Background: an optimization exercise with open tools, aiming at small area and a short achievable clock period. Do not read the settings as production practice. Where RTL was checked, it was by simulation tests only, not by an equivalence proof against the original. Not every run is shown, and edits may drop behaviour that the tests do not exercise. Function not checked in run 2: the RTL went through the layout flow alone. Power is estimated from default activity; no workload was simulated.

Run 1, metal 1:
Supply wires on this layer in gray.
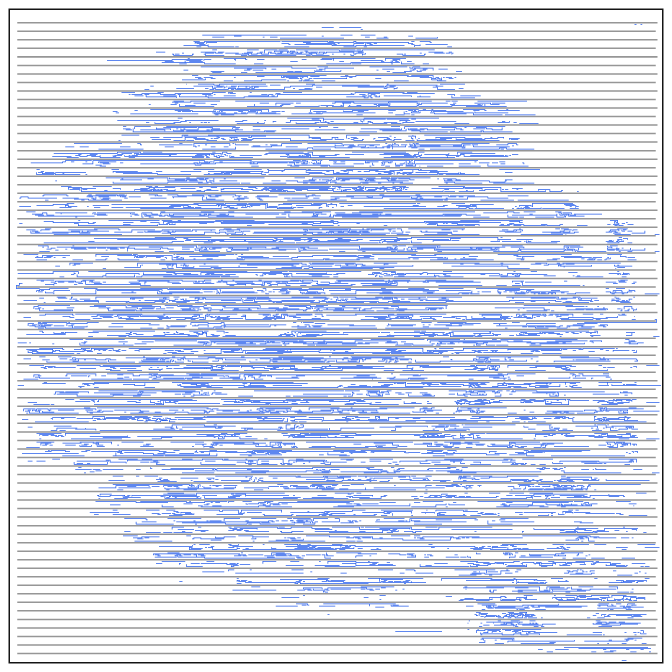
Run 1, where the registers sit:
Scale bar: 50 µm.
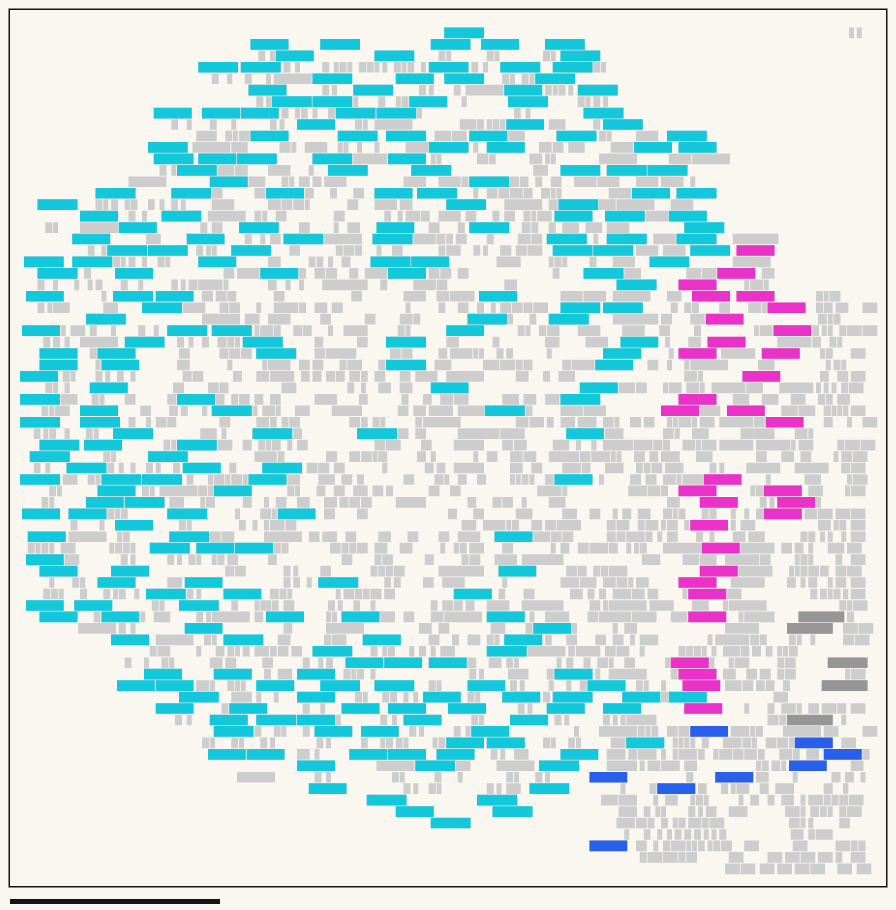
Run 1, clock tree after CTS:
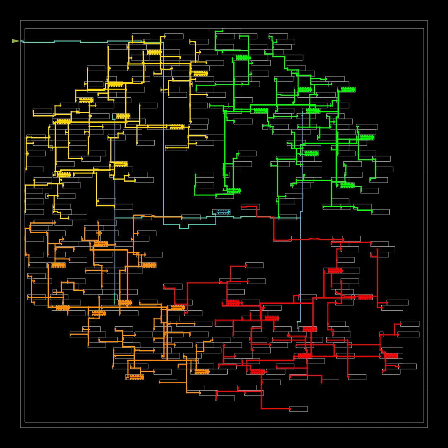
Run 1, drive-strength map:
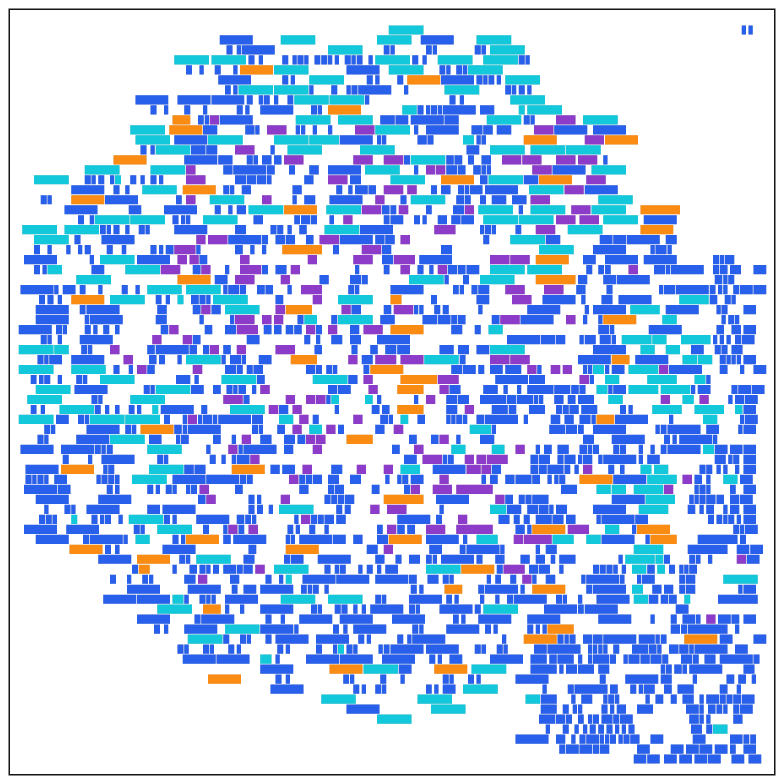
**flow/design.v**
```verilog
`timescale 1ns / 1ps
module Console(
    output [6:0]sseg,
    input [3:0]hex,
	 input n_valid   
    );
    assign sseg = (n_valid) ? 7'b1000000:
						(hex == 4'd0) ? 7'b0111111 :
						(hex == 4'd1) ? 7'b0000110 :
						(hex == 4'd2) ? 7'b1011011 :
						(hex == 4'd3) ? 7'b1001111:
						(hex == 4'd4) ? 7'b1100110 :
						(hex == 4'd5) ? 7'b1101101 :
						(hex == 4'd6) ? 7'b1111101 :
						(hex == 4'd7) ? 7'b0000111 :
						(hex == 4'd8) ? 7'b1111111 :
						(hex == 4'd9) ? 7'b1100111 :
						(hex == 4'd10) ? 7'b1110111 :
						(hex == 4'd11) ? 7'b1111100 :
						(hex == 4'd12) ? 7'b0111001 :
						(hex == 4'd13) ? 7'b1011110 :
						(hex == 4'd14) ? 7'b1111001 :
						7'b1110001 ;
endmodule
`timescale 1ns / 1ps
module Microprocessor(
    output mem_write,
    output mem_read,
    output reg_write,
    output [1:0]op,
    output [6:0]reg_num,
    output [6:0]pc_high,
    output [6:0]pc_low,
    output [7:0]instruction_address,
    output [6:0]rwd_1,
    output [6:0]rwd_0,
    output [1:0]r_symbol,
    input oscillator,
    input reset,
    input [7:0]instruction
    );
    reg [7:0]registers[3:0];
    reg [7:0]pc;
    reg [7:0]memory[31:0];
    reg [4:0]rw_num;
    reg [1:0]op_out;
    reg data_invalid;
    reg reg_invalid;
    wire [7:0]immediate;
    wire [7:0]display_bus = registers[rw_num];
    wire [7:0]mem_addr = registers[instruction[5:4]]+immediate;
    wire [7:0]mem_rdata = (mem_addr < 8'd32) ? memory[mem_addr[4:0]] : 8'd0;
    Console data1(rwd_1, display_bus[7:4],data_invalid);
    Console data0(rwd_0, display_bus[3:0],data_invalid);
    Console  pc_counter_high(pc_high, pc[7:4],1'b0);
    Console  pc_counter_low(pc_low, pc[3:0], 1'b0);
    Console reg_num_(reg_num, rw_num,reg_invalid);
    assign instruction_address = pc;
    assign immediate = {instruction[1],instruction[1],instruction[1],
                        instruction[1],instruction[1],instruction[1],
                        instruction[1],instruction[0]};  
    assign mem_write = (op == 2'b10);
    assign mem_read = (op == 2'b01);
    assign reg_write = ~op[1];
    assign op = op_out;
    assign r_symbol = 2'b11;
    always @ (posedge oscillator or posedge reset) begin
		if (reset) begin
			pc <= 8'd0;
			data_invalid <= 1'b1;
			reg_invalid <= 1'b1;
			registers[0] <= 8'd0;
			registers[1] <= 8'd0;
			registers[2] <= 8'd0;
			registers[3] <= 8'd0;
			memory[0] <= 0;
			memory[1] <= 1;
			memory[2] <= 2;
			memory[3] <= 3;
			memory[4] <= 4;
			memory[5] <= 5;
			memory[6] <= 6;
			memory[7] <= 7;
			memory[8] <= 8;
			memory[9] <= 9;
			memory[10] <= 10;
			memory[11] <= 11;
			memory[12] <= 12;
			memory[13] <= 13;
			memory[14] <= 14;
			memory[15] <= 15;
			memory[16] <= 0;
			memory[17] <= -1;
			memory[18] <= -2;
			memory[19] <= -3;
			memory[20] <= -4;
			memory[21] <= -5;
			memory[22] <= -6;
			memory[23] <= -7;
			memory[24] <= -8;
			memory[25] <= -9;
			memory[26] <= -10;
			memory[27] <= -11;
			memory[28] <= -12;
			memory[29] <= -13;
			memory[30] <= -14;
			memory[31] <= -15;
		end
  else begin
			op_out <= instruction[7:6];
		  data_invalid <= 1'b0;
		  reg_invalid <= 1'b0;
        if (instruction[7:6] == 2'b00) begin
					pc <= pc+1;
			     rw_num <= instruction[1:0];
				registers[instruction[1:0]] <= registers[instruction[3:2]] +
                                registers[instruction[5:4]];
        end
        else if (instruction[7:6] == 2'b01) begin
					pc <= pc+1;
			     rw_num <= instruction[3:2];
					registers[instruction[3:2]] <= mem_rdata;
        end
        else if (instruction[7:6] == 2'b10) begin
				pc <= pc+1;
			     data_invalid <= 1'b1;
			     reg_invalid <= 1'b1;
			     if (mem_addr < 8'd32) memory[mem_addr[4:0]] <= registers[instruction[3:2]];
        end
        else if (instruction[7:6] == 2'b11) begin
			     data_invalid <= 1'b1;
			     reg_invalid <= 1'b1;
			     pc <= pc + immediate+1;
		    end
      end
	  end
endmodule
```
**flow/run.sh**
```bash
#!/bin/bash
# synth_recipe.tcl (not shown) runs the flow's synth.tcl, then flattens the netlist and writes it again
# the make line also repeats each setting of config.mk as NAME=value (left out here)
make -C /OpenROAD-flow-scripts/flow DESIGN_CONFIG=/design/flow/config.mk WORK_HOME=/design/flow/orfs CLKGATE_MAP_FILE= SYNTH_SCRIPT=/design/flow/synth_recipe.tcl finish
```
**flow/config.mk**
```make
export PLATFORM = sky130hd
export DESIGN_NAME = Microprocessor
export DESIGN_NICKNAME = Microprocessor
export VERILOG_FILES = /design/flow/design.v
export SDC_FILE = /design/flow/constraint.sdc
export NUM_CORES = 4
export LEC_CHECK = 0
export CAP_MARGIN = 20
export CORE_MARGIN = 2
export CORE_UTILIZATION = 40
export SLEW_MARGIN = 20
```
**flow/constraint.sdc**
```tcl
create_clock -name core_clock -period 6.0 [get_ports {oscillator}]
set_input_delay 1.2000 -clock core_clock [delete_from_list [all_inputs] [get_ports {oscillator}]]
set_output_delay 1.2000 -clock core_clock [all_outputs]
set_load 0.01 [all_outputs]
```
==> run notes, run 1 <==
status=complete, no violations; mean post-synth cell area=9.74 µm²; fillers=3844; Required @ worst endpoint=around 6.4 ns; Seq/Total Area, Yosys=46.3%; share of layout cells above drive strength 1=approximately a quarter; FF+latch area=7710 µm²; Net Sw Power=4.35 mW; placed instance area=about 18000 µm²; largest net degree at the start of global routing=168; Die Area=43300 µm²; setup ws final=roughly 0.57 ns; Hold EP=memory[18][4]; final-report hold violation count=0; CP Depth=12; # diodes=0; Crit path arrival time=~6 ns; crit end category=register; Layout Cell Area excl Fill=slightly below 20000 µm²; pre-CTS setup slack=roughly 0.13 ns; Worst setup endpoint=registers[3][5]; most frequent cell after synthesis=nand2_1; global route overflow=0; combinational power=around 5 mW; io pins=60; hold_sp=memory[18][4]; final worst path period share=90.6%; Post-CTS Setup Repair Bufs=0; Placed Cells=2259; Worst path max stage delay=0.62 ns; PostCTS Resize Cnt=0; Top Metal Used=met4; CP max stage cell=clkdlybuf4s50_1; Worst Path Buf+Inv=2; post-route ant nets=0; mux cell area share after synthesis=11.6%; Netlist cell types=87; Largest Register=memory; Top FF cell, synth=dfrtp_1; largest family of logic cells by synthesized area=compound AO/OA/AOI/OAI gates; Leak Pwr=7.91 nW; P_seq=3.02 mW; worst hold margin=about 0.46 ns; Synth Instances=approximately 1.7k; Met2 Wirelength=about 26 mm; R2R setup slack=~1.5 ns; Simple-Gate Fraction of Synth Area=between 10% and 20%; number of synthesized flops with an enable pin=4; Max clock buf depth=3; met1 Use GR=around 36%; routing usage on met3=between 4 and 5%; Worst Setup Start Kind=input port; FF-to-FF Start=registers[3][2]; critical path class=in -> reg; multi-input logic area=8230 µm²; Clock Power Share=22.3%; Crit Reg-Reg Endpoint=registers[3][5]; Seq pwr share=29.8%; Std-Cell Rows=74; flops & latches, synth=301; vias in the first global route=13.4k; met2 usage=around two fifths; biggest regs=memory (256), registers (32), pc (8); crit-path cells=clkdlybuf4s50_1, mux4_2, ha_1, and3_1, nor3_2, nor2_4, buf_4, a311o_1, a22oi_1, nand4_1, o311ai_1, o21ai_1; PwrDens=521 nW/µm²; busiest layer in global routing=met2; DRC=0; Layout Utilization=~47%; CP max FO=15; measured slew at the worst slew-check pin=1.04 ns; CTS Buf Count=36; Fmax achieved=0.184 GHz; metal3 WL=4.09 mm; post-synthesis compound-gate area fraction=18.4%; CTS tree=yes; All-Layer GR Usage=26.8%; asr flop ratio synth=98.7%; Hold Crit Depth=2; iteration count of the initial detailed-routing pass=7; Final TNS setup=0 ns; chip height=around 210 µm; area delta synth->final=16.7%; Mapped Area=16700 µm²; delay-heaviest family, CP=simple AND/OR/NAND/NOR gates; Vias=13.7k; Max Cap Viol=0; HP Class=reg -> reg; port bufs=57; first-pass GRT wire length=87.3 mm; Detail Placement HPWL=40.7 mm; post-layout min period=roughly 5.4 ns; Slew headroom=30.3%; cells on worst reg2reg path=11; hold_buf cts=0; post-synth top area cell=dfrtp_1
Notes on 'metal 1' above:
The longest straight run is 71.8 µm. The layer carries 24.9 mm of wire.

Notes on 'where the registers sit' above:
Cyan shows memory, flops 256. Magenta shows registers, flops 32, where east. Blue shows pc, flops 8, where south-east.

Notes on 'clock tree after CTS' above:
num sequential: 301
CTS H-tree lvls: 2
CTS Sinks: 301
clk root buf: clkbuf_16

Notes on 'drive-strength map' above:
Purple shows drive 3 to 4, cells 168. Orange shows drive 6 and up, cells 56. Cyan shows drive 2, cells 200. Blue shows drive 1 or less, cells 1367.

run 1: placed cells by master, fill, tap and decap left out, drive strengths merged, types with 6 or more instances in the layout:
| cell | count |
|---|---|
| nand2b | 6 |
| mux2i | 36 |
| a21oi | 62 |
| a22o | 10 |
| a221oi | 11 |
| buf | 109 |
| clkinv | 8 |
| a21o | 6 |
| a31oi | 7 |
| nor3 | 31 |
| nand3 | 34 |
| a22oi | 35 |
| inv | 36 |
| nand3b | 7 |
| nor2b | 13 |
| mux2 | 90 |
| nor2 | 55 |
| o21a | 7 |
| dfstp | 125 |
| o211ai | 7 |
| or3 | 33 |
| a222oi | 9 |
| and3 | 7 |
| xor2 | 9 |
| o41ai | 8 |
| o21ai | 255 |
| nand2 | 307 |
| nand4 | 19 |
| a311oi | 6 |
| a211oi | 14 |
| xnor2 | 16 |
| clkdlybuf4s50 | 57 |
| nor3b | 7 |
| o22ai | 8 |
| clkbuf | 48 |
| mux4 | 17 |
| dfrtp | 172 |
| ha | 26 |
run 1: layout make-up:
class	instances	area share, %
Timing Repair Buffer	166	7.70
Sequential cell	301	39.6
Multi-Input combinational cell	1225	42.3
Tap cell	532	3.42
Clock buffer	48	5.23
Inverter	35	0.695
Clock inverter	16	0.991
==> inputs of run 2 (changes only) <==
==> flow/design.v (replaced) <==
module Console(
    output [6:0] sseg,
    input  [3:0] hex,
    input        n_valid    
    );
    reg [6:0] s;
    always @(*) begin
        case (hex)
            4'h0: s = 7'h3F; 4'h1: s = 7'h06; 4'h2: s = 7'h5B; 4'h3: s = 7'h4F;
            4'h4: s = 7'h66; 4'h5: s = 7'h6D; 4'h6: s = 7'h7D; 4'h7: s = 7'h07;
            4'h8: s = 7'h7F; 4'h9: s = 7'h67; 4'hA: s = 7'h77; 4'hB: s = 7'h7C;
            4'hC: s = 7'h39; 4'hD: s = 7'h5E; 4'hE: s = 7'h79; default: s = 7'h71;
        endcase
    end
    assign sseg = n_valid ? 7'b1000000 : s;
endmodule
module Microprocessor(
    output mem_write,
    output mem_read,
    output reg_write,
    output [1:0]op,
    output [6:0]reg_num,
    output [6:0]pc_high,
    output [6:0]pc_low,
    output [7:0]instruction_address,
    output [6:0]rwd_1,
    output [6:0]rwd_0,
    output [1:0]r_symbol,
    input oscillator,
    input reset,
    input [7:0]instruction
    );
    reg [7:0] pc;
    reg [7:0] r0, r1, r2, r3;
    reg       valid;       
    reg [1:0] opc;         
    reg [1:0] rn;          
    reg [7:0] disp;        
    wire [1:0] op_i = instruction[7:6];
    wire [7:0] imm  = {{7{instruction[1]}}, instruction[0]};
    reg [7:0] ra, rb;
    always @(*) begin
        case (instruction[5:4])
            2'd0: ra = r0; 2'd1: ra = r1; 2'd2: ra = r2; default: ra = r3;
        endcase
        case (instruction[3:2])
            2'd0: rb = r0; 2'd1: rb = r1; 2'd2: rb = r2; default: rb = r3;
        endcase
    end
    wire [7:0] addr = ra + imm;
    wire       inr  = (addr[7:5] == 3'b000);
    wire       st   = (op_i == 2'b10) & inr;
    wire [7:0] mw [0:31];
    genvar i;
    generate
        for (i = 0; i < 32; i = i + 1) begin : m
            reg [7:0] w;
            always @(posedge oscillator or posedge reset)
                if (reset)
                    w <= (i < 16) ? i : 16 - i;
                else if (st && addr[4:0] == i)
                    w <= rb;
            assign mw[i] = w;
        end
    endgenerate
    wire [7:0] rdata = inr ? mw[addr[4:0]] : 8'd0;
    wire [7:0] sum   = ra + rb;
    wire [7:0] wdata = instruction[6] ? rdata : sum;
    wire [1:0] wsel  = instruction[6] ? instruction[3:2] : instruction[1:0];
    wire       wen   = ~instruction[7];
    always @(posedge oscillator or posedge reset) begin
        if (reset) begin
            pc <= 8'd0;
            r0 <= 8'd0; r1 <= 8'd0; r2 <= 8'd0; r3 <= 8'd0;
            valid <= 1'b0;
        end else begin
            pc <= pc + ((op_i == 2'b11) ? imm : 8'd0) + 8'd1;
            if (wen && wsel == 2'd0) r0 <= wdata;
            if (wen && wsel == 2'd1) r1 <= wdata;
            if (wen && wsel == 2'd2) r2 <= wdata;
            if (wen && wsel == 2'd3) r3 <= wdata;
            valid <= wen;
        end
    end
    always @(posedge oscillator) begin
        opc  <= op_i;
        rn   <= wsel;
        disp <= wdata;
    end
    Console c_rwd1(rwd_1,   disp[7:4], ~valid);
    Console c_rwd0(rwd_0,   disp[3:0], ~valid);
    Console c_pch (pc_high, pc[7:4],   1'b0);
    Console c_pcl (pc_low,  pc[3:0],   1'b0);
    Console c_rn  (reg_num, {2'b00, rn}, ~valid);
    assign instruction_address = pc;
    assign op        = opc;
    assign mem_write = (opc == 2'b10);
    assign mem_read  = (opc == 2'b01);
    assign reg_write = ~opc[1];
    assign r_symbol  = 2'b11;
endmodule
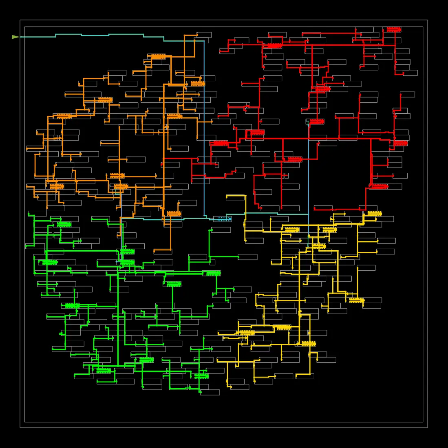
Run 2: clock tree after CTS
CTS Buf Count: 37
num sequential: 318
CTS Sinks: 318

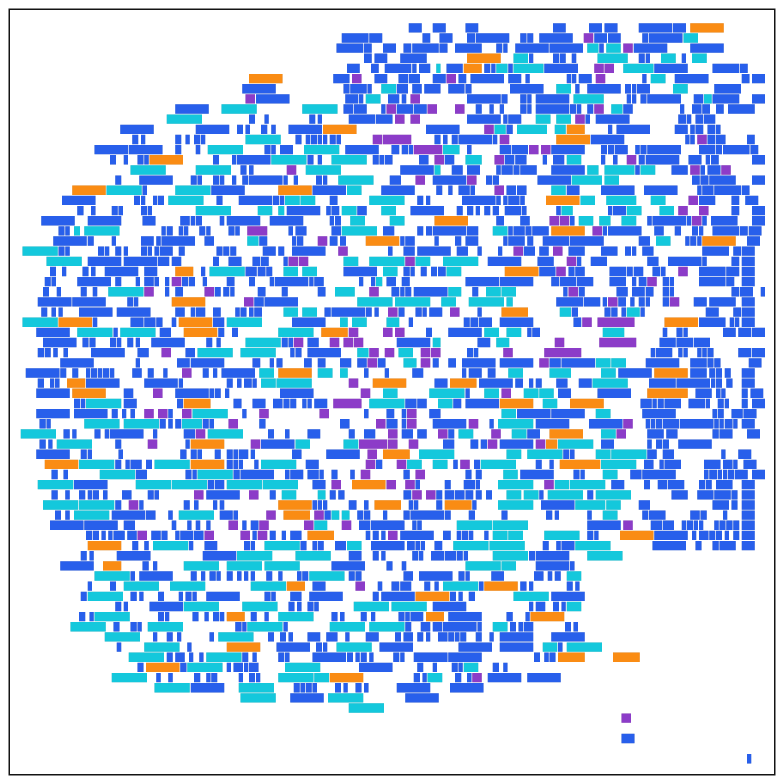
Run 2: drive-strength map
Blue shows drive 1 or less, cells 1315. Cyan shows drive 2, cells 259. Orange shows drive 6 and up, cells 61. Purple shows drive 3 to 4, cells 142.

==> run notes, run 2 <==
Post-CTS Setup Repair Bufs=0; post-synth top area cell=dfrtp_1; Detail Placement HPWL=35.3 mm; final-report hold violation count=0; Netlist cell types=between 80 and 90; R2R setup slack=1.05 ns; chip height=about 200 µm; final worst path period share=between 90 and 100%; Non-clk bufs=around 200; cells on worst reg2reg path=18; status=complete, no violations; mean post-synth cell area=9.95 µm²; Inverters=43; CP max FO=11; worst hold margin=~0.47 ns; CTS tree=yes; combinational power=about 5.5 mW; number of synthesized flops with an enable pin=0; Synth Instances=1620; DRC=0; PwrDens=581 nW/µm²; Seq/Total Area, Yosys=roughly half; Worst setup endpoint=c_rwd1.s[0]; HP Class=reg -> reg; FF-to-FF Start=r2[0]; first-pass GRT wire length=78.1 mm; placed instance area=between 15000 and 20000 µm²; Hold Crit Depth=2; asr flop ratio synth=93.4%; io pins=60; post-route ant nets=0; Top FF cell, synth=dfrtp_1; largest net degree at the start of global routing=124; iteration count of the initial detailed-routing pass=7; Max clock buf depth=3; clkbuf count=55; area delta synth->final=20.0%; Worst Setup Start Kind=input port; Mapped Area=16100 µm²; delay-heaviest family, CP=compound AO/OA/AOI/OAI gates
[run 2: changes by cell type in the layout (fill, tap and decap cells not counted), moves of 21 or more]
cell | previous run | this run
o21ai_0 | 39 | 236
or3_1 | 33 | 1
mux2_4 | 48 | 1
o21ai_1 | 204 | 1
mux2_2 | 25 | 89
dfxtp_1 | 0 | 21
buf_4 | 101 | 129
[run 2: cells by family after synthesis]
logic type | Yosys count | share of synthesized area (%)
simple gates | 480 | 13.1
compound gates | 463 | 17.8
flops | 318 | 49.7
buf+inv | 151 | 4.02
mux | 135 | 9.81
fa+ha+maj | 49 | 3.95
xor+xnor | 23 | 1.58
other cells | 1 | 0.0233
[run 2: layer usage]
| metal | share of wire (%) | routed length [µm] | up-vias | global-route usage (%) |
|---|---|---|---|---|
| met5 | 0 | 0 | - | 0 |
| met4 | 3.0 | 1500 | 0 | 7.82 |
| met3 | 6.5 | 3260 | 82 | 4.17 |
| met2 | 45 | 22900 | 459 | 39.2 |
| met1 | 45 | 22900 | 6359 | 34.2 |
| li1 | - | - | 6016 | - |
==> inputs of run 3 (changes only) <==
--- a/flow/design.v
+++ b/flow/design.v
@@ -1,16 +1,24 @@
+`timescale 1ns / 1ps
 module Console(
-    output [6:0] sseg,
-    input  [3:0] hex,
-    input        n_valid    
+    output [6:0]sseg,
+    input [3:0]hex,
+	 input n_valid   
     );
-    reg [6:0] s;
-    always @(*) begin
-        case (hex)
-            4'h0: s = 7'h3F; 4'h1: s = 7'h06; 4'h2: s = 7'h5B; 4'h3: s = 7'h4F;
-            4'h4: s = 7'h66; 4'h5: s = 7'h6D; 4'h6: s = 7'h7D; 4'h7: s = 7'h07;
-            4'h8: s = 7'h7F; 4'h9: s = 7'h67; 4'hA: s = 7'h77; 4'hB: s = 7'h7C;
-            4'hC: s = 7'h39; 4'hD: s = 7'h5E; 4'hE: s = 7'h79; default: s = 7'h71;
-        endcase
-    end
-    assign sseg = n_valid ? 7'b1000000 : s;
+    assign sseg = (n_valid) ? 7'b1000000:
+						(hex == 4'd0) ? 7'b0111111 :
+						(hex == 4'd1) ? 7'b0000110 :
+						(hex == 4'd2) ? 7'b1011011 :
+						(hex == 4'd3) ? 7'b1001111:
+						(hex == 4'd4) ? 7'b1100110 :
+						(hex == 4'd5) ? 7'b1101101 :
+						(hex == 4'd6) ? 7'b1111101 :
+						(hex == 4'd7) ? 7'b0000111 :
+						(hex == 4'd8) ? 7'b1111111 :
+						(hex == 4'd9) ? 7'b1100111 :
+						(hex == 4'd10) ? 7'b1110111 :
+						(hex == 4'd11) ? 7'b1111100 :
+						(hex == 4'd12) ? 7'b0111001 :
+						(hex == 4'd13) ? 7'b1011110 :
+						(hex == 4'd14) ? 7'b1111001 :
+						7'b1110001 ;
 endmodule
@@ -49,6 +57,38 @@
     end
-    wire [7:0] addr = ra + imm;
-    wire       inr  = (addr[7:5] == 3'b000);
-    wire       st   = (op_i == 2'b10) & inr;
-    wire [7:0] mw [0:31];
+    wire [5:0] q = ra[7:2];
+    wire [1:0] l = ra[1:0];
+    wire [9:0] qd;                  
+    assign qd[0] = (q == 6'd63);
+    genvar k;
+    generate
+        for (k = 1; k < 10; k = k + 1) begin : qdec
+            assign qd[k] = (q == k - 1);
+        end
+    endgenerate
+    wire       b0p = (l == 2'd3);
+    wire       b2m = (l == 2'd0);
+    wire       b3m = ~l[1];
+    wire [7:0] rs0, rs1, rs2, rs3;
+    generate
+        for (k = 0; k < 8; k = k + 1) begin : rsel
+            assign rs0[k] = b0p ? qd[k]   : qd[k+1];
+            assign rs1[k] = qd[k+1];
+            assign rs2[k] = b2m ? qd[k+2] : qd[k+1];
+            assign rs3[k] = b3m ? qd[k+2] : qd[k+1];
+        end
+    endgenerate
+    wire [1:0] bk = l + instruction[1:0];
+    wire [3:0] bs = 4'b0001 << bk;
+    wire [31:0] sel;                
+    assign sel = {rs3[7] & bs[3], rs2[7] & bs[2], rs1[7] & bs[1], rs0[7] & bs[0],
+                  rs3[6] & bs[3], rs2[6] & bs[2], rs1[6] & bs[1], rs0[6] & bs[0],
+                  rs3[5] & bs[3], rs2[5] & bs[2], rs1[5] & bs[1], rs0[5] & bs[0],
+                  rs3[4] & bs[3], rs2[4] & bs[2], rs1[4] & bs[1], rs0[4] & bs[0],
+                  rs3[3] & bs[3], rs2[3] & bs[2], rs1[3] & bs[1], rs0[3] & bs[0],
+                  rs3[2] & bs[3], rs2[2] & bs[2], rs1[2] & bs[1], rs0[2] & bs[0],
+                  rs3[1] & bs[3], rs2[1] & bs[2], rs1[1] & bs[1], rs0[1] & bs[0],
+                  rs3[0] & bs[3], rs2[0] & bs[2], rs1[0] & bs[1], rs0[0] & bs[0]};
+    wire       st = (op_i == 2'b10);
+    wire [7:0] rd [0:32];
+    assign rd[0] = 8'd0;
     genvar i;
@@ -60,8 +100,8 @@
                     w <= (i < 16) ? i : 16 - i;
-                else if (st && addr[4:0] == i)
+                else if (st && sel[i])
                     w <= rb;
-            assign mw[i] = w;
+            assign rd[i+1] = rd[i] | ({8{sel[i]}} & w);
         end
     endgenerate
-    wire [7:0] rdata = inr ? mw[addr[4:0]] : 8'd0;
+    wire [7:0] rdata = rd[32];
     wire [7:0] sum   = ra + rb;
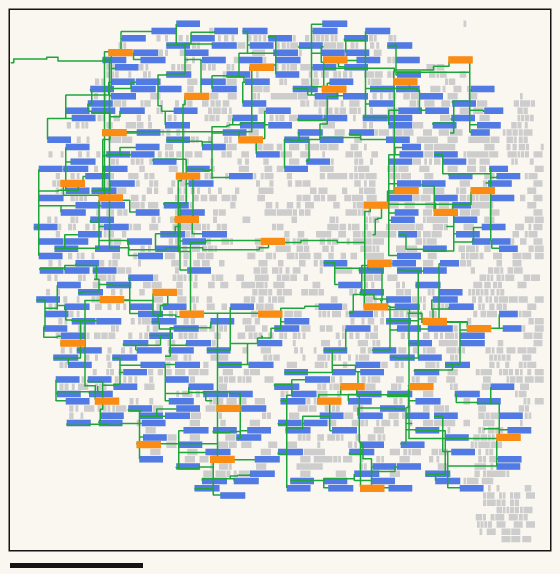
Run 3: clock distribution
Scale bar: 50 µm.
Orange shows cells driving clock nets, count 36. Blue shows flip-flops, count 309. Green shows clock wires, length 4030 µm.
There are 37 routed clock nets. Position of the flops: spread over the die.

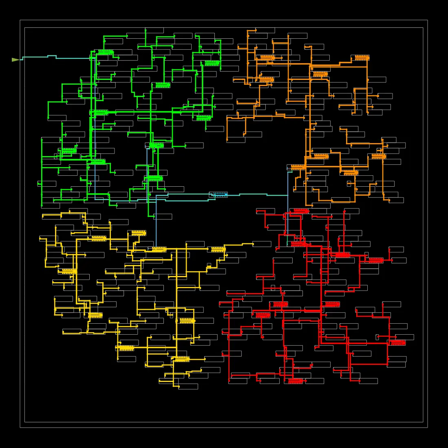
Run 3: clock tree after CTS
CTS Sinks: 309
num sequential: 309
CTS Buf Count: 36

==> run notes, run 3 <==
clock tree cell share of total cell area=6.39%; post-synth top area cell=dfrtp_1; Synth Area in Adders=between 1 and 1.5%; Top FF cell, synth=dfrtp_1; flops & latches, synth=309; All-Layer GR Usage=between 20% and 30%; HP Class=reg -> reg; post-layout min period=5.29 ns; clk root buf=clkbuf_16; Final non-clock buffer share=between 5 and 6%; Leading cell kind=flip-flops and latches; wl on met1=22.6 mm; vias in the first global route=12.4k; CTS H-tree lvls=2; multi-input logic area=7310 µm²; PwrDens=537 nW/µm²; Non-clk bufs=115; Die Area=about 40000 µm²; PostCTS Resize Cnt=0; share of layout cells above drive strength 1=25.5%; Net Sw Power=a little under 4 mW; Worst path max stage delay=0.76 ns; Seq/Total Area, Yosys=49.7%; Mapped Area=15700 µm²; cells on worst reg2reg path=12; final worst path period share=88.1%; # diodes=1; largest family of logic cells by synthesized area=compound AO/OA/AOI/OAI gates; Synth Instances=1567; CP Depth=13; iteration count of the initial detailed-routing pass=5; post-synthesis compound-gate area fraction=16.5%; status=complete, no violations; Max clock buf depth=3; Crit Reg-Reg Endpoint=r1[1]; Clock Power Share=22.2%; Required @ worst endpoint=between 6 and 7 ns; Top Metal Used=met5; Netlist cell types=92; busiest layer in global routing=met2; asr flop ratio synth=between 90% and 100%; met2 usage=39.8%; area delta synth->final=15.3%; largest net degree at the start of global routing=approximately 130; CP max FO=10; Crit path arrival time=5.67 ns; Vias=12.7k; Final TNS setup=0 ns; crit end category=register; routing usage on met3=under 10%; combinational power=slightly below 4 mW; worst hold margin=0.474 ns; Simple-Gate Fraction of Synth Area=between 10% and 20%; mean post-synth cell area=10.0 µm²; Met2 Wirelength=23.5 mm; measured slew at the worst slew-check pin=between 1 and 1.5 ns; metal3 WL=3.86 mm; hold_buf cts=0; Worst setup endpoint=r1[1]; Hold Crit Depth=2
==> run 3: cell count changes in the layout (fill, tap and decap cells not counted), moves of 10 or more <==
cell,previous run,this run
buf_4,129,55
mux2_2,89,128
nand3_1,25,63
nand2_1,292,256
a21oi_1,62,27
ha_1,46,15
nor2_1,62,41
o21ai_0,236,215
a22o_1,5,22
and2_1,20,7
a22oi_1,29,18
nand4_1,11,22
a32oi_1,6,16
==> run 3: per-stage QoR <==
stage / instances / area (µm²) / setup slack (ns) / power [mW] / utilization, %
floorplan: 1568 / 15700 / 0.956 / 5.85 / -
global placement: 2078 / 17000 / 0.461 / 7.45 / 43.8
detailed placement: 2078 / 17000 / 0.459 / 7.52 / 43.8
CTS: 2142 / 18100 / 0.952 / 9.70 / 46.8
global route: 2143 / 18100 / 0.610 / 10.3 / 46.8
finish: 2144 / 18100 / 0.715 / 9.75 / 46.8
==> run 3: worst min-delay path: cells and delay by family, from the launching register on <==
kind | cells | cell delay [ns]
compound gates | 1 | 0.06
flops | 1 | 0.33
simple gates | 1 | 0.05
==> inputs of run 4 (changes only) <==
--- a/flow/config.mk
+++ b/flow/config.mk
@@ -9,3 +9,4 @@
 export CORE_MARGIN = 2
-export CORE_UTILIZATION = 40
+export CORE_UTILIZATION = 55
+export SETUP_SLACK_MARGIN = 2.0
 export SLEW_MARGIN = 20
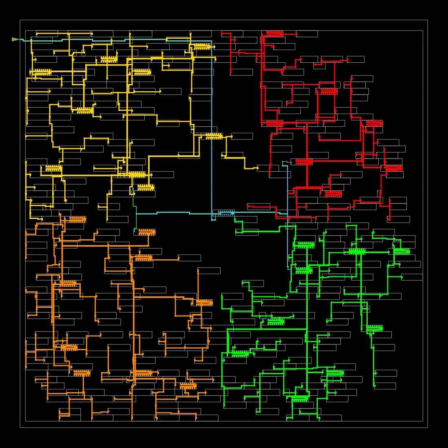
Run 4: clock tree after CTS
CTS Buf Count: 35

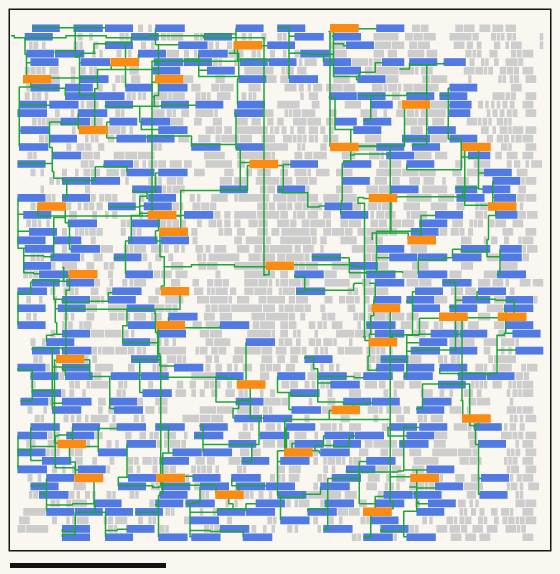
Run 4: clock distribution
Scale bar: 50 µm.
P_clk: 2.13 mW
Clock Power Share: 20.8%

==> run notes, run 4 <==
met1 Use GR=~49%; CTS H-tree lvls=2; fillers=2190; Seq/Total Area, Yosys=49.7%; Top Metal Used=met4; busiest layer in global routing=met2; commonest non-fill, non-tap cells in the layout=255 x nand2_1, 211 x o21ai_0, 173 x dfrtp_1; total power=10.3 mW; Detail Placement HPWL=around 35 mm; Largest Register=m.w; metal3 WL=roughly 4.5 mm; chip height=roughly 170 µm; share of layout cells above drive strength 1=30.6%; area delta synth->final=20.5%; post-synth top area cell=dfrtp_1; met2 usage=54.0%; HP Class=reg -> reg; Die Area=30000 µm²; number of synthesized flops with an enable pin=0; Crit path arrival time=~4.5 ns; Hold EP=m[5].w[6]; CTS Sinks=309; P_seq=3.66 mW; wl on met1=about 22 mm; final-report hold violation count=0; FF-to-FF Start=r3[0]; Worst Path Buf+Inv=4; largest net degree at the start of global routing=150; Synth Instances=1567; All-Layer GR Usage=34.8%; CP max stage cell=mux4_2; hold_buf cts=0; crit-path cells=buf_12, mux4_2, ha_4, xnor2_4, buf_4, buf_4, nand3b_1, buf_4, a21oi_4, o21ai_0, o2111ai_1, and4b_1, a21oi_2, mux2_4; Std-Cell Rows=between 60 and 70; Vias=13.1k; Hold Crit Depth=2; combinational power share=43.7%; asr flop ratio synth=96.1%; DRC=0; Worst path max stage delay=0.57 ns; critical path class=in -> reg; io pins=60; Synth Area in Adders=1.45%; Mapped Area=about 16000 µm²; Max Cap Viol=0; Net Sw Power=4.18 mW; Post-CTS Setup Repair Bufs=19; PostCTS Resize Cnt=46; clk root buf=clkbuf_16; CP Depth=14; Max clock buf depth=3; Seq pwr share=35.5%; PwrDens=between 500 and 600 nW/µm²; first-pass GRT wire length=79.0 mm; global route overflow=0; Leak Pwr=7.84 nW; combinational power=4.49 mW; post-route ant nets=0; Crit Reg-Reg Endpoint=r2[4]; Netlist cell types=between 90 and 100; measured slew at the worst slew-check pin=0.975 ns; commonest non-fill, non-tap cell in the layout=nand2_1; final worst path period share=between 60 and 70%; status=complete, no violations; CTS tree=yes; flops & latches, synth=309; mux cell area share after synthesis=12.7%; port bufs=between 50 and 60; routing usage on met3=6.07%; delay-heaviest family, CP=compound AO/OA/AOI/OAI gates; iteration count of the initial detailed-routing pass=7; Worst setup endpoint=r2[4]; Fmax achieved=0.248 GHz; # diodes=0; post-layout min period=4.03 ns; Required @ worst endpoint=6.44 ns; hold_sp=m[5].w[6]; Top FF cell, synth=dfrtp_1; largest family of logic cells by synthesized area=compound AO/OA/AOI/OAI gates; cells on worst reg2reg path=13; Simple-Gate Fraction of Synth Area=14.5%; CP max FO=10; crit end category=register; Met2 Wirelength=23.3 mm; post-synthesis compound-gate area fraction=16.5%; Worst Setup Start Kind=input port; vias in the first global route=12.5k; most frequent cell after synthesis=nand2_1; R2R setup slack=2.41 ns; mean post-synth cell area=~10 µm²
-- run 4: worst min-delay path, cell delays in order (launching register included) --
cell and delay (ns):
dfrtp_1 0.34, nand2_1 0.04, o21ai_0 0.06
-- run 4: final cells by class --
type / instances / area, µm² / share of cell area [%]
flip-flops and latches: 309 / 7830 / 41.3
clock inverters: 11 / 124 / 0.653
clock buffers: 51 / 1020 / 5.36
inverters: 38 / 155 / 0.818
multi-input cells: 1103 / 7980 / 42.1
well taps: 378 / 473 / 2.49
repair buffers: 151 / 1390 / 7.33
-- run 4: metrics by stage --
stage	hold slack [ns]	utilization (%)	cell area, µm²	setup slack [ns]	cells
floorplan	0.442	-	16200	0.956	1568
global placement	0.458	61.1	17100	0.430	1932
detailed placement	0.469	61.1	17100	0.404	1932
CTS	0.483	66.4	18600	1.99	2016
global route	0.500	67.7	19000	1.97	2041
finish	0.479	67.7	19000	1.97	2041
-- run 4: cell families after synthesis --
group / count (synthesis)
and+or+nand+nor: 488
AOI/OAI and AO/OA: 404
DFF: 309
muxes: 173
buffers and inverters: 160
adders and majority gates: 17
xor gates and xnor gates: 15
other: 1
## Run 5: files that changed since run 4, shown whole
removed: flow/run.sh
==> flow/design.v <==
`timescale 1ns / 1ps
module Console(
    output [6:0]sseg,
    input [3:0]hex,
	 input n_valid   
    );
    assign sseg = (n_valid) ? 7'b1000000:
						(hex == 4'd0) ? 7'b0111111 :
						(hex == 4'd1) ? 7'b0000110 :
						(hex == 4'd2) ? 7'b1011011 :
						(hex == 4'd3) ? 7'b1001111:
						(hex == 4'd4) ? 7'b1100110 :
						(hex == 4'd5) ? 7'b1101101 :
						(hex == 4'd6) ? 7'b1111101 :
						(hex == 4'd7) ? 7'b0000111 :
						(hex == 4'd8) ? 7'b1111111 :
						(hex == 4'd9) ? 7'b1100111 :
						(hex == 4'd10) ? 7'b1110111 :
						(hex == 4'd11) ? 7'b1111100 :
						(hex == 4'd12) ? 7'b0111001 :
						(hex == 4'd13) ? 7'b1011110 :
						(hex == 4'd14) ? 7'b1111001 :
						7'b1110001 ;
endmodule
module Microprocessor(
    output mem_write,
    output mem_read,
    output reg_write,
    output [1:0]op,
    output [6:0]reg_num,
    output [6:0]pc_high,
    output [6:0]pc_low,
    output [7:0]instruction_address,
    output [6:0]rwd_1,
    output [6:0]rwd_0,
    output [1:0]r_symbol,
    input oscillator,
    input reset,
    input [7:0]instruction
    );
    reg [7:0] pc;
    reg [7:0] r [0:3];
    reg       valid;       
    reg [1:0] opc;         
    reg [1:0] rn;          
    reg [7:0] disp;        
    wire [1:0] op_i = instruction[7:6];
    wire [1:0] sa   = instruction[5:4];
    wire [1:0] sb   = instruction[3:2];
    wire [7:0] ra = r[sa];
    wire [7:0] rb = r[sb];
    wire [9:0] qd [0:3];
    genvar k, n;
    generate
        for (k = 0; k < 4; k = k + 1) begin : rq
            assign qd[k][0] = (r[k][7:2] == 6'd63);
            for (n = 1; n < 10; n = n + 1) begin : d
                assign qd[k][n] = (r[k][7:2] == n - 1);
            end
        end
    endgenerate
    wire [9:0] qs = qd[sa];
    wire [1:0] l  = ra[1:0];
    wire       b0p = (l == 2'd3);
    wire       b2m = (l == 2'd0);
    wire       b3m = ~l[1];
    wire [7:0] rs [0:3];
    generate
        for (n = 0; n < 8; n = n + 1) begin : rsel
            assign rs[0][n] = b0p ? qs[n]   : qs[n+1];
            assign rs[1][n] = qs[n+1];
            assign rs[2][n] = b2m ? qs[n+2] : qs[n+1];
            assign rs[3][n] = b3m ? qs[n+2] : qs[n+1];
        end
    endgenerate
    wire [1:0] bk = l + instruction[1:0];
    wire [3:0] bs = 4'b0001 << bk;
    wire       st = (op_i == 2'b10);
    wire [7:0] bd [0:3];            
    generate
        for (k = 0; k < 4; k = k + 1) begin : bank
            wire [7:0] acc [0:8];
            assign acc[0] = 8'd0;
            for (n = 0; n < 8; n = n + 1) begin : row
                localparam integer A = 4 * n + k;
                reg [7:0] w;
                always @(posedge oscillator or posedge reset)
                    if (reset)
                        w <= (A < 16) ? A : 16 - A;
                    else if (st && bs[k] && rs[k][n])
                        w <= rb;
                assign acc[n+1] = acc[n] | ({8{rs[k][n]}} & w);
            end
            assign bd[k] = acc[8];
        end
    endgenerate
    wire [7:0] rdata = ({8{bs[0]}} & bd[0]) | ({8{bs[1]}} & bd[1]) |
                       ({8{bs[2]}} & bd[2]) | ({8{bs[3]}} & bd[3]);
    wire [7:0] g0 = ra & rb;
    wire [7:0] p0 = ra ^ rb;
    wire [7:0] g1, p1, g2, p2, g3;
    generate
        for (n = 0; n < 8; n = n + 1) begin : pfx
            if (n >= 1) begin : l1
                assign g1[n] = g0[n] | (p0[n] & g0[n-1]);
                assign p1[n] = p0[n] & p0[n-1];
            end else begin : l1z
                assign g1[n] = g0[n];
                assign p1[n] = p0[n];
            end
            if (n >= 2) begin : l2
                assign g2[n] = g1[n] | (p1[n] & g1[n-2]);
                assign p2[n] = p1[n] & p1[n-2];
            end else begin : l2z
                assign g2[n] = g1[n];
                assign p2[n] = p1[n];
            end
            if (n >= 4) begin : l3
                assign g3[n] = g2[n] | (p2[n] & g2[n-4]);
            end else begin : l3z
                assign g3[n] = g2[n];
            end
        end
    endgenerate
    wire [7:0] sum = p0 ^ {g3[6:0], 1'b0};
    wire [7:0] wdata = instruction[6] ? rdata : sum;
    wire [1:0] wsel  = instruction[6] ? sb : instruction[1:0];
    wire       wen   = ~instruction[7];
    wire [7:0] pc_p1 = pc + 8'd1;
    wire [7:0] pc_p2 = {pc[7:1] + 7'd1, pc[0]};
    wire [7:0] pc_m1 = pc - 8'd1;
    reg  [7:0] pc_next;
    always @(*) begin
        if (op_i != 2'b11)
            pc_next = pc_p1;
        else case (instruction[1:0])
            2'b00: pc_next = pc_p1;
            2'b01: pc_next = pc_p2;
            2'b10: pc_next = pc_m1;
            default: pc_next = pc;
        endcase
    end
    always @(posedge oscillator or posedge reset) begin
        if (reset) begin
            pc <= 8'd0;
            r[0] <= 8'd0; r[1] <= 8'd0; r[2] <= 8'd0; r[3] <= 8'd0;
            valid <= 1'b0;
        end else begin
            pc <= pc_next;
            if (wen) r[wsel] <= wdata;
            valid <= wen;
        end
    end
    always @(posedge oscillator) begin
        opc  <= op_i;
        rn   <= wsel;
        disp <= wdata;
    end
    Console c_rwd1(rwd_1,   disp[7:4], ~valid);
    Console c_rwd0(rwd_0,   disp[3:0], ~valid);
    Console c_pch (pc_high, pc[7:4],   1'b0);
    Console c_pcl (pc_low,  pc[3:0],   1'b0);
    Console c_rn  (reg_num, {2'b00, rn}, ~valid);
    assign instruction_address = pc;
    assign op        = opc;
    assign mem_write = (opc == 2'b10);
    assign mem_read  = (opc == 2'b01);
    assign reg_write = ~opc[1];
    assign r_symbol  = 2'b11;
endmodule
==> flow/flow/run.sh <==
#!/bin/bash
# Standard layout, with plain buffers (not delay cells) on the ports.
set -euo pipefail
export BUFFER_PORTS_ARGS="-buffer_cell sky130_fd_sc_hd__buf_2"
bash standard.sh finish > standard_flow.log 2>&1
==> flow/standard.sh <==
#!/bin/bash
# synth_recipe.tcl (not shown) runs the flow's synth.tcl, then flattens the netlist and writes it again
# the make line also repeats each setting of config.mk as NAME=value (left out here)
make -C /OpenROAD-flow-scripts/flow DESIGN_CONFIG=/design/flow/config.mk WORK_HOME=/design/flow/orfs CLKGATE_MAP_FILE= SYNTH_SCRIPT=/design/flow/synth_recipe.tcl "${@:-finish}"
==> flow/config.mk <==
export PLATFORM = sky130hd
export DESIGN_NAME = Microprocessor
export DESIGN_NICKNAME = Microprocessor
export VERILOG_FILES = /design/flow/design.v
export SDC_FILE = /design/flow/constraint.sdc
export NUM_CORES = 4
export LEC_CHECK = 0
export ABC_AREA = 1
export CAP_MARGIN = 20
export CORE_MARGIN = 2
export CORE_UTILIZATION = 55
export CTS_BUF_LIST = sky130_fd_sc_hd__clkbuf_4 sky130_fd_sc_hd__clkbuf_8
export SETUP_SLACK_MARGIN = 3.0
export SLEW_MARGIN = 20
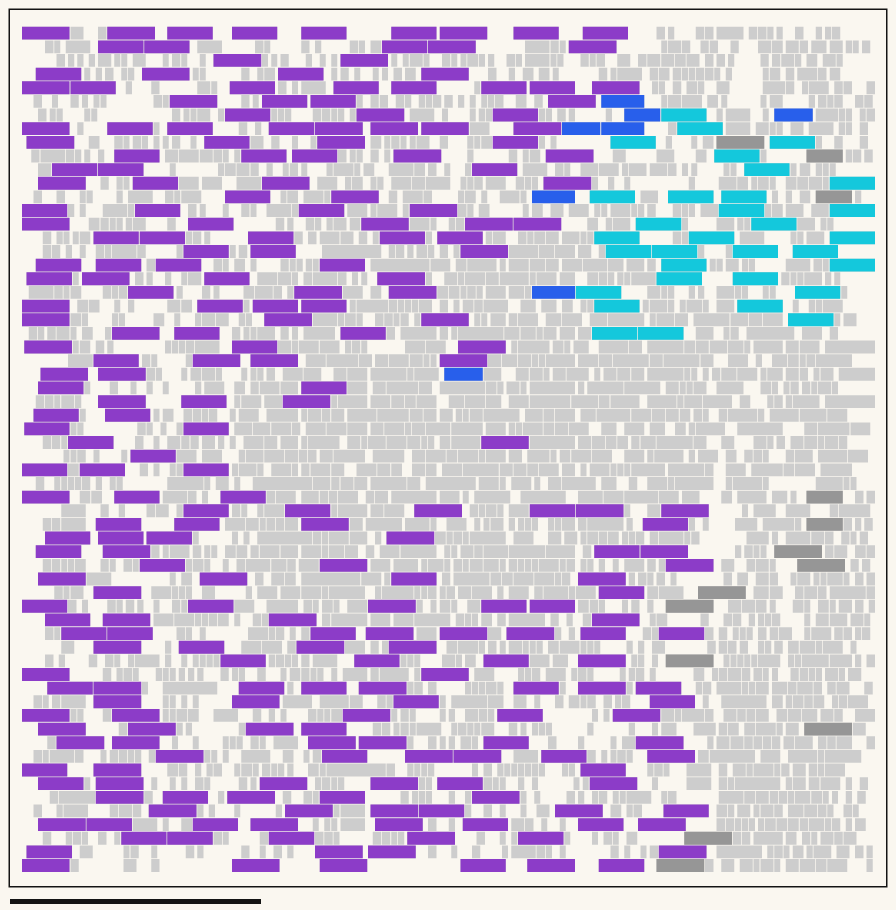
Run 5: where the registers sit
Scale bar: 50 µm.
sequential share of cell area: 35.5%
P_seq: 2.98 mW
Layout Utilization: 77.1%
FF+latch area: 7860 µm²

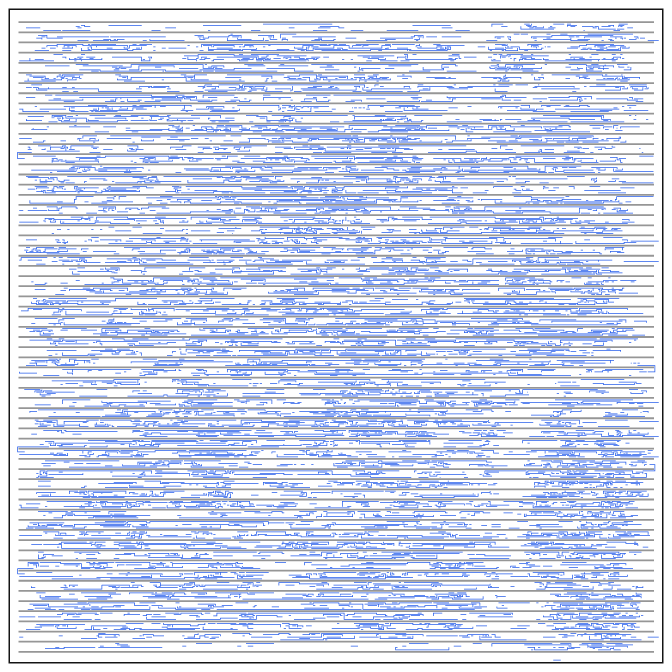
Run 5: metal 1
Supply wires on this layer in gray.
Vias: 16.7k
final wirelength: 58.6 mm
met1 Use GR: 47.7%

==> run notes, run 5 <==
R2R setup slack=3.03 ns; Leading cell kind=multi-input gates; Required @ worst endpoint=4.80 ns; All-Layer GR Usage=between 30% and 40%; cells on worst reg2reg path=18; Worst Setup Start Kind=register; Leak Pwr=10.1 nW; post-route ant nets=0; Final TNS setup=0 ns; Std-Cell Rows=between 60 and 70; combinational power share=41.8%; PostCTS Resize Cnt=221; CP max stage cell=dfrtp_2; biggest regs=bank.row.w (256), r (32); status=complete, no violations; final-report hold violation count=0; Met2 Wirelength=26.7 mm; crit end category=output pin; worst hold margin=0.469 ns; CTS H-tree lvls=2; Crit path arrival time=2.21 ns; chip height=175 µm; critical path class=reg -> out; Netlist cell types=55; metal3 WL=5.64 mm; PwrDens=393 nW/µm²; fillers=2037; share of layout cells above drive strength 1=a little under two fifths; Layout Cell Area excl Fill=22100 µm²; clkbuf count=between 80 and 90; Seq/Total Area, Yosys=48.9%; mean post-synth cell area=7.59 µm²; total power=8.68 mW; CTS Buf Count=52; multi-input gates=1583; Max clock buf depth=3; HP Class=reg -> reg; clk root buf=clkbuf_8; area delta synth->final=38.1%; Detail Placement HPWL=31.8 mm; met2 usage=54.3%; Net Sw Power=~3.4 mW; Crit Reg-Reg Endpoint=r[3][0]; wl on met1=22.4 mm; most frequent cell after synthesis=nand2_1; FF-to-FF Start=r[1][7]; first-pass GRT wire length=between 80 and 90 mm; Post-CTS Setup Repair Bufs=86
==> run 5: cell count changes after synthesis, sizes merged, moves of 16 or more <==
cell | previous run | this run
nand2 | 256 | 809
mux2 | 128 | 0
inv | 38 | 148
o21ai | 223 | 331
nor2 | 42 | 122
nand3 | 63 | 105
mux2i | 36 | 0
clkbuf | 93 | 62
a22o | 22 | 0
a22oi | 19 | 1
and3 | 17 | 0
nand4 | 22 | 39
a32oi | 16 | 0
==> run 5: logic make-up after synthesis <==
| logic type | after synthesis | synth area share [%] |
|---|---|---|
| flip-flops | 309 | 48.9 |
| adder cells (fa/ha/maj) | 19 | 1.53 |
| AND/OR/NAND/NOR | 1103 | 28.5 |
| XOR/XNOR | 8 | 0.438 |
| AO/OA/AOI/OAI | 440 | 14.9 |
| other | 1 | 0.0234 |
| buffers and inverters | 230 | 5.79 |
==> run 5: power by group through the flow <==
| stage | Clock, mW | Combinational [mW] | Sequential [mW] |
|---|---|---|---|
| final | 2.08 | 3.63 | 2.98 |
| after global routing | 2.18 | 3.85 | 3.02 |
| after CTS | 2.08 | 2.85 | 2.94 |
| after detailed placement | 0 | 2.18 | 2.98 |
| after global placement | 0 | 2.15 | 2.97 |
| after floorplan | 0 | 1.58 | 2.83 |
==> inputs of run 6 (changes only) <==
--- a/flow/config.mk
+++ b/flow/config.mk
@@ -11,4 +11,3 @@
 export CORE_UTILIZATION = 55
-export CTS_BUF_LIST = sky130_fd_sc_hd__clkbuf_4 sky130_fd_sc_hd__clkbuf_8
-export SETUP_SLACK_MARGIN = 3.0
+export SETUP_SLACK_MARGIN = 2.5
 export SLEW_MARGIN = 20
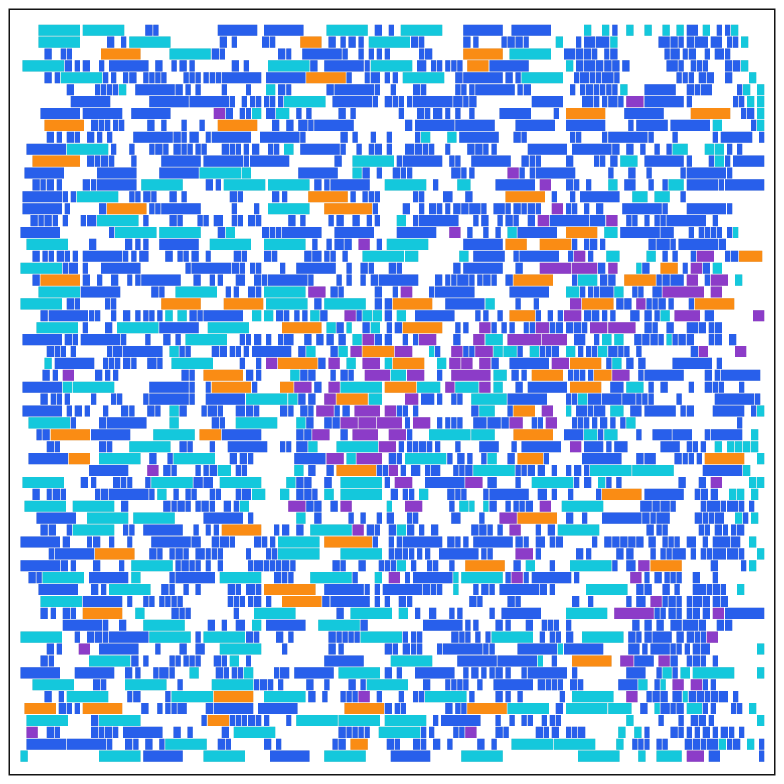
Run 6: drive-strength map
Orange shows drive 6 and up, cells 68. Cyan shows drive 2, cells 312. Purple shows drive 3 to 4, cells 108. Blue shows drive 1 or less, cells 1730.
area delta synth->final: 18.2%
Layout Cell Area excl Fill: 18900 µm²
Non-clk bufs: 119
setup ws final: 2.53 ns

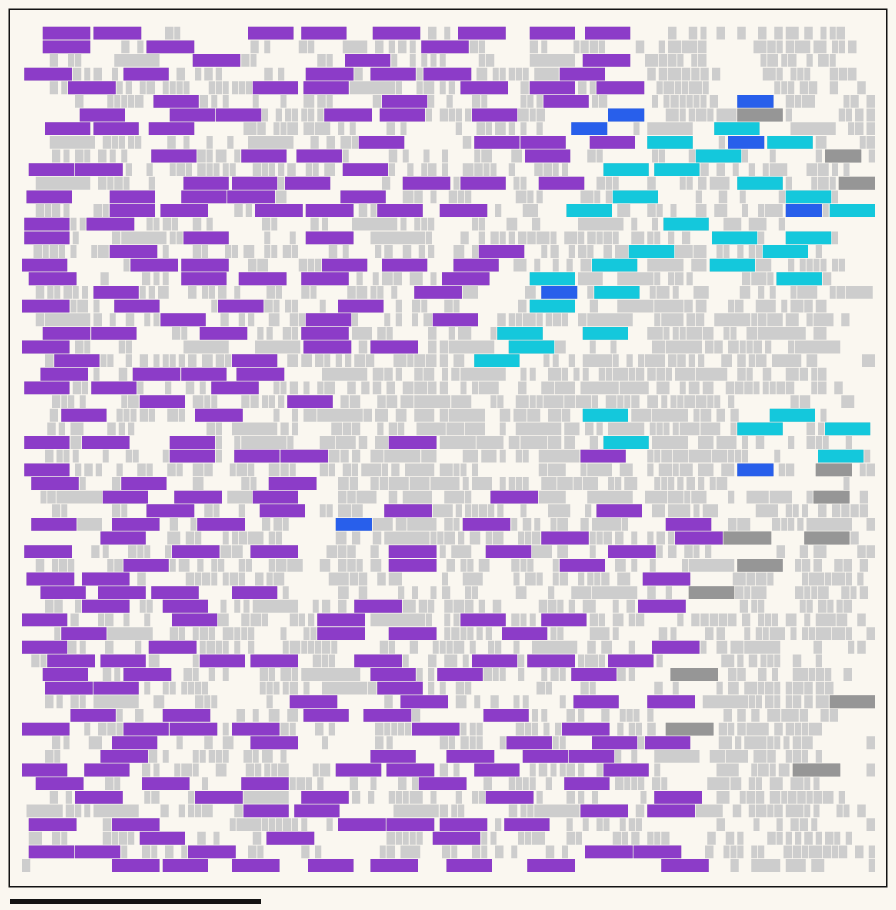
Run 6: where the registers sit
Scale bar: 50 µm.
Blue shows disp, flops 8. Purple shows bank.row.w, flops 256. Cyan shows r, flops 32.
Layout Utilization: 66.0%
FF+latch area: 7830 µm²
P_seq: 2.96 mW

==> run notes, run 6 <==
status=complete, no violations; Top FF cell, synth=dfrtp_1; CTS Buf Count=35; total power=7.62 mW; Top Metal Used=met4; CP max stage cell=fa_2; PwrDens=402 nW/µm²; Pwr top=sequential cells; Worst Path Buf+Inv=6; CTS Sinks=309; CTS H-tree lvls=2; DRC=0; pre-CTS setup slack=approximately 1.6 ns; Max Cap Viol=0; post-route ant nets=0; Vias=14.8k; critical path class=in -> reg; CTS tree=yes; metal3 WL=3.45 mm; Crit path arrival time=3.87 ns; Placed Cells=2493; Final TNS setup=0 ns; placed instance area=16700 µm²; HP Class=reg -> reg; final worst path period share=between 50% and 60%; multi-input logic area=7820 µm²; Leading cell kind=flip-flops and latches; Met2 Wirelength=between 20 and 25 mm; Std-Cell Rows=62; P_clk=roughly 2.2 mW; Die Area=approximately 30000 µm²; clkbuf count=49; Seq/Total Area, Yosys=48.9%; met1 Use GR=46.1%; mean post-synth cell area=7.59 µm²; post-synth top area cell=dfrtp_1; combinational power share=32.4%; biggest regs=bank.row.w (256), r (32); busiest layer in global routing=met2; commonest non-fill, non-tap cells in the layout=739 x nand2_1, 312 x o21ai_0, 169 x dfrtp_1; share of layout cells above drive strength 1=between 20% and 30%; sequential share of cell area=41.4%
[run 6: cell counts after synthesis]
No cell type changed its count.
[run 6: cells by family (layout without fill, tap and decap cells)]
kind of cell               Yosys count  in the layout  share of synthesized area [%]
and+or+nand+nor                   1103           1105                           28.5
xor gates and xnor gates             8              8                          0.438
DFF                                309            309                           48.9
other                                1              2                         0.0234
AOI/OAI and AO/OA                  440            440                           14.9
adders and majority gates           19             19                           1.53
buffers and inverters              230            335                           5.79
[run 6: worst paths after layout]
kind | depth (start not counted) | startpoint | endpoint
max in group asynchronous | 3 | reset | bank[0].row[0].w[4]
worst min register to register | 2 | bank[2].row[1].w[4] | bank[2].row[1].w[4]
worst min-delay path | 2 | bank[2].row[1].w[4] | bank[2].row[1].w[4]
min in group asynchronous | 2 | reset | bank[3].row[1].w[5]
worst max register to register | 14 | r[2][0] | disp[6]
worst max-delay path | 17 | instruction[2] | disp[6]
[run 6: repair_timing]
item / CTS / global route
endpoints found under the hold margin: 0 / 0
gates cloned: 1 / 5
gates resized for setup: 36 / 142
pin swaps: 3 / 34
hold buffers: 0 / 0
buffers inserted: 4 / 36
endpoints found under the setup margin: 118 / 285
==> inputs of run 7 (changes only) <==
==> flow/run.sh (new file) <==
#!/bin/bash
# synth_recipe.tcl (not shown) runs the flow's synth.tcl, then flattens the netlist and writes it again
# the make line also repeats each setting of config.mk as NAME=value (left out here)
make -C /OpenROAD-flow-scripts/flow DESIGN_CONFIG=/design/flow/config.mk WORK_HOME=/design/flow/orfs CLKGATE_MAP_FILE= SYNTH_SCRIPT=/design/flow/synth_recipe.tcl finish
--- a/flow/config.mk
+++ b/flow/config.mk
@@ -7,3 +7,2 @@
 export LEC_CHECK = 0
-export ABC_AREA = 1
 export CAP_MARGIN = 20
removed: flow/flow/run.sh
removed: flow/standard.sh
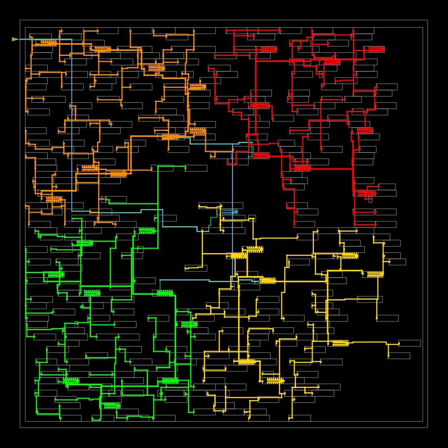
Run 7: clock tree after CTS

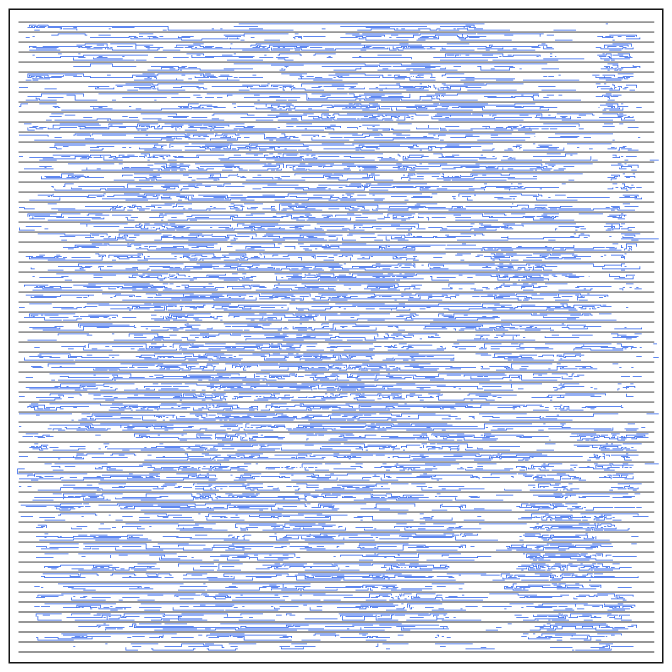
Run 7: metal 1
Supply wires on this layer in gray.
The wires run mostly horizontal. The layer carries 23.5 mm of wire. The layer holds 40% of the routed length.
final wirelength: 58.7 mm
met1 Use GR: 49.8%
Vias: 14.5k

==> run notes, run 7 <==
measured slew at the worst slew-check pin=0.929 ns; Die Area=31500 µm²; final-report hold violation count=0; # diodes=0; Mapped Area=16500 µm²; CTS H-tree lvls=2; Top FF cell, synth=dfrtp_1; Netlist cell types=89; post-route ant nets=0; Final TNS setup=0 ns; status=complete, no violations; Layout Utilization=roughly three quarters; Top Metal Used=met5; Synth Area in Adders=approximately 1.5%; DRC=0; Hold Crit Depth=2; Crit path arrival time=~4.6 ns; PostCTS Resize Cnt=170; cells on worst reg2reg path=12; metal3 WL=just over 6 mm; busiest layer in global routing=met2; vias in the first global route=13.8k; setup ws final=1.86 ns; Std-Cell Rows=63; iteration count of the initial detailed-routing pass=9; largest family of logic cells by synthesized area=multiplexers; fraction of synthesized cell area in xor and xnor cells=1.13%; Placed Cells=roughly 2k; routing usage on met3=under 10%; CP startpoint=instruction[5]; hold_sp=bank[1].row[0].w[0]; HP Class=reg -> reg; Detail Placement HPWL=34.2 mm; Max Cap Viol=0; critical path class=in -> reg; All-Layer GR Usage=a little over a third; commonest non-fill, non-tap cell in the layout=mux2_4; post-synth top area cell=dfrtp_1; number of synthesized flops with an enable pin=0; post-synthesis compound-gate area fraction=around 15%; asr flop ratio synth=96.1%; met2 usage=54.0%; Finished Layout Cells=2180; CTS tree=yes; Max clock buf depth=3; CTS Sinks=between 300 and 400; total power=12.0 mW; largest net degree at the start of global routing=approximately 160; Fmax achieved=between 0.2 and 0.25 GHz; clk root buf=clkbuf_16; biggest regs=bank.row.w (256), r (32); CP max FO=11; Simple-Gate Fraction of Synth Area=12.0%; Synth Instances=1577; Post-CTS Setup Repair Bufs=113; final worst path period share=between 60% and 70%; worst hold margin=about 0.47 ns; placed instance area=18600 µm²; most frequent cell after synthesis=mux2_2; Required @ worst endpoint=6.42 ns
==> run 7: path summary, 6_finish.rpt <==
check | to | slack (ns)
worst max-delay path | disp[7] | 1.86
worst min-delay path | bank[1].row[0].w[0] | 0.47
worst max register to register | disp[7] | 2.30
worst min register to register | bank[1].row[0].w[0] | 0.47
max in group asynchronous | bank[2].row[1].w[3] | 3.99
min in group asynchronous | pc[2] | 1.25
==> run 7: worst max-delay path: stages <==
cell	delay [ns]
buf_8	0.10
buf_8	0.13
buf_6	0.12
buf_4	0.14
mux4_2	0.50
bufbuf_16	0.34
nor2_1	0.08
and3_1	0.24
a31oi_1	0.35
o211ai_1	0.18
a211oi_2	0.58
a211oi_2	0.13
o22ai_2	0.26
buf_4	0.17
inv_2	0.02
==> run 7: layout make-up <==
cell class,count,area (µm²),area share (%)
Inverter,43,180,0.808
Multi-Input combinational cell,1108,9890,44.4
Tap cell,390,488,2.19
Clock buffer,54,1100,4.93
Clock inverter,9,106,0.477
Timing Repair Buffer,267,2700,12.1
Sequential cell,309,7840,35.1
==> run 7: where the power goes <==
part	switching, mW	leakage (nW)	internal, mW
logic	3.36	5.04	2.89
clock network	0.889	0.587	1.35
registers	0.662	3.68	2.88
total	4.91	9.31	7.12
==> inputs of run 8 (changes only) <==
--- a/flow/config.mk
+++ b/flow/config.mk
@@ -7,2 +7,3 @@
 export LEC_CHECK = 0
+export ABC_AREA = 1
 export CAP_MARGIN = 20
@@ -10,2 +11,4 @@
 export CORE_UTILIZATION = 55
+export CTS_CLUSTER_DIAMETER = 70
+export CTS_CLUSTER_SIZE = 25
 export SETUP_SLACK_MARGIN = 2.5
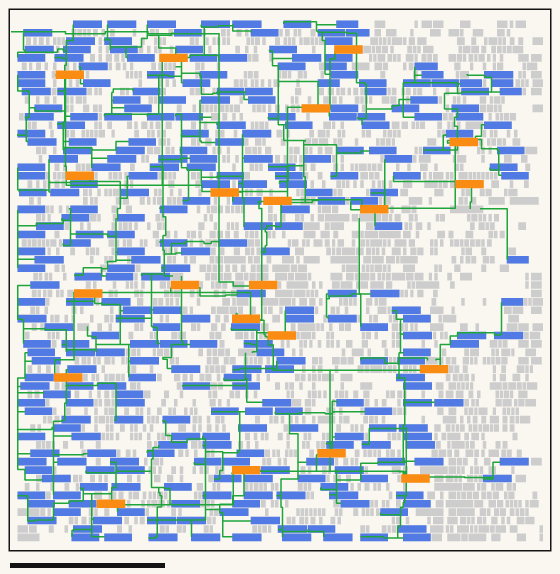
Run 8: clock distribution
Scale bar: 50 µm.
Blue shows flip-flops, count 309. Orange shows cells driving clock nets, count 21. Green shows clock wires, length 3540 µm.
Position of the flops: spread over the die. There are 22 routed clock nets.

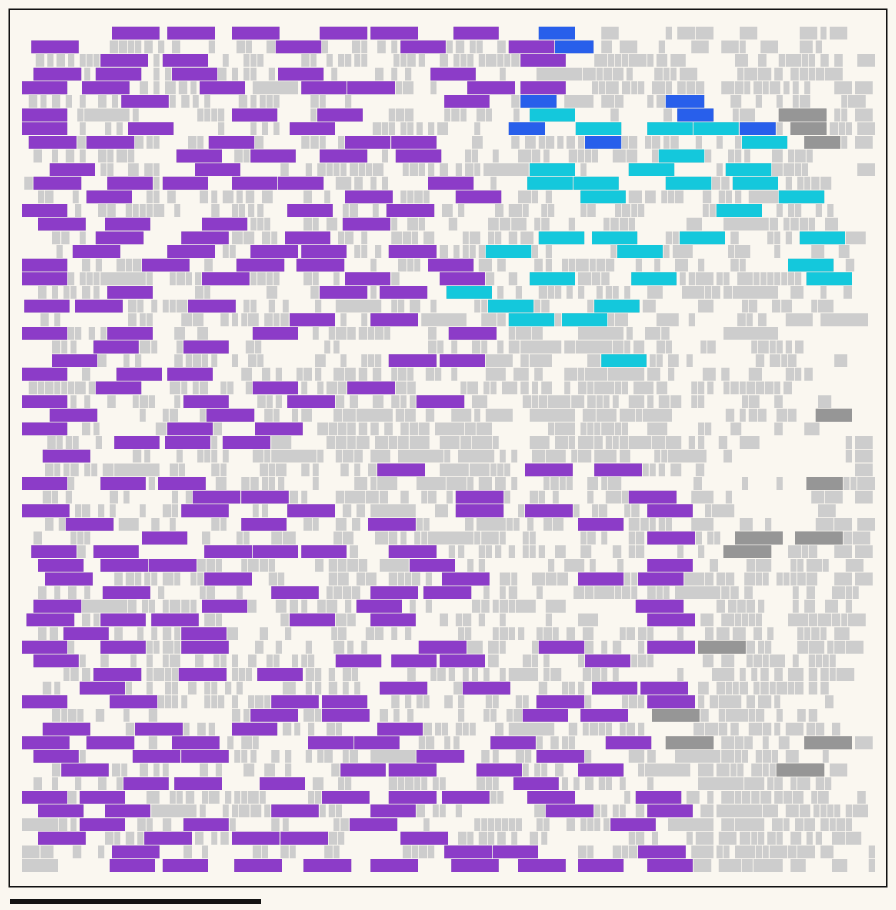
Run 8: where the registers sit
Scale bar: 50 µm.
Cyan shows r, flops 32. Purple shows bank.row.w, flops 256. Blue shows disp, flops 8.
Another 13 sequential cells are not colored.

==> run notes, run 8 <==
largest family of logic cells by synthesized area=simple AND/OR/NAND/NOR gates; share of layout cells above drive strength 1=18.4%; largest net degree at the start of global routing=184; Crit path arrival time=roughly 2.3 ns; Final TNS setup=0 ns; Pint=4.22 mW; Seq pwr share=a little over two fifths; switching share of power=39.7%; commonest non-fill, non-tap cell in the layout=nand2_1; Worst Setup Start Kind=register; io pins=60; metal3 WL=3.03 mm; most frequent cell after synthesis=nand2_1; FF-to-FF Start=r[1][2]; Post-CTS Setup Repair Bufs=16; Mapped Area=around 16000 µm²; Crit Reg-Reg Endpoint=r[1][1]; P_seq=2.96 mW; number of tapcells=384; measured slew at the worst slew-check pin=around 1.1 ns; biggest regs=bank.row.w (256), r (32); flops & latches, synth=309; Met2 Wirelength=21.1 mm; fillers=2546; combinational power share=a little over a third; CP max FO=5; Hold EP=bank[2].row[3].w[0]; crit end category=output pin; multi-input gates=~1.6k; mux cell area share after synthesis=0%; hold_buf cts=0; Leading cell kind=flip-flops and latches; Net Sw Power=around 2.8 mW; crit-path cells=inv_4, ha_4, buf_4, nor3_4, buf_4, o41ai_2, nand2_1, clkdlybuf4s15_1; Simple-Gate Fraction of Synth Area=28.5%; status=complete, no violations; met2 usage=48.7%; Max Cap Viol=0; Non-clk bufs=108; CP max stage cell=dfrtp_2; Leak Pwr=8.22 nW; CTS Buf Count=21; area delta synth->final=14.9%; Clock Power Share=21.9%; # diodes=0; critical path's most frequent cell=buf_4; post-synthesis compound-gate area fraction=around 15%; final worst path period share=58.0%; HP Class=reg -> reg; routing usage on met3=between 3 and 4%; Final non-clock buffer share=5.42%; busiest layer in global routing=met2; final-report hold violation count=0; Seq/Total Area, Yosys=48.9%; clock tree cell share of total cell area=3.86%; critical path class=reg -> out; Detail Placement HPWL=31.5 mm; post-layout min period=3.48 ns; All-Layer GR Usage=a little under a third; Worst path max stage delay=approximately 0.5 ns; Top Metal Used=met4; total power=7.00 mW; PostCTS Resize Cnt=95; post-synth top area cell=dfrtp_1; iteration count of the initial detailed-routing pass=5; met1 Use GR=between 40% and 50%; combinational power=2.51 mW; multi-input gate share of total cell area=42.2%; port bufs=57; Fmax achieved=0.287 GHz; Vias=around 15k; Std-Cell Rows=just over 60
[run 8: changes by cell type in the layout (fill, tap and decap cells not counted), moves of 33 or more]
| cell | before | now |
|---|---|---|
| nand2_1 | 162 | 740 |
| mux2_4 | 192 | 0 |
| o21ai_0 | 123 | 312 |
| buf_4 | 137 | 45 |
| inv_1 | 33 | 124 |
| nand3_1 | 28 | 104 |
| nand2_2 | 11 | 61 |
| buf_6 | 48 | 1 |
| nand4_1 | 5 | 38 |
[run 8: critical path: cells and delay by family, from the launching register on]
kind	cells	cell delay, ns
flops	1	0.49
fa+ha+maj	1	0.18
simple gates	2	0.14
compound gates	1	0.31
buf+inv	4	0.63
[run 8: metrics by stage]
step,area [µm²],std cells,util (%),worst slack (ns),hold WS [ns]
5_1_grt,18400,2563,64.1,2.44,0.506
3_5_place_dp,17000,2491,59.1,1.01,0.472
6_report,18400,2563,64.1,2.52,0.489
3_3_place_gp,17000,2491,59.1,1.05,0.466
2_1_floorplan,16100,2111,-,0.956,0.449
4_1_cts,18000,2545,62.8,2.26,0.494
==> inputs of run 9 (changes only) <==
--- a/flow/config.mk
+++ b/flow/config.mk
@@ -11,4 +11,4 @@
 export CORE_UTILIZATION = 55
-export CTS_CLUSTER_DIAMETER = 70
-export CTS_CLUSTER_SIZE = 25
+export CTS_CLUSTER_DIAMETER = 100
+export CTS_CLUSTER_SIZE = 30
 export SETUP_SLACK_MARGIN = 2.5
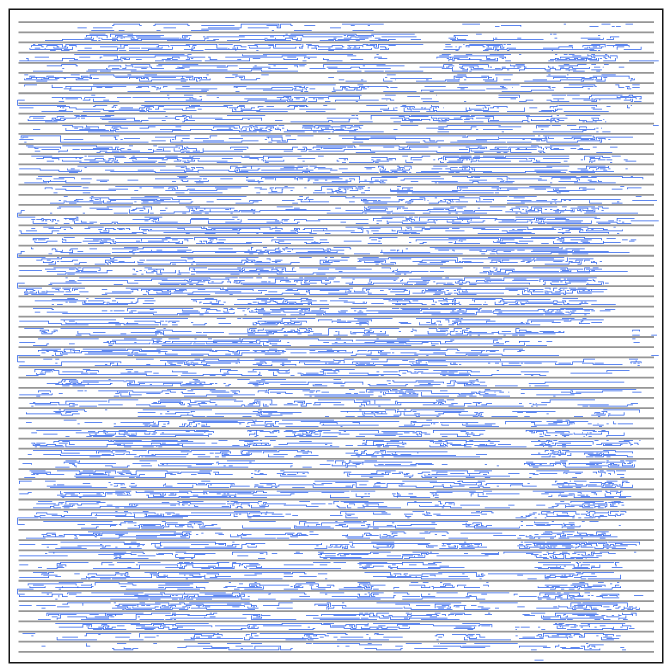
Run 9: metal 1
Supply wires on this layer in gray.
2057 nets have wire on it. The wires run mostly horizontal. The layer holds 46% of the routed length. The layer carries 21.7 mm of wire. The longest straight run is 64.9 µm.

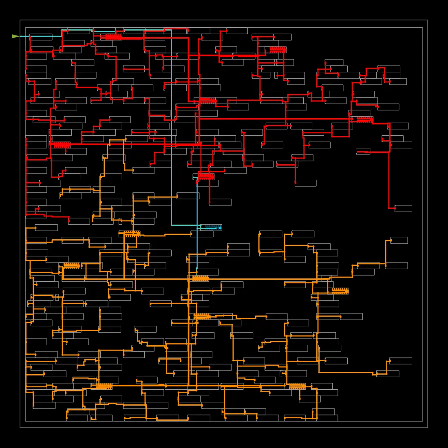
Run 9: clock tree after CTS
CTS Buf Count: 14
CTS H-tree lvls: 1

==> run notes, run 9 <==
Slew headroom=a little under a third; global route overflow=0; commonest non-fill, non-tap cells in the layout=738 x nand2_1, 312 x o21ai_0, 164 x dfrtp_1; met1 Use GR=between 40% and 50%; first-pass GRT wire length=75.2 mm; routing usage on met3=around 3.5%; Std-Cell Rows=between 60 and 70; CP max FO=4; port bufs=57; most frequent cell after synthesis=nand2_1; Detail Placement HPWL=31.5 mm; CP startpoint=pc[1]; Worst Setup Start Kind=register; final worst path period share=57.6%; biggest regs=bank.row.w (256), r (32); Mapped Area=16000 µm²; hold_sp=bank[0].row[4].w[6]; P_clk=1.17 mW; Netlist cell types=55; Synth Instances=2110; post-synth top area cell=dfrtp_1; routed len/inst=18.5 µm; setup ws final=2.54 ns; Worst Path Buf+Inv=3; Required @ worst endpoint=4.80 ns; measured slew at the worst slew-check pin=1.05 ns; Top Metal Used=met4; Max clock buf depth=3; HP Class=reg -> reg; total power=6.69 mW; final-report hold violation count=0; combinational power share=38.6%; # diodes=0; Worst path max stage delay=between 0.4 and 0.5 ns; Largest Register=bank.row.w; critical path class=reg -> out; crit end category=output pin; asr flop ratio synth=just under 100%; CP max stage cell=dfrtp_2; io pins=60; combinational power=around 2.6 mW; Layout Utilization=63.8%; Final TNS setup=0 ns; Met2 Wirelength=between 20 and 25 mm; Die Area=30500 µm²; All-Layer GR Usage=31.0%; Net Sw Power=2.66 mW; PwrDens=365 nW/µm²; met2 usage=48.4%; busiest layer in global routing=met2; Crit path arrival time=2.26 ns; mux cell area share after synthesis=0%; largest net degree at the start of global routing=184; fraction of synthesized cell area in xor and xnor cells=0.438%; Seq/Total Area, Yosys=48.9%; metal3 WL=2.94 mm; share of layout cells above drive strength 1=18.4%; status=complete, no violations; Synth Area in Adders=approximately 1.5%; wl on met1=roughly 22 mm; clk root buf=clkbuf_16; post-layout min period=about 3.5 ns; post-synthesis compound-gate area fraction=14.9%; P_seq=roughly 2.9 mW; PostCTS Resize Cnt=114; DRC=0; area delta synth->final=14.4%; switching share of power=approximately two fifths; post-route ant nets=0; Fmax achieved=about 0.29 GHz; delay-heaviest family, CP=compound AO/OA/AOI/OAI gates; Clock Power Share=17.4%; FF-to-FF Start=r[1][2]; CTS tree=yes; pre-CTS setup slack=1.01 ns; Seq pwr share=44.0%; Vias=between 10k and 15k; Pwr top=sequential cells; mean post-synth cell area=roughly 7.6 µm²; Top FF cell, synth=dfrtp_1; crit-path cells=buf_4, ha_4, inv_2, nand2_2, o21ai_2, nand2_2, o41ai_2, nand2_1, buf_2; Simple-Gate Fraction of Synth Area=28.5%; iteration count of the initial detailed-routing pass=8; Leak Pwr=~8.2 nW; CTS Sinks=approximately 310
run 9: changes by cell type in the layout (fill, tap and decap cells not counted), sizes merged, moves of 3 or more:
| cell | change |
|---|---|
| buf | +14 |
| clkinv | -6 |
| dlygate4sd2 | -3 |
| inv | -7 |
run 9: path summary, 6_finish.rpt:
check                                       to  cells after the start  slack, ns
min reg2reg                bank[0].row[4].w[6]                      2       0.50
min                        bank[0].row[4].w[6]                      2       0.50
max reg2reg                            disp[7]                     17       3.05
max                                  pc_low[2]                      9       2.54
min in group asynchronous  bank[3].row[4].w[1]                      3       1.21
max in group asynchronous                valid                      3       3.86
run 9: layout make-up:
class                      instances  area [µm²]
fill                            2564       10400
timing repair buffer             119        1100
multi-input combinational       1575        7850
sequential                       309        7840
inverter                         152         608
clock inverter                     2        27.5
clock buffer                      22         402
tap                              384         480
run 9: metrics by stage:
step / area, µm² / cells
2_1_floorplan: 16100 / 2111
3_3_place_gp: 17000 / 2491
3_5_place_dp: 17000 / 2491
4_1_cts: 17900 / 2537
5_1_grt: 18300 / 2563
6_report: 18300 / 2563
==> inputs of run 10 (changes only) <==
--- a/flow/config.mk
+++ b/flow/config.mk
@@ -11,5 +11,4 @@
 export CORE_UTILIZATION = 55
-export CTS_CLUSTER_DIAMETER = 100
-export CTS_CLUSTER_SIZE = 30
-export SETUP_SLACK_MARGIN = 2.5
+export CTS_BUF_LIST = sky130_fd_sc_hd__clkbuf_4 sky130_fd_sc_hd__clkbuf_8
+export SETUP_SLACK_MARGIN = 3.0
 export SLEW_MARGIN = 20
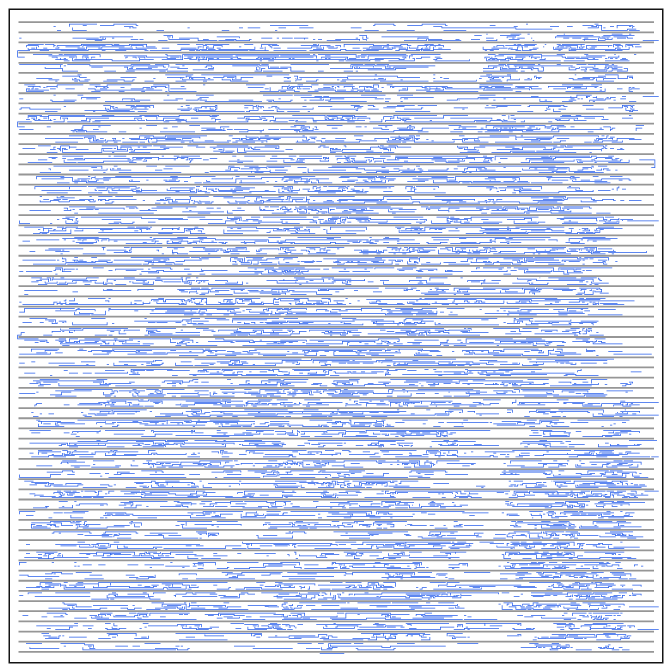
Run 10: metal 1
Supply wires on this layer in gray.
The layer holds 40% of the routed length. The longest straight run is 54.7 µm. 2219 nets have wire on it.

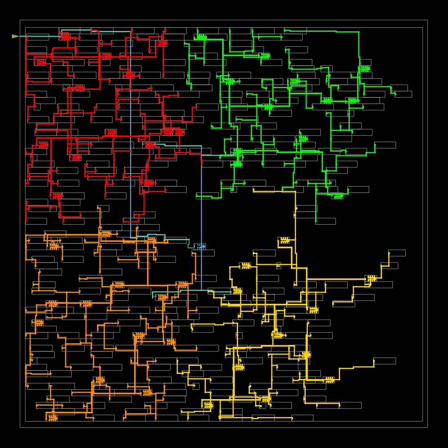
Run 10: clock tree after CTS
CTS H-tree lvls: 2
CTS Buf Count: 52
clk root buf: clkbuf_8

==> run notes, run 10 <==
crit end category=output pin; Worst Setup Start Kind=register; All-Layer GR Usage=32.8%; global route overflow=0; post-layout min period=roughly 3.5 ns; commonest non-fill, non-tap cell in the layout=nand2_1; Required @ worst endpoint=roughly 4.8 ns; Synth Instances=2110; # diodes=0; Die Area=30500 µm²; mean post-synth cell area=7.59 µm²; post-synth top area cell=dfrtp_1; post-route ant nets=0; share of layout cells above drive strength 1=34.7%; pre-CTS setup slack=0.922 ns; Max Cap Viol=0; io pins=60; Finished Layout Cells=2762; P_seq=roughly 3.0 mW; Net Sw Power=3.30 mW; P_clk=2.05 mW; post-synthesis compound-gate area fraction=14.9%; port bufs=57; commonest non-fill, non-tap cells in the layout=697 x nand2_1, 217 x o21ai_1, 164 x dfrtp_1; Placed Cells=2491; first-pass GRT wire length=79.4 mm; Post-CTS Setup Repair Bufs=74; worst hold margin=about 0.47 ns; Clock Power Share=24.4%; largest family of logic cells by synthesized area=simple AND/OR/NAND/NOR gates; final wirelength=approximately 55 mm; Max clock buf depth=3; Top FF cell, synth=dfrtp_1; Mapped Area=between 15000 and 20000 µm²; Pwr top=combinational logic; Hold Crit Depth=2; setup ws final=approximately 2.5 ns; Slew headroom=41.4%; hold_buf cts=0; biggest regs=bank.row.w (256), r (32); measured slew at the worst slew-check pin=between 0.8 and 0.9 ns; flops & latches, synth=309; Simple-Gate Fraction of Synth Area=28.5%; most frequent cell after synthesis=nand2_1; final-report hold violation count=0; status=complete, no violations; placed instance area=17300 µm²; PwrDens=about 390 nW/µm²; Seq/Total Area, Yosys=48.9%; CTS tree=yes; Vias=around 16k; area delta synth->final=34.4%; total power=8.40 mW; CP max FO=7; critical path class=reg -> out; largest net degree at the start of global routing=158; final worst path period share=57.8%; CTS Sinks=309; Synth Area in Adders=under 10%; cells on worst reg2reg path=19; PostCTS Resize Cnt=300; Seq pwr share=35.6%; Layout Utilization=75.0%; mux cell area share after synthesis=0%; switching share of power=39.2%; combinational power=about 3.4 mW
[run 10: final timing paths]
path                                startpoint                   to  slack, ns
max                                      pc[0]            pc_low[3]       2.53
min                        bank[3].row[6].w[6]  bank[3].row[6].w[6]       0.47
max reg2reg                            r[2][4]              r[3][7]       3.19
min reg2reg                bank[3].row[6].w[6]  bank[3].row[6].w[6]       0.47
max in group asynchronous                reset                valid       4.08
min in group asynchronous                reset  bank[3].row[0].w[2]       1.19
[run 10: critical path, cell delays in order, from the launching register on]
cell and delay [ns]:
dfrtp_2 0.47, inv_4 0.08, ha_4 0.20, nor2_4 0.12
a21oi_1 0.06, a21oi_1 0.13, o22ai_1 0.10, o21ai_1 0.15
inv_1 0.06, o21ai_1 0.12, nand2_1 0.06, buf_2 0.14
[run 10: per-layer routing]
metal	vias to the layer above	global-route usage (%)	share of wire [%]
met2	770	53.5	47
met1	7754	45.1	40
met5	-	0	0
met4	0	12.3	4.8
met3	194	4.35	7.6
li1	7407	-	-
[run 10: layout make-up]
cell class              instances  area, µm²
multi-input cells            1580       9120
repair buffers                239       2210
flip-flops and latches        309       7870
clock inverters                 9       78.8
clock buffers                  88       1070
repair inverters                1       8.76
fillers                      2133       7180
well taps                     384        480
inverters                     152        686
==> inputs of run 11 (changes only) <==
--- a/flow/config.mk
+++ b/flow/config.mk
@@ -11,4 +11,6 @@
 export CORE_UTILIZATION = 55
-export CTS_BUF_LIST = sky130_fd_sc_hd__clkbuf_4 sky130_fd_sc_hd__clkbuf_8
+export CTS_CLUSTER_DIAMETER = 70
+export CTS_CLUSTER_SIZE = 25
 export SETUP_SLACK_MARGIN = 3.0
 export SLEW_MARGIN = 20
+export TNS_END_PERCENT = 0
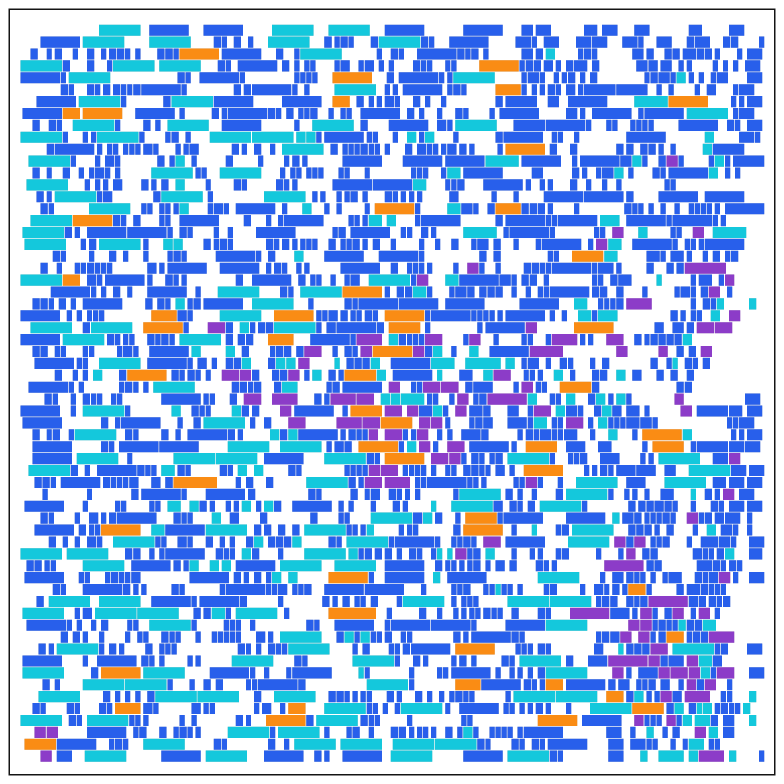
Run 11: drive-strength map
Purple shows drive 3 to 4, cells 107. Cyan shows drive 2, cells 274. Orange shows drive 6 and up, cells 53. Blue shows drive 1 or less, cells 1764.

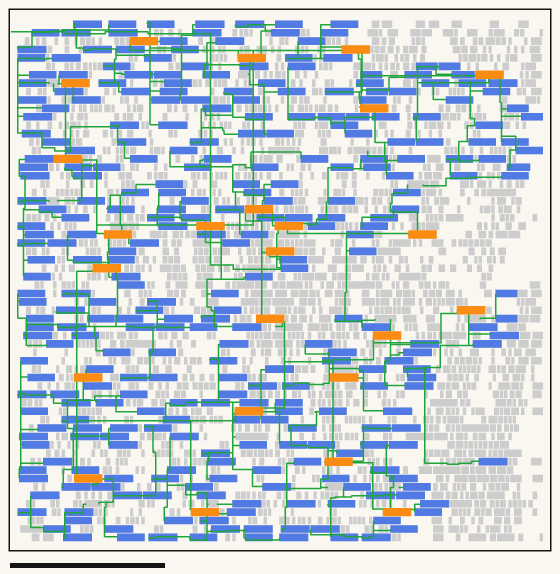
Run 11: clock distribution
Scale bar: 50 µm.
Blue shows flip-flops, count 309. Orange shows cells driving clock nets, count 24. Green shows clock wires, length 3700 µm.
Position of the flops: spread over the die.

==> run notes, run 11 <==
iteration count of the initial detailed-routing pass=6; Max Cap Viol=0; Pint=4.48 mW; Mapped Area=16000 µm²; hold_buf cts=0; post-layout min period=3.40 ns; combinational power share=35.1%; R2R setup slack=3.13 ns; Final TNS setup=0 ns; Hold EP=bank[0].row[2].w[2]; combinational power=2.59 mW; FF+latch area=around 7800 µm²; commonest non-fill, non-tap cell in the layout=nand2_1; Slew headroom=43.4%; Fmax achieved=approximately 0.3 GHz; first-pass GRT wire length=75.6 mm; io pins=60; largest family of logic cells by synthesized area=simple AND/OR/NAND/NOR gates; number of synthesized flops with an enable pin=0; post-route ant nets=0; Pwr top=sequential cells; asr flop ratio synth=between 90% and 100%; crit end category=output pin; flops & latches, synth=slightly above 300; CTS Sinks=309; delay-heaviest family, CP=flip-flops; Clock Power Share=25.1%; Std-Cell Rows=62; P_clk=~1.9 mW; Vias=14.7k; cells on worst reg2reg path=18; routed len/inst=18.4 µm; Worst Setup Start Kind=register; Largest Register=bank.row.w; measured slew at the worst slew-check pin=0.849 ns; post-synth top area cell=dfrtp_1; final worst path period share=between 50 and 60%; Net Sw Power=2.89 mW; Crit path arrival time=2.20 ns; Post-CTS Setup Repair Bufs=38; port bufs=57; area delta synth->final=17.3%; global route overflow=0; largest net degree at the start of global routing=between 150 and 200; final wirelength=around 48 mm; mean post-synth cell area=around 7.6 µm²; fillers=2564; Detail Placement HPWL=between 30 and 40 mm; switching share of power=39.2%; status=complete, no violations; vias in the first global route=13.6k; CP max stage cell=dfrtp_2; post-synthesis compound-gate area fraction=14.9%; DRC=0; clk root buf=clkbuf_16; fraction of synthesized cell area in xor and xnor cells=0.438%; Finished Layout Cells=2582; Placed Cells=2491; worst hold margin=0.490 ns; Layout Utilization=roughly two thirds; multi-input logic area=7820 µm²; Required @ worst endpoint=4.80 ns; CTS tree=yes; Seq/Total Area, Yosys=48.9%; Netlist cell types=55; critical path class=reg -> out; setup ws final=2.60 ns; share of layout cells above drive strength 1=19.7%; P_seq=between 2 and 3 mW; PostCTS Resize Cnt=198; total power=7.37 mW; pre-CTS setup slack=about 0.79 ns; chip height=175 µm
-- run 11: cell counts after synthesis --
No cell type changed its count.
-- run 11: cell families after synthesis --
family,Yosys count
simple gates,1103
compound gates,440
flops,309
buf+inv,230
fa+ha+maj,19
xor+xnor,8
other cells,1
-- run 11: layer usage --
layer | part of all wire (%) | GRT usage (%) | up-vias
met4 | 3.5 | 9.65 | 0
li1 | - | - | 7053
met1 | 45 | 45.0 | 7020
met5 | 0 | 0 | -
met2 | 46 | 50.3 | 504
met3 | 5.7 | 2.37 | 100
-- run 11: worst max-delay path by stage --
| stage | startpoint | end | cells past startpoint |
|---|---|---|---|
| floorplan | reset | bank[0].row[0].w[0] | 1 |
| global placement | instruction[5] | disp[4] | 16 |
| detailed placement | instruction[5] | r[3][5] | 18 |
| CTS | pc[0] | pc_low[3] | 11 |
| global route | pc[0] | pc_low[1] | 9 |
| finish | pc[0] | pc_low[2] | 8 |
-- run 11: layout make-up --
cell class                      instances  area share [%]
Inverter                              152            3.18
Tap cell                              384            2.56
Multi-Input combinational cell       1572            41.6
Clock inverter                         17            1.45
Sequential cell                       309            41.8
Clock buffer                           27            3.48
Timing Repair Buffer                  121            5.95
==> inputs of run 12 (changes only) <==
--- a/flow/config.mk
+++ b/flow/config.mk
@@ -15,2 +15,2 @@
 export SLEW_MARGIN = 20
-export TNS_END_PERCENT = 0
+export TNS_END_PERCENT = 10
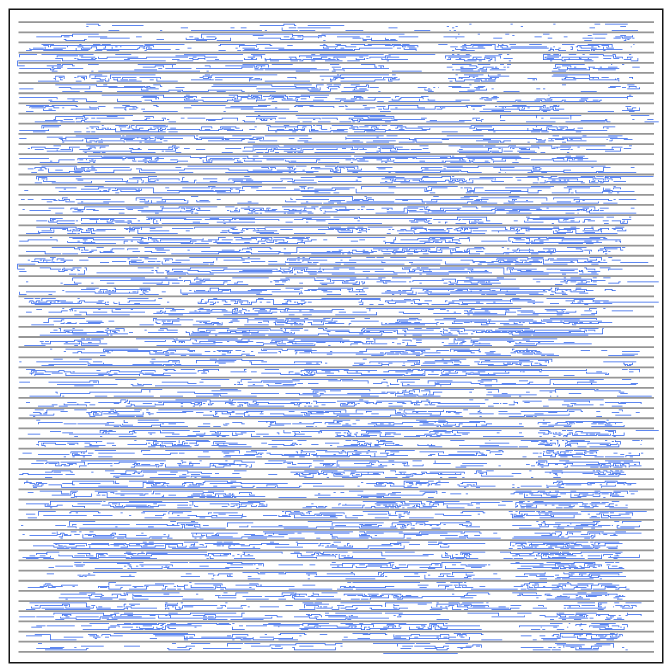
Run 12: metal 1
Supply wires on this layer in gray.
Vias: 15.1k
met1 Use GR: 45.9%
final wirelength: 49.7 mm

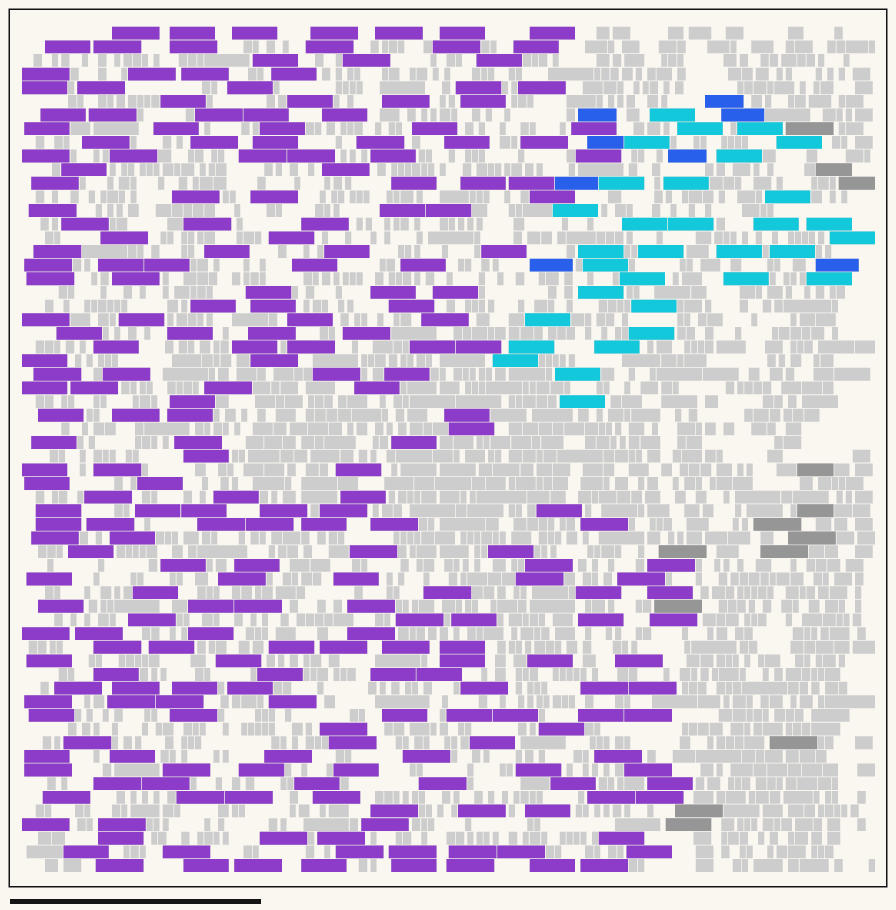
Run 12: where the registers sit
Scale bar: 50 µm.
sequential share of cell area: 39.6%
Layout Utilization: 69.2%
P_seq: 2.94 mW
FF+latch area: 7860 µm²

==> run notes, run 12 <==
fillers=around 2.4k; Slew headroom=a little under two fifths; first-pass GRT wire length=79.1 mm; Final TNS setup=0 ns; combinational power share=37.9%; Met2 Wirelength=23.1 mm; flops & latches, synth=309; chip height=around 170 µm; HP Class=reg -> reg; Fmax achieved=approximately 0.29 GHz; P_clk=1.85 mW; Top Metal Used=met4; PwrDens=389 nW/µm²; Mapped Area=16000 µm²; clk latency of the worst-skew pair=0.56 ns; CP max FO=5; share of layout cells above drive strength 1=roughly 25%; Yosys top cell area share=a little over a quarter; post-layout min period=3.39 ns; CTS tree=yes; Clock Power Share=24.0%; Std-Cell Rows=62; setup ws final=2.61 ns; CP Depth=8; Core ar.=28700 µm²; met2 usage=52.5%; io pins=60; Max Cap Viol=0; Worst Setup Start Kind=register; Die Area=a little over 30000 µm²; number of synthesized flops with an enable pin=0; Worst Path Buf+Inv=3; switching share of power=39.7%; busiest layer in global routing=met2; clk root buf=clkbuf_16; delay-heaviest family, CP=flip-flops; measured slew at the worst slew-check pin=0.939 ns; final-report hold violation count=0; routed len/inst=18.9 µm; CTS H-tree lvls=1; # diodes=0; iteration count of the initial detailed-routing pass=6; Largest Register=bank.row.w; Detail Placement HPWL=about 32 mm; final worst path period share=56.5%; CTS Buf Count=24; worst hold margin=roughly 0.48 ns; Pwr top=sequential cells; port bufs=57; Leak Pwr=just under 9 nW; area delta synth->final=24.0%; pre-CTS setup slack=slightly below 0.8 ns; Seq pwr share=38.1%; Seq/Total Area, Yosys=about half; PostCTS Resize Cnt=344; max-slew violation count=0; crit end category=output pin; CP max stage cell=dfrtp_2; Pint=4.66 mW; Crit path arrival time=2.19 ns; Required @ worst endpoint=4.80 ns; asr flop ratio synth=a little over nine tenths; wl on met1=about 21 mm; Hold Crit Depth=2; critical path class=reg -> out; Post-CTS Setup Repair Bufs=slightly above 70; biggest regs=bank.row.w (256), r (32); DRC=0; metal3 WL=3.13 mm; largest net degree at the start of global routing=183; All-Layer GR Usage=32.5%; status=complete, no violations; Net Sw Power=3.07 mW; Worst path max stage delay=0.48 ns; commonest non-fill, non-tap cell in the layout=nand2_1; most frequent cells after synthesis=786 x nand2_1, 326 x o21ai_0, 173 x dfrtp_1, 140 x inv_1, 124 x dfstp_2; crit-path cells=inv_4, ha_4, buf_6, o21ai_4, nand2_4, o41ai_2, nand2_1, buf_2; combinational power=2.93 mW; Top FF cell, synth=dfrtp_1; hold_buf cts=0; placed instance area=roughly 17000 µm²; cells on worst reg2reg path=17; total power=a little under 8 mW; most frequent cell after synthesis=nand2_1; vias in the first global route=14.3k; Netlist cell types=55; Placed Cells=between 2k and 2.5k; Synth Instances=2110; CTS Sinks=around 310; commonest non-fill, non-tap cells in the layout=729 x nand2_1, 302 x o21ai_0, 165 x dfrtp_1; post-route ant nets=0; global route overflow=0; Finished Layout Cells=2635; mean post-synth cell area=7.59 µm²; Layout Cell Area excl Fill=19800 µm²
-- run 12: cell counts after synthesis --
No cell type changed its count.
-- run 12: worst paths after layout --
path                       slack, ns                  end           startpoint
max reg2reg                     3.18              r[1][6]              r[1][3]
max                             2.61            pc_low[2]                pc[0]
max in group asynchronous       3.89                valid                reset
min in group asynchronous       1.10  bank[3].row[0].w[7]                reset
min reg2reg                     0.48  bank[1].row[6].w[0]  bank[1].row[6].w[0]
min                             0.48  bank[1].row[6].w[0]  bank[1].row[6].w[0]
-- run 12: cells by family after synthesis --
logic type	synth area share, %
adders and majority gates	1.53
other	0.0234
and+or+nand+nor	28.5
buffers and inverters	5.79
xor gates and xnor gates	0.438
DFF	48.9
AOI/OAI and AO/OA	14.9
-- run 12: area by class of cell --
class | count | area [µm²] | share of cell area, %
Multi-Input combinational cell | 1575 | 8340 | 42.0
Sequential cell | 309 | 7860 | 39.6
Timing Repair Buffer | 171 | 1620 | 8.14
Clock buffer | 27 | 654 | 3.30
Inverter | 152 | 633 | 3.19
Tap cell | 384 | 480 | 2.42
Clock inverter | 17 | 272 | 1.37
==> inputs of run 13 (changes only) <==
--- a/flow/config.mk
+++ b/flow/config.mk
@@ -10,7 +10,6 @@
 export CORE_MARGIN = 2
-export CORE_UTILIZATION = 55
+export CORE_UTILIZATION = 70
 export CTS_CLUSTER_DIAMETER = 70
 export CTS_CLUSTER_SIZE = 25
-export SETUP_SLACK_MARGIN = 3.0
+export SETUP_SLACK_MARGIN = 2.5
 export SLEW_MARGIN = 20
-export TNS_END_PERCENT = 10
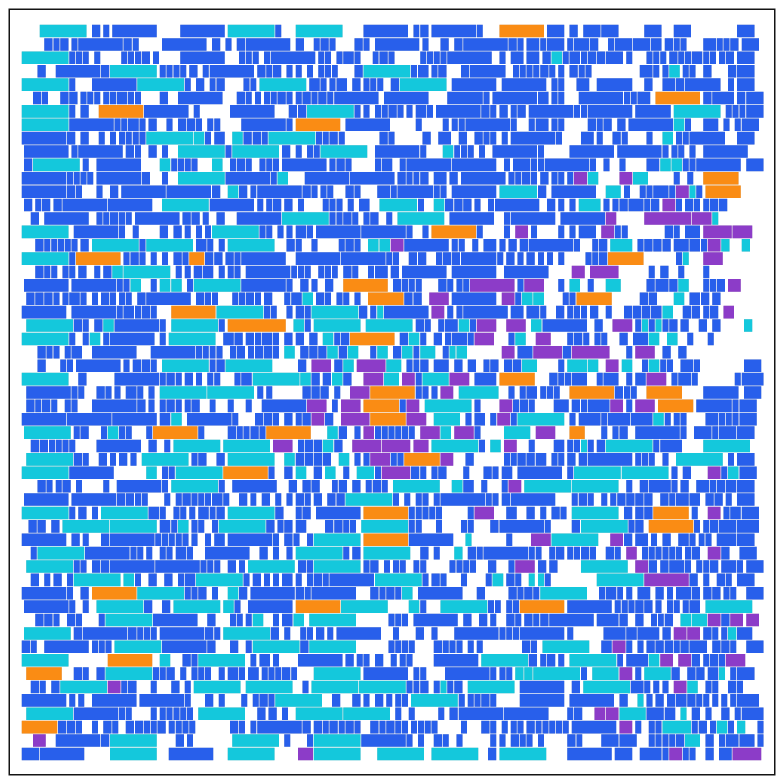
Run 13: drive-strength map
Orange shows drive 6 and up, cells 38. Cyan shows drive 2, cells 257. Purple shows drive 3 to 4, cells 93. Blue shows drive 1 or less, cells 1788.
Layout Cell Area excl Fill: 18300 µm²
Non-clk bufs: 111
setup ws final: 2.28 ns
area delta synth->final: 14.3%

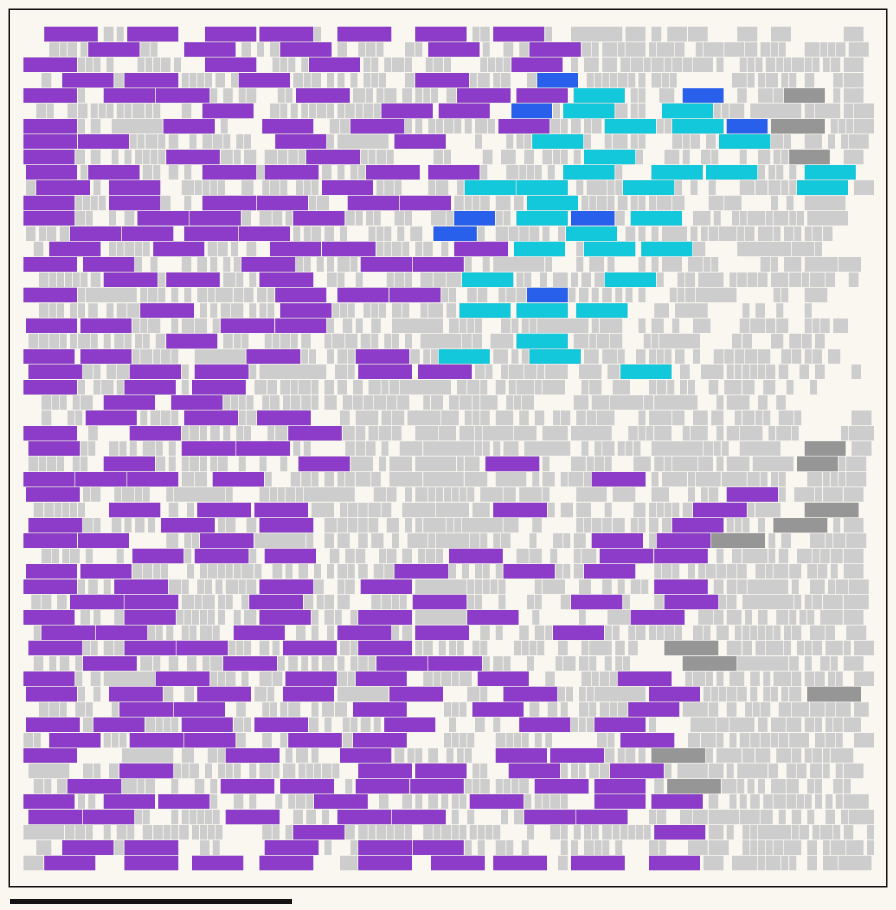
Run 13: where the registers sit
Scale bar: 50 µm.
Cyan shows r, flops 32. Blue shows disp, flops 8. Purple shows bank.row.w, flops 256, where spread over the die.
Layout Utilization: 81.1%
FF+latch area: 7840 µm²
sequential share of cell area: 42.9%

==> run notes, run 13 <==
total power=~6.9 mW; crit-path cells=inv_4, ha_2, inv_2, nor3_4, nor2_1, a21oi_1, nor3_1, nand2_1, clkdlybuf4s50_1; P_seq=2.96 mW; All-Layer GR Usage=just under 40%; Vias=15.4k; commonest non-fill, non-tap cells in the layout=745 x nand2_1, 314 x o21ai_0, 164 x dfrtp_1; fillers=1478; Core ar.=22600 µm²; status=complete, no violations; busiest layer in global routing=met2; Pwr top=sequential cells; Mapped Area=16000 µm²; Worst Setup Start Kind=register; Detail Placement HPWL=30.7 mm; clk latency of the worst-skew pair=roughly 0.53 ns; Required @ worst endpoint=4.80 ns; met2 usage=roughly 60%; hold_buf cts=0; flops & latches, synth=309; first-pass GRT wire length=73.8 mm; global route overflow=0; Leak Pwr=8.27 nW; final-report hold violation count=0; Worst Path Buf+Inv=3; CTS Sinks=309; pre-CTS setup slack=0.989 ns; commonest non-fill, non-tap cell in the layout=nand2_1; chip height=155 µm; PwrDens=380 nW/µm²; biggest regs=bank.row.w (256), r (32); vias in the first global route=between 10k and 15k; CTS tree=yes; metal3 WL=about 5.3 mm; CTS Buf Count=18; Top Metal Used=met4; measured slew at the worst slew-check pin=0.869 ns; critical path class=reg -> out; combinational power share=38.0%; final worst path period share=62.0%; wl on met1=18.6 mm; post-synth top area cell=dfrtp_1; Final TNS setup=0 ns; Std-Cell Rows=55; Slew headroom=42.1%; clk root buf=clkbuf_16; Finished Layout Cells=2461; crit end category=output pin; number of synthesized flops with an enable pin=0; met1 Use GR=54.3%; Clock Power Share=about a fifth; post-route ant nets=0; switching share of power=39.6%; io pins=60; most frequent cells after synthesis=786 x nand2_1, 326 x o21ai_0, 173 x dfrtp_1, 140 x inv_1, 124 x dfstp_2; P_clk=1.35 mW; Worst path max stage delay=0.53 ns; CTS H-tree lvls=1; routing usage on met3=6.88%; Max clock buf depth=3; Netlist cell types=55; # diodes=0; Max Cap Viol=0; Placed Cells=between 2k and 2.5k; Seq/Total Area, Yosys=48.9%; HP Class=reg -> reg; post-layout min period=about 3.7 ns; combinational power=2.64 mW; Yosys top cell area share=between 20% and 30%; final setup vio count=0; largest net degree at the start of global routing=163; Crit path arrival time=roughly 2.5 ns; DRC=0; final wirelength=~48 mm; routed len/inst=19.4 µm; most frequent cell after synthesis=nand2_1; Top FF cell, synth=dfrtp_1; placed instance area=16800 µm²; Worst Skew=0.0243 ns; asr flop ratio synth=96.1%; CP max stage cell=clkdlybuf4s50_1; Largest Register=bank.row.w; Met2 Wirelength=around 22 mm; share of layout cells above drive strength 1=17.8%; Fmax achieved=0.269 GHz; mean post-synth cell area=7.59 µm²; Die Area=24100 µm²; Synth Instances=2110; port bufs=57; max-slew violation count=0; Pint=4.19 mW; CP max FO=7; iteration count of the initial detailed-routing pass=9; Seq pwr share=between 40% and 50%; Chip Width=155 µm; delay-heaviest family, CP=buffers and inverters; worst hold margin=0.493 ns; Net Sw Power=2.75 mW
[run 13: area by class of cell]
cell class                 count  area [µm²]  area share, %
sequential                   309        7840           42.9
timing repair buffer         111        1180           6.45
multi-input combinational   1573        7750           42.3
tap                          285         357           1.95
clock buffer                  24         494           2.70
clock inverter                 7        78.8          0.431
inverter                     152         598           3.27
[run 13: logic make-up after synthesis]
logic type / synth area share (%)
XOR/XNOR: 0.438
flip-flops: 48.9
AO/OA/AOI/OAI: 14.9
other: 0.0234
AND/OR/NAND/NOR: 28.5
buffers and inverters: 5.79
adder cells (fa/ha/maj): 1.53
[run 13: final timing paths]
path                                startpoint                   to  slack (ns)  cells after the start
max                                      pc[1]            pc_low[1]        2.28                      9
min                        bank[3].row[1].w[6]  bank[3].row[1].w[6]        0.49                      2
max reg2reg                            r[3][3]              r[1][7]        3.09                     18
min reg2reg                bank[3].row[1].w[6]  bank[3].row[1].w[6]        0.49                      2
max in group asynchronous                reset  bank[0].row[4].w[4]        4.08                      3
min in group asynchronous                reset  bank[3].row[0].w[2]        1.23                      3
[run 13: what timing repair did]
action / CTS / global route
gates cloned: 2 / 2
resized for setup: 105 / 75
pin swaps: 5 / 8
buffers inserted: 15 / 20
setup endpoints to repair: 309 / 252
==> inputs of run 14 (changes only) <==
--- a/flow/config.mk
+++ b/flow/config.mk
@@ -10,6 +10,7 @@
 export CORE_MARGIN = 2
-export CORE_UTILIZATION = 70
+export CORE_UTILIZATION = 55
 export CTS_CLUSTER_DIAMETER = 70
 export CTS_CLUSTER_SIZE = 25
-export SETUP_SLACK_MARGIN = 2.5
+export SETUP_SLACK_MARGIN = 3.5
 export SLEW_MARGIN = 20
+export TNS_END_PERCENT = 0
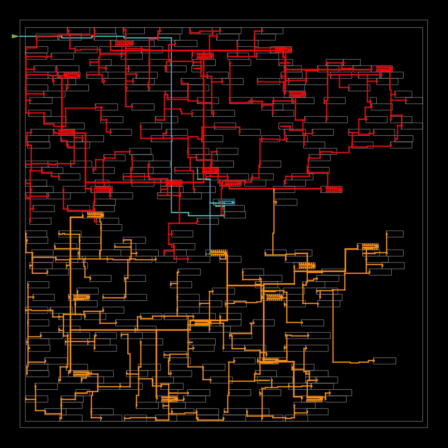
Run 14: clock tree after CTS
CTS H-tree lvls: 1
clk root buf: clkbuf_16
CTS Buf Count: 24

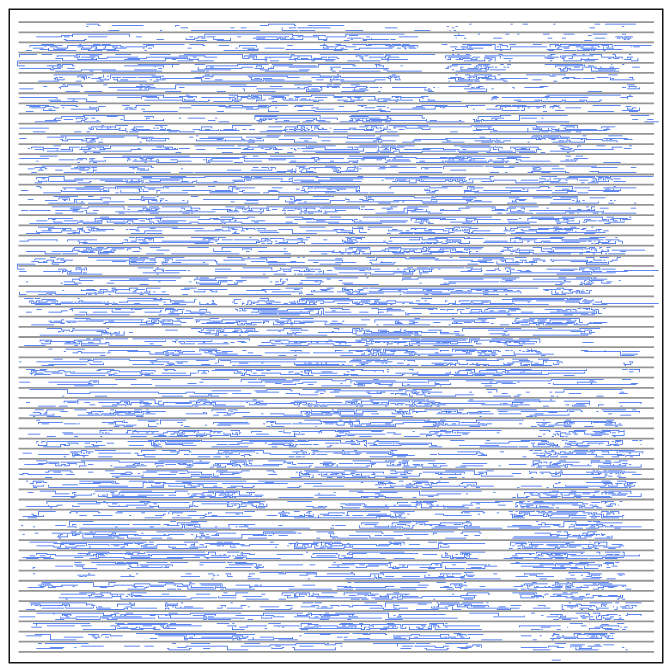
Run 14: metal 1
Supply wires on this layer in gray.
Vias: 14.7k
final wirelength: 47.5 mm
met1 Use GR: 45.0%

==> run notes, run 14 <==
io pins=60; Pwr top=sequential cells; PostCTS Resize Cnt=198; CTS tree=yes; wl on met1=21.3 mm; final setup vio count=0; routing usage on met3=2.37%; post-layout min period=3.40 ns; most frequent cell after synthesis=nand2_1; largest net degree at the start of global routing=183; FF-to-FF Start=r[1][2]; Hold Crit Depth=2; Max Cap Viol=0; # diodes=0; commonest non-fill, non-tap cells in the layout=741 x nand2_1, 310 x o21ai_0, 165 x dfrtp_1; R2R setup slack=3.13 ns; max-slew violation count=0; share of layout cells above drive strength 1=19.7%; CP max stage cell=dfrtp_2; Mapped Area=16000 µm²; Leak Pwr=8.40 nW; final-report hold violation count=0; Worst setup endpoint=pc_low[2]; Worst path max stage delay=0.48 ns; first-pass GRT wire length=75.6 mm; CP max FO=5; crit-path cells=inv_4, ha_4, buf_6, o21ai_4, nand2_2, o41ai_2, nand2_1, buf_2; Core ar.=about 29000 µm²; busiest layer in global routing=met2; Pint=about 4.5 mW; hold_sp=bank[0].row[2].w[2]; Final TNS setup=0 ns; Die Area=around 30000 µm²; Post-CTS Setup Repair Bufs=38; Top FF cell, synth=dfrtp_1; switching share of power=39.2%; iteration count of the initial detailed-routing pass=6; Chip Width=175 µm; Fmax achieved=0.294 GHz; combinational power share=35.1%; Worst Setup Start Kind=register; Net Sw Power=approximately 2.9 mW; hold_buf cts=0; Seq pwr share=39.8%; Seq/Total Area, Yosys=about half; Std-Cell Rows=62; metal3 WL=2.71 mm; CTS Sinks=309; commonest non-fill, non-tap cell in the layout=nand2_1; area delta synth->final=17.3%; Slew headroom=43.4%; most frequent cells after synthesis=786 x nand2_1, 326 x o21ai_0, 173 x dfrtp_1, 140 x inv_1, 124 x dfstp_2; met2 usage=50.3%; post-synth top area cell=dfrtp_1; asr flop ratio synth=96.1%; post-route ant nets=0; biggest regs=bank.row.w (256), r (32); fillers=~2.6k; Peak supply drop=0.257 mV; Netlist cell types=55; number of synthesized flops with an enable pin=0; vias in the first global route=13.6k; Detail Placement HPWL=31.6 mm; delay-heaviest family, CP=flip-flops; routed len/inst=18.4 µm; final worst path period share=56.7%; placed instance area=~17000 µm²; Crit path arrival time=2.20 ns; status=complete, no violations; flops & latches, synth=309; Met2 Wirelength=approximately 22 mm; Layout Cell Area excl Fill=18800 µm²; Largest Register=bank.row.w; critical path class=reg -> out; P_clk=1.85 mW; Required @ worst endpoint=roughly 4.8 ns; Hold EP=bank[0].row[2].w[2]; mean post-synth cell area=roughly 7.6 µm²; DRC=0; Max clock buf depth=3; Worst Path Buf+Inv=3; Synth Instances=~2.1k; global route overflow=0; Top Metal Used=met4; port bufs=57; Yosys top cell area share=27.0%; PwrDens=392 nW/µm²; chip height=175 µm; crit end category=output pin
## run 14: cell counts after synthesis
No cell type changed its count.
## run 14: cell families (layout without fill, tap and decap cells)
| logic type | Yosys count | count (layout) | synth area share (%) |
|---|---|---|---|
| buf+inv | 230 | 317 | 5.79 |
| simple gates | 1103 | 1103 | 28.5 |
| xor+xnor | 8 | 8 | 0.438 |
| compound gates | 440 | 440 | 14.9 |
| other cells | 1 | 2 | 0.0234 |
| fa+ha+maj | 19 | 19 | 1.53 |
| flops | 309 | 309 | 48.9 |
## run 14: per-stage QoR
step	utilization [%]	std cells	hold WS, ns	total power, mW	setup slack [ns]
after floorplan	-	2111	0.449	4.28	0.956
after global placement	58.9	2491	0.465	5.12	0.773
after detailed placement	58.9	2491	0.466	5.16	0.794
after CTS	64.6	2573	0.490	7.26	2.66
after global routing	65.4	2582	0.505	7.77	2.46
final	65.4	2582	0.490	7.37	2.60
## run 14: area by class of cell
cell class | instances | area [µm²] | area share (%)
clock inverter | 17 | 272 | 1.45
inverter | 152 | 598 | 3.18
tap | 384 | 480 | 2.56
multi-input combinational | 1572 | 7820 | 41.6
clock buffer | 27 | 654 | 3.48
timing repair buffer | 121 | 1120 | 5.95
sequential | 309 | 7840 | 41.8
==> inputs of run 15 (changes only) <==
--- a/flow/config.mk
+++ b/flow/config.mk
@@ -11,6 +11,3 @@
 export CORE_UTILIZATION = 55
-export CTS_CLUSTER_DIAMETER = 70
-export CTS_CLUSTER_SIZE = 25
-export SETUP_SLACK_MARGIN = 3.5
+export SETUP_SLACK_MARGIN = 2.5
 export SLEW_MARGIN = 20
-export TNS_END_PERCENT = 0
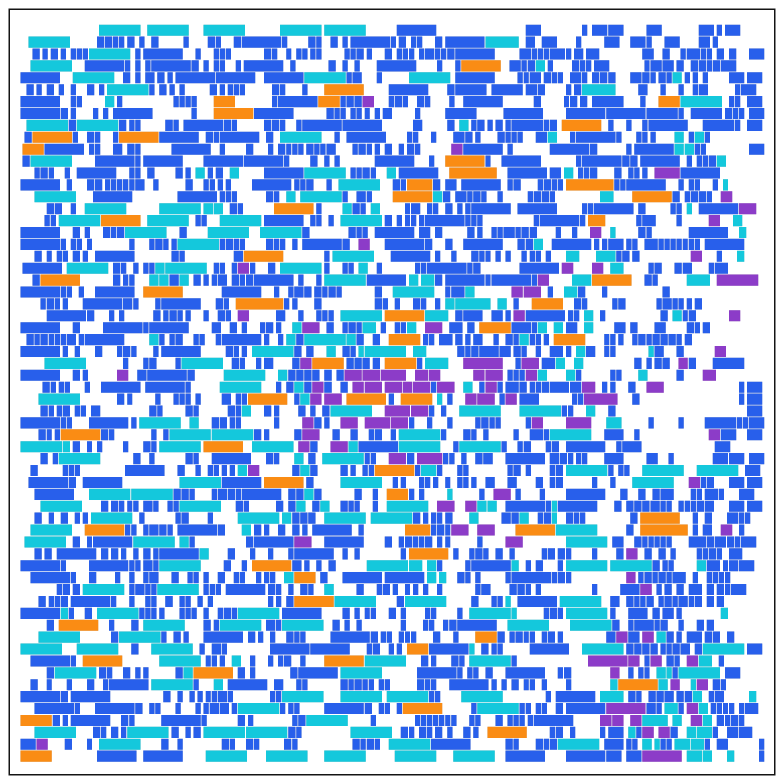
Run 15: drive-strength map
Layout Cell Area excl Fill: 19000 µm²
setup ws final: 2.49 ns
area delta synth->final: 18.6%

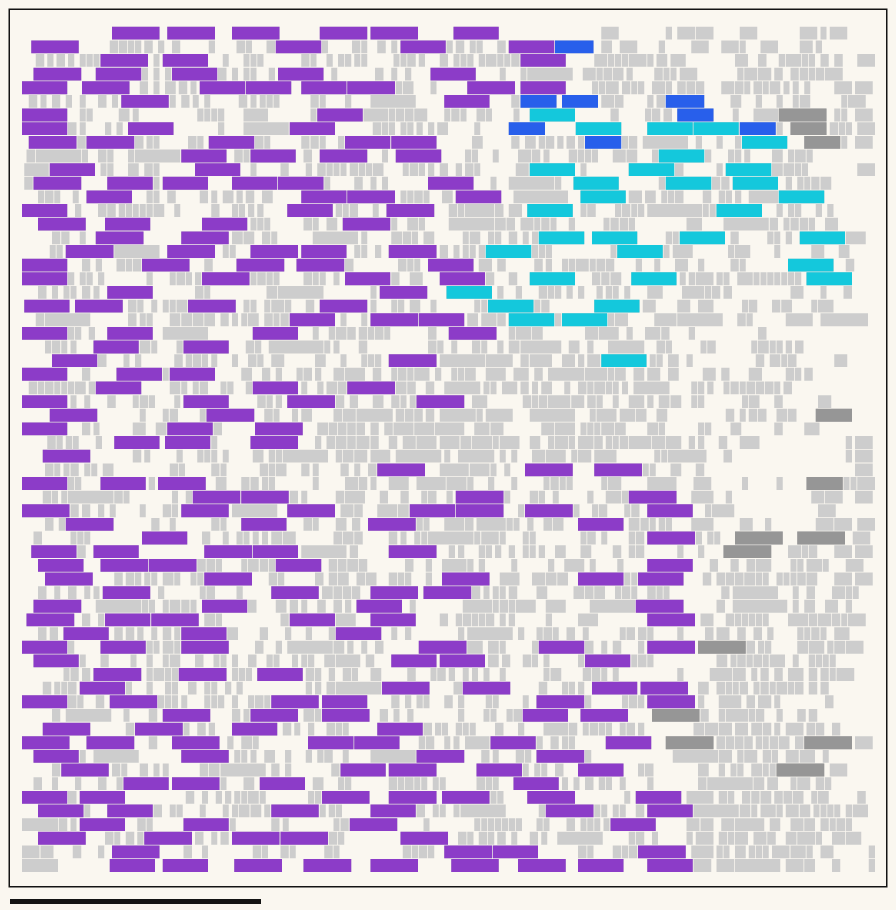
Run 15: where the registers sit
Scale bar: 50 µm.
sequential share of cell area: 41.3%
P_seq: 2.96 mW
Layout Utilization: 66.1%

==> run notes, run 15 <==
status=complete, no violations; vias in the first global route=between 10k and 15k; biggest regs=bank.row.w (256), r (32); final setup vio count=0; Mapped Area=~16000 µm²; wl on met1=21.4 mm; R2R setup slack=3.07 ns; Seq pwr share=38.4%; final-report hold violation count=0; flops & latches, synth=309; largest net degree at the start of global routing=184; number of tapcells=384; Non-clk bufs=113; post-route ant nets=0; number of synthesized flops with an enable pin=0; combinational power share=32.9%; PostCTS Resize Cnt=a little over 100; num sequential=roughly 300; Core ar.=between 20000 and 30000 µm²; most frequent cell after synthesis=nand2_1; HP Class=reg -> reg; Inverters=about 150; Final non-clock buffer share=5.60%; clk root buf=clkbuf_16; Required @ worst endpoint=4.80 ns; measured slew at the worst slew-check pin=1.07 ns; Finished Layout Cells=roughly 2.6k; iteration count of the initial detailed-routing pass=6; CP startpoint=pc[0]; All-Layer GR Usage=31.6%; PwrDens=406 nW/µm²; Top Metal Used=met4; crit end category=output pin; switching share of power=36.6%; Worst Skew=around 0.021 ns; Seq/Total Area, Yosys=48.9%; Leak Pwr=roughly 8.5 nW; DRC=0; placed instance area=17000 µm²; Max clock buf depth=3; Std-Cell Rows=62; P_clk=between 2 and 2.5 mW; CP max FO=5; total power=~7.7 mW; hold_sp=bank[2].row[2].w[2]; CTS Sinks=309; Max Cap Viol=0; Crit Reg-Reg Endpoint=r[0][7]; pre-CTS setup slack=1.01 ns; post-synth top area cell=dfrtp_1; clk latency of the worst-skew pair=0.52 ns; Leading cell kind=flip-flops and latches; Clock Power Share=28.7%; final wirelength=48.0 mm; Peak supply drop=between 0.3 and 0.4 mV; io pins=60; Net Sw Power=2.82 mW; multi-input logic area=~7800 µm²; port bufs=57; routing usage on met3=3.74%; busiest layer in global routing=met2; # diodes=0; CTS Buf Count=34; Worst Path Buf+Inv=4; Yosys top cell area share=27.0%; global route overflow=0; final worst path period share=58.5%; post-layout min period=3.51 ns; commonest non-fill, non-tap cell in the layout=nand2_1; metal3 WL=3.16 mm; CTS tree=yes; Fmax achieved=between 0.2 and 0.3 GHz; multi-input gates=1575; Synth Instances=2110; crit-path cells=buf_4, ha_4, inv_4, nand2_2, o21ai_2, buf_4, nand2_2, o41ai_2, nand2_1, clkbuf_2; Final TNS setup=0 ns; Die Area=30500 µm²; clock tree cell share of total cell area=under 10%; Hold EP=bank[2].row[2].w[2]; Worst setup endpoint=pc_low[2]; worst hold margin=0.485 ns; Worst path max stage delay=about 0.46 ns; Pwr top=sequential cells; Placed Cells=2491; Met2 Wirelength=around 22 mm; Largest Register=bank.row.w; Pint=4.88 mW; critical path class=reg -> out; met2 usage=49.4%; FF-to-FF Start=r[1][2]; Post-CTS Setup Repair Bufs=22; Detail Placement HPWL=31.5 mm; chip height=175 µm; max-slew violation count=0; CP Depth=10; asr flop ratio synth=96.1%; CTS H-tree lvls=2; CP max stage cell=dfrtp_2; Netlist cell types=55; Crit path arrival time=about 2.3 ns; met1 Use GR=about 46%
==> run 15: cell count changes in the layout (fill, tap and decap cells not counted), moves of 8 or more <==
| cell | previous run | this run |
|---|---|---|
| buf_2 | 8 | 0 |
| clkbuf_8 | 0 | 8 |
| clkbuf_1 | 1 | 9 |
| clkbuf_16 | 26 | 35 |
==> run 15: worst register-to-register path, stage by stage, from the launching register on <==
cell,delay [ns]
dfrtp_1,0.39
inv_1,0.11
a21oi_1,0.33
nor2_1,0.14
nor2_4,0.19
nor2_4,0.11
buf_4,0.19
nand3_1,0.09
nand2_2,0.19
nand2_1,0.11
nand2_1,0.05
nor2_1,0.10
nand2_1,0.10
nand2_1,0.07
nand2_1,0.07
o21ai_1,0.24
nand2_2,0.17
nand2_1,0.10
nand2_1,0.05
==> run 15: cells by family (layout without fill, tap and decap cells) <==
logic type      count (synthesis)  in the layout  share of synthesized area (%)
compound gates                440            441                           14.9
xor+xnor                        8              8                          0.438
fa+ha+maj                      19             19                           1.53
buf+inv                       230            327                           5.79
flops                         309            309                           48.9
other cells                     1              2                         0.0234
simple gates                 1103           1105                           28.5

==> notes/layouts.md <==
Pictures saved along the way, in no particular order.

Drive-strength map.
Plate I
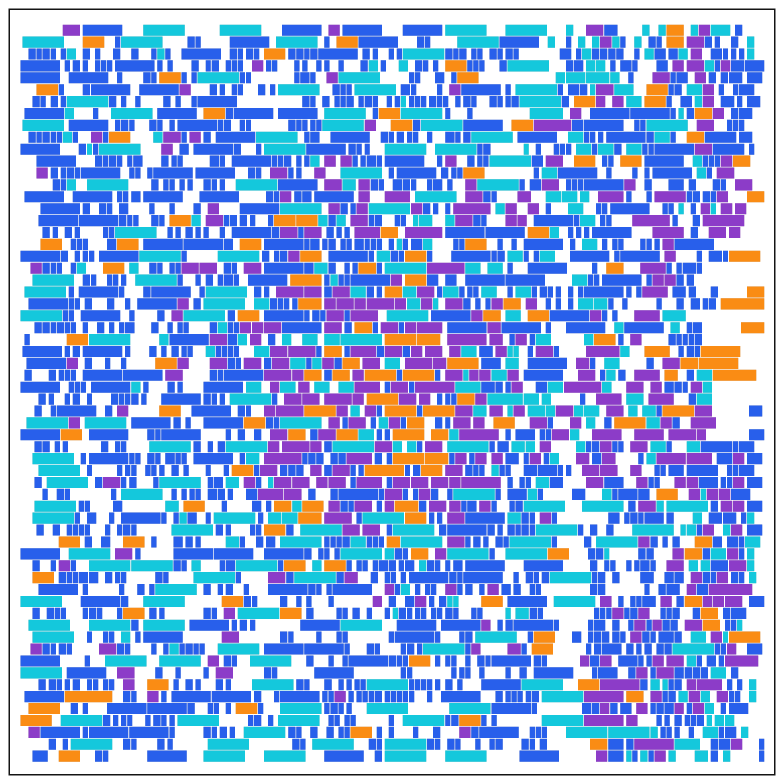
Plate II
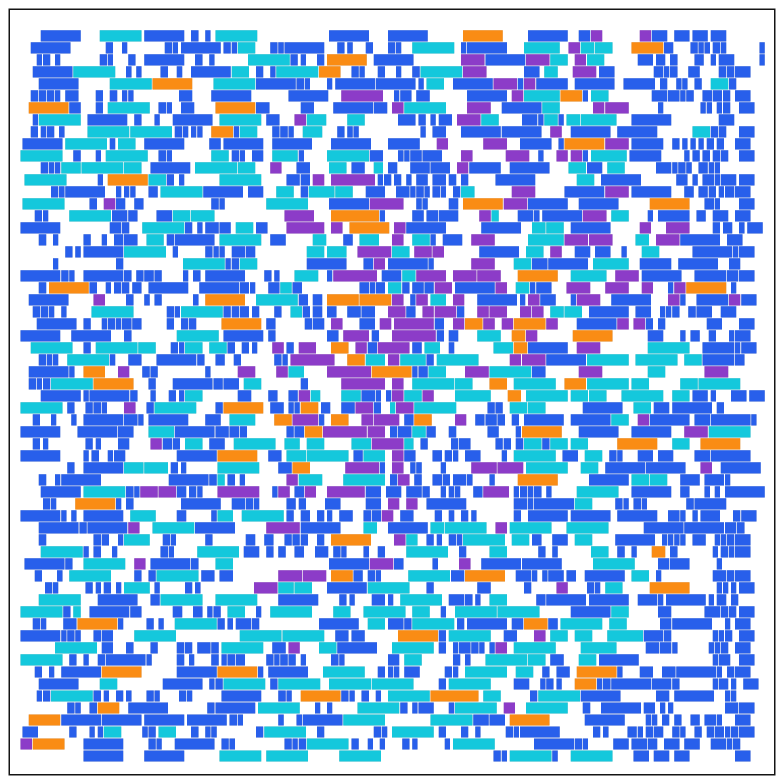
Plate III
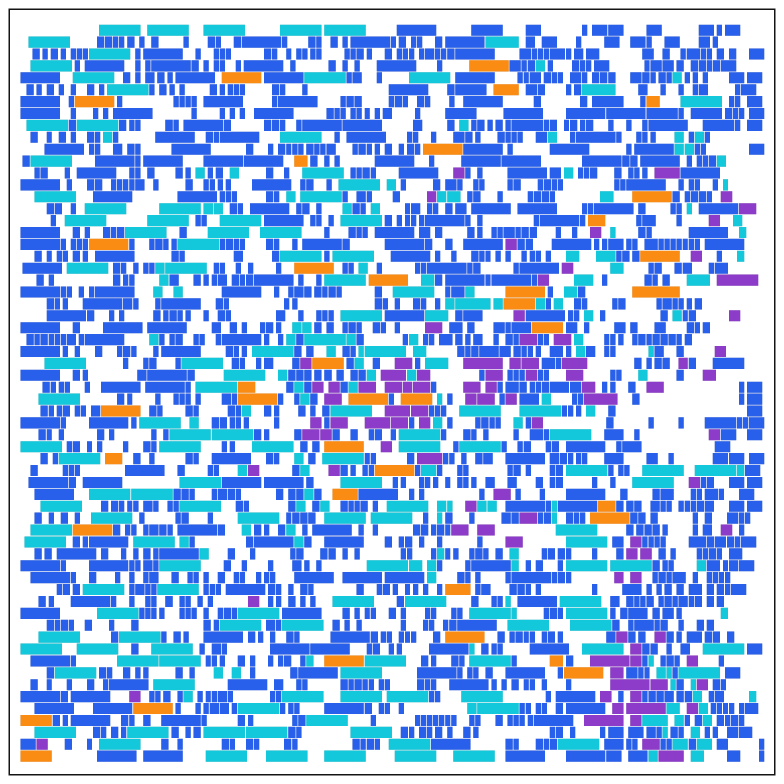
Plate IV
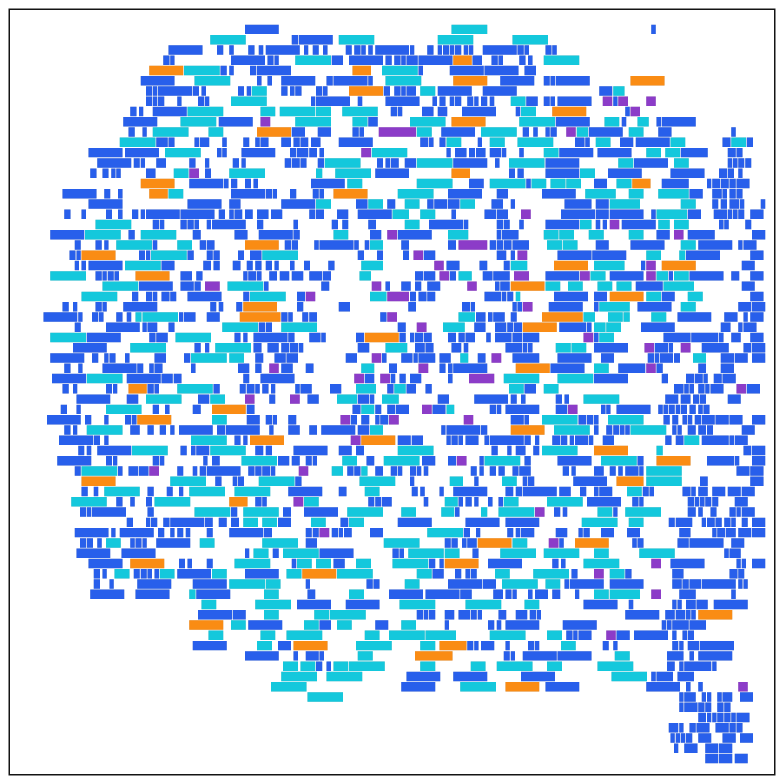
Plate V
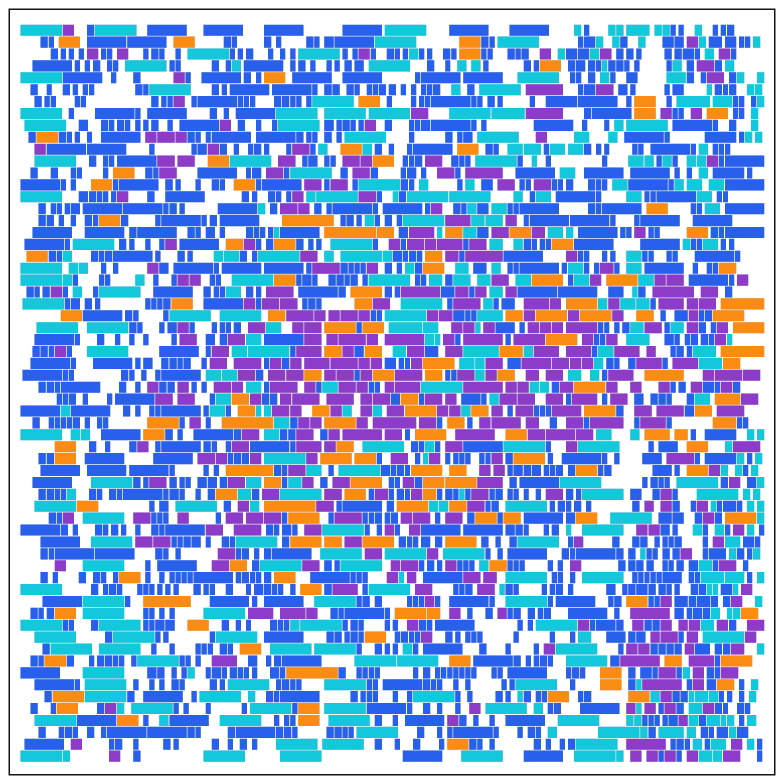
- Plate I = run 10
- Plate II = run 4
- Plate III = run 8
- Plate V = run 5
- Plate IV = run 3

## separate check: timing with driven ports
Ports are ideal in the flow. The routed layouts listed here were re-timed in OpenROAD. Step 1: set_driving_cell puts a clkbuf_16 on oscillator and a buf_2 on each other input, an assumption about the parent block. Step 2 also shifts input and output timing later by t, the mid clock arrival at the registers, as if the neighbouring blocks saw the same clock. a / b / c = no drivers / after step 1 / after step 2; a / b = the first two.
| run | t (ns) | setup WS [ns] |
|---|---|---|
| run 1 | 0.599 | 0.566 / 0.593 / -0.006 |
| run 2 | 0.583 | 0.272 / 0.299 / -0.284 |
| run 3 | 0.564 | 0.715 / 0.729 / 0.165 |
| run 4 | 0.557 | 1.972 / 1.961 / 1.404 |
| run 5 | 0.629 | 2.589 / 2.541 / 1.999 |
| run 6 | 0.579 | 2.529 / 2.503 / 1.950 |
| run 7 | 0.572 | 1.864 / 1.876 / 1.304 |
| run 8 | 0.573 | 2.518 / 2.467 / 2.025 |
| run 9 | 0.565 | 2.543 / 2.490 / 2.054 |
| run 10 | 0.631 | 2.532 / 2.479 / 2.149 |
| run 11 | 0.599 | 2.601 / 2.547 / 2.084 |
| run 12 | 0.597 | 2.608 / 2.558 / 2.174 |
| run 13 | 0.567 | 2.279 / 2.227 / 2.017 |
| run 14 | 0.599 | 2.601 / 2.547 / 2.084 |
| run 15 | 0.568 | 2.493 / 2.438 / 2.092 |
With both steps, setup timing fails in run 1 and run 2, where it was met with ideal ports.
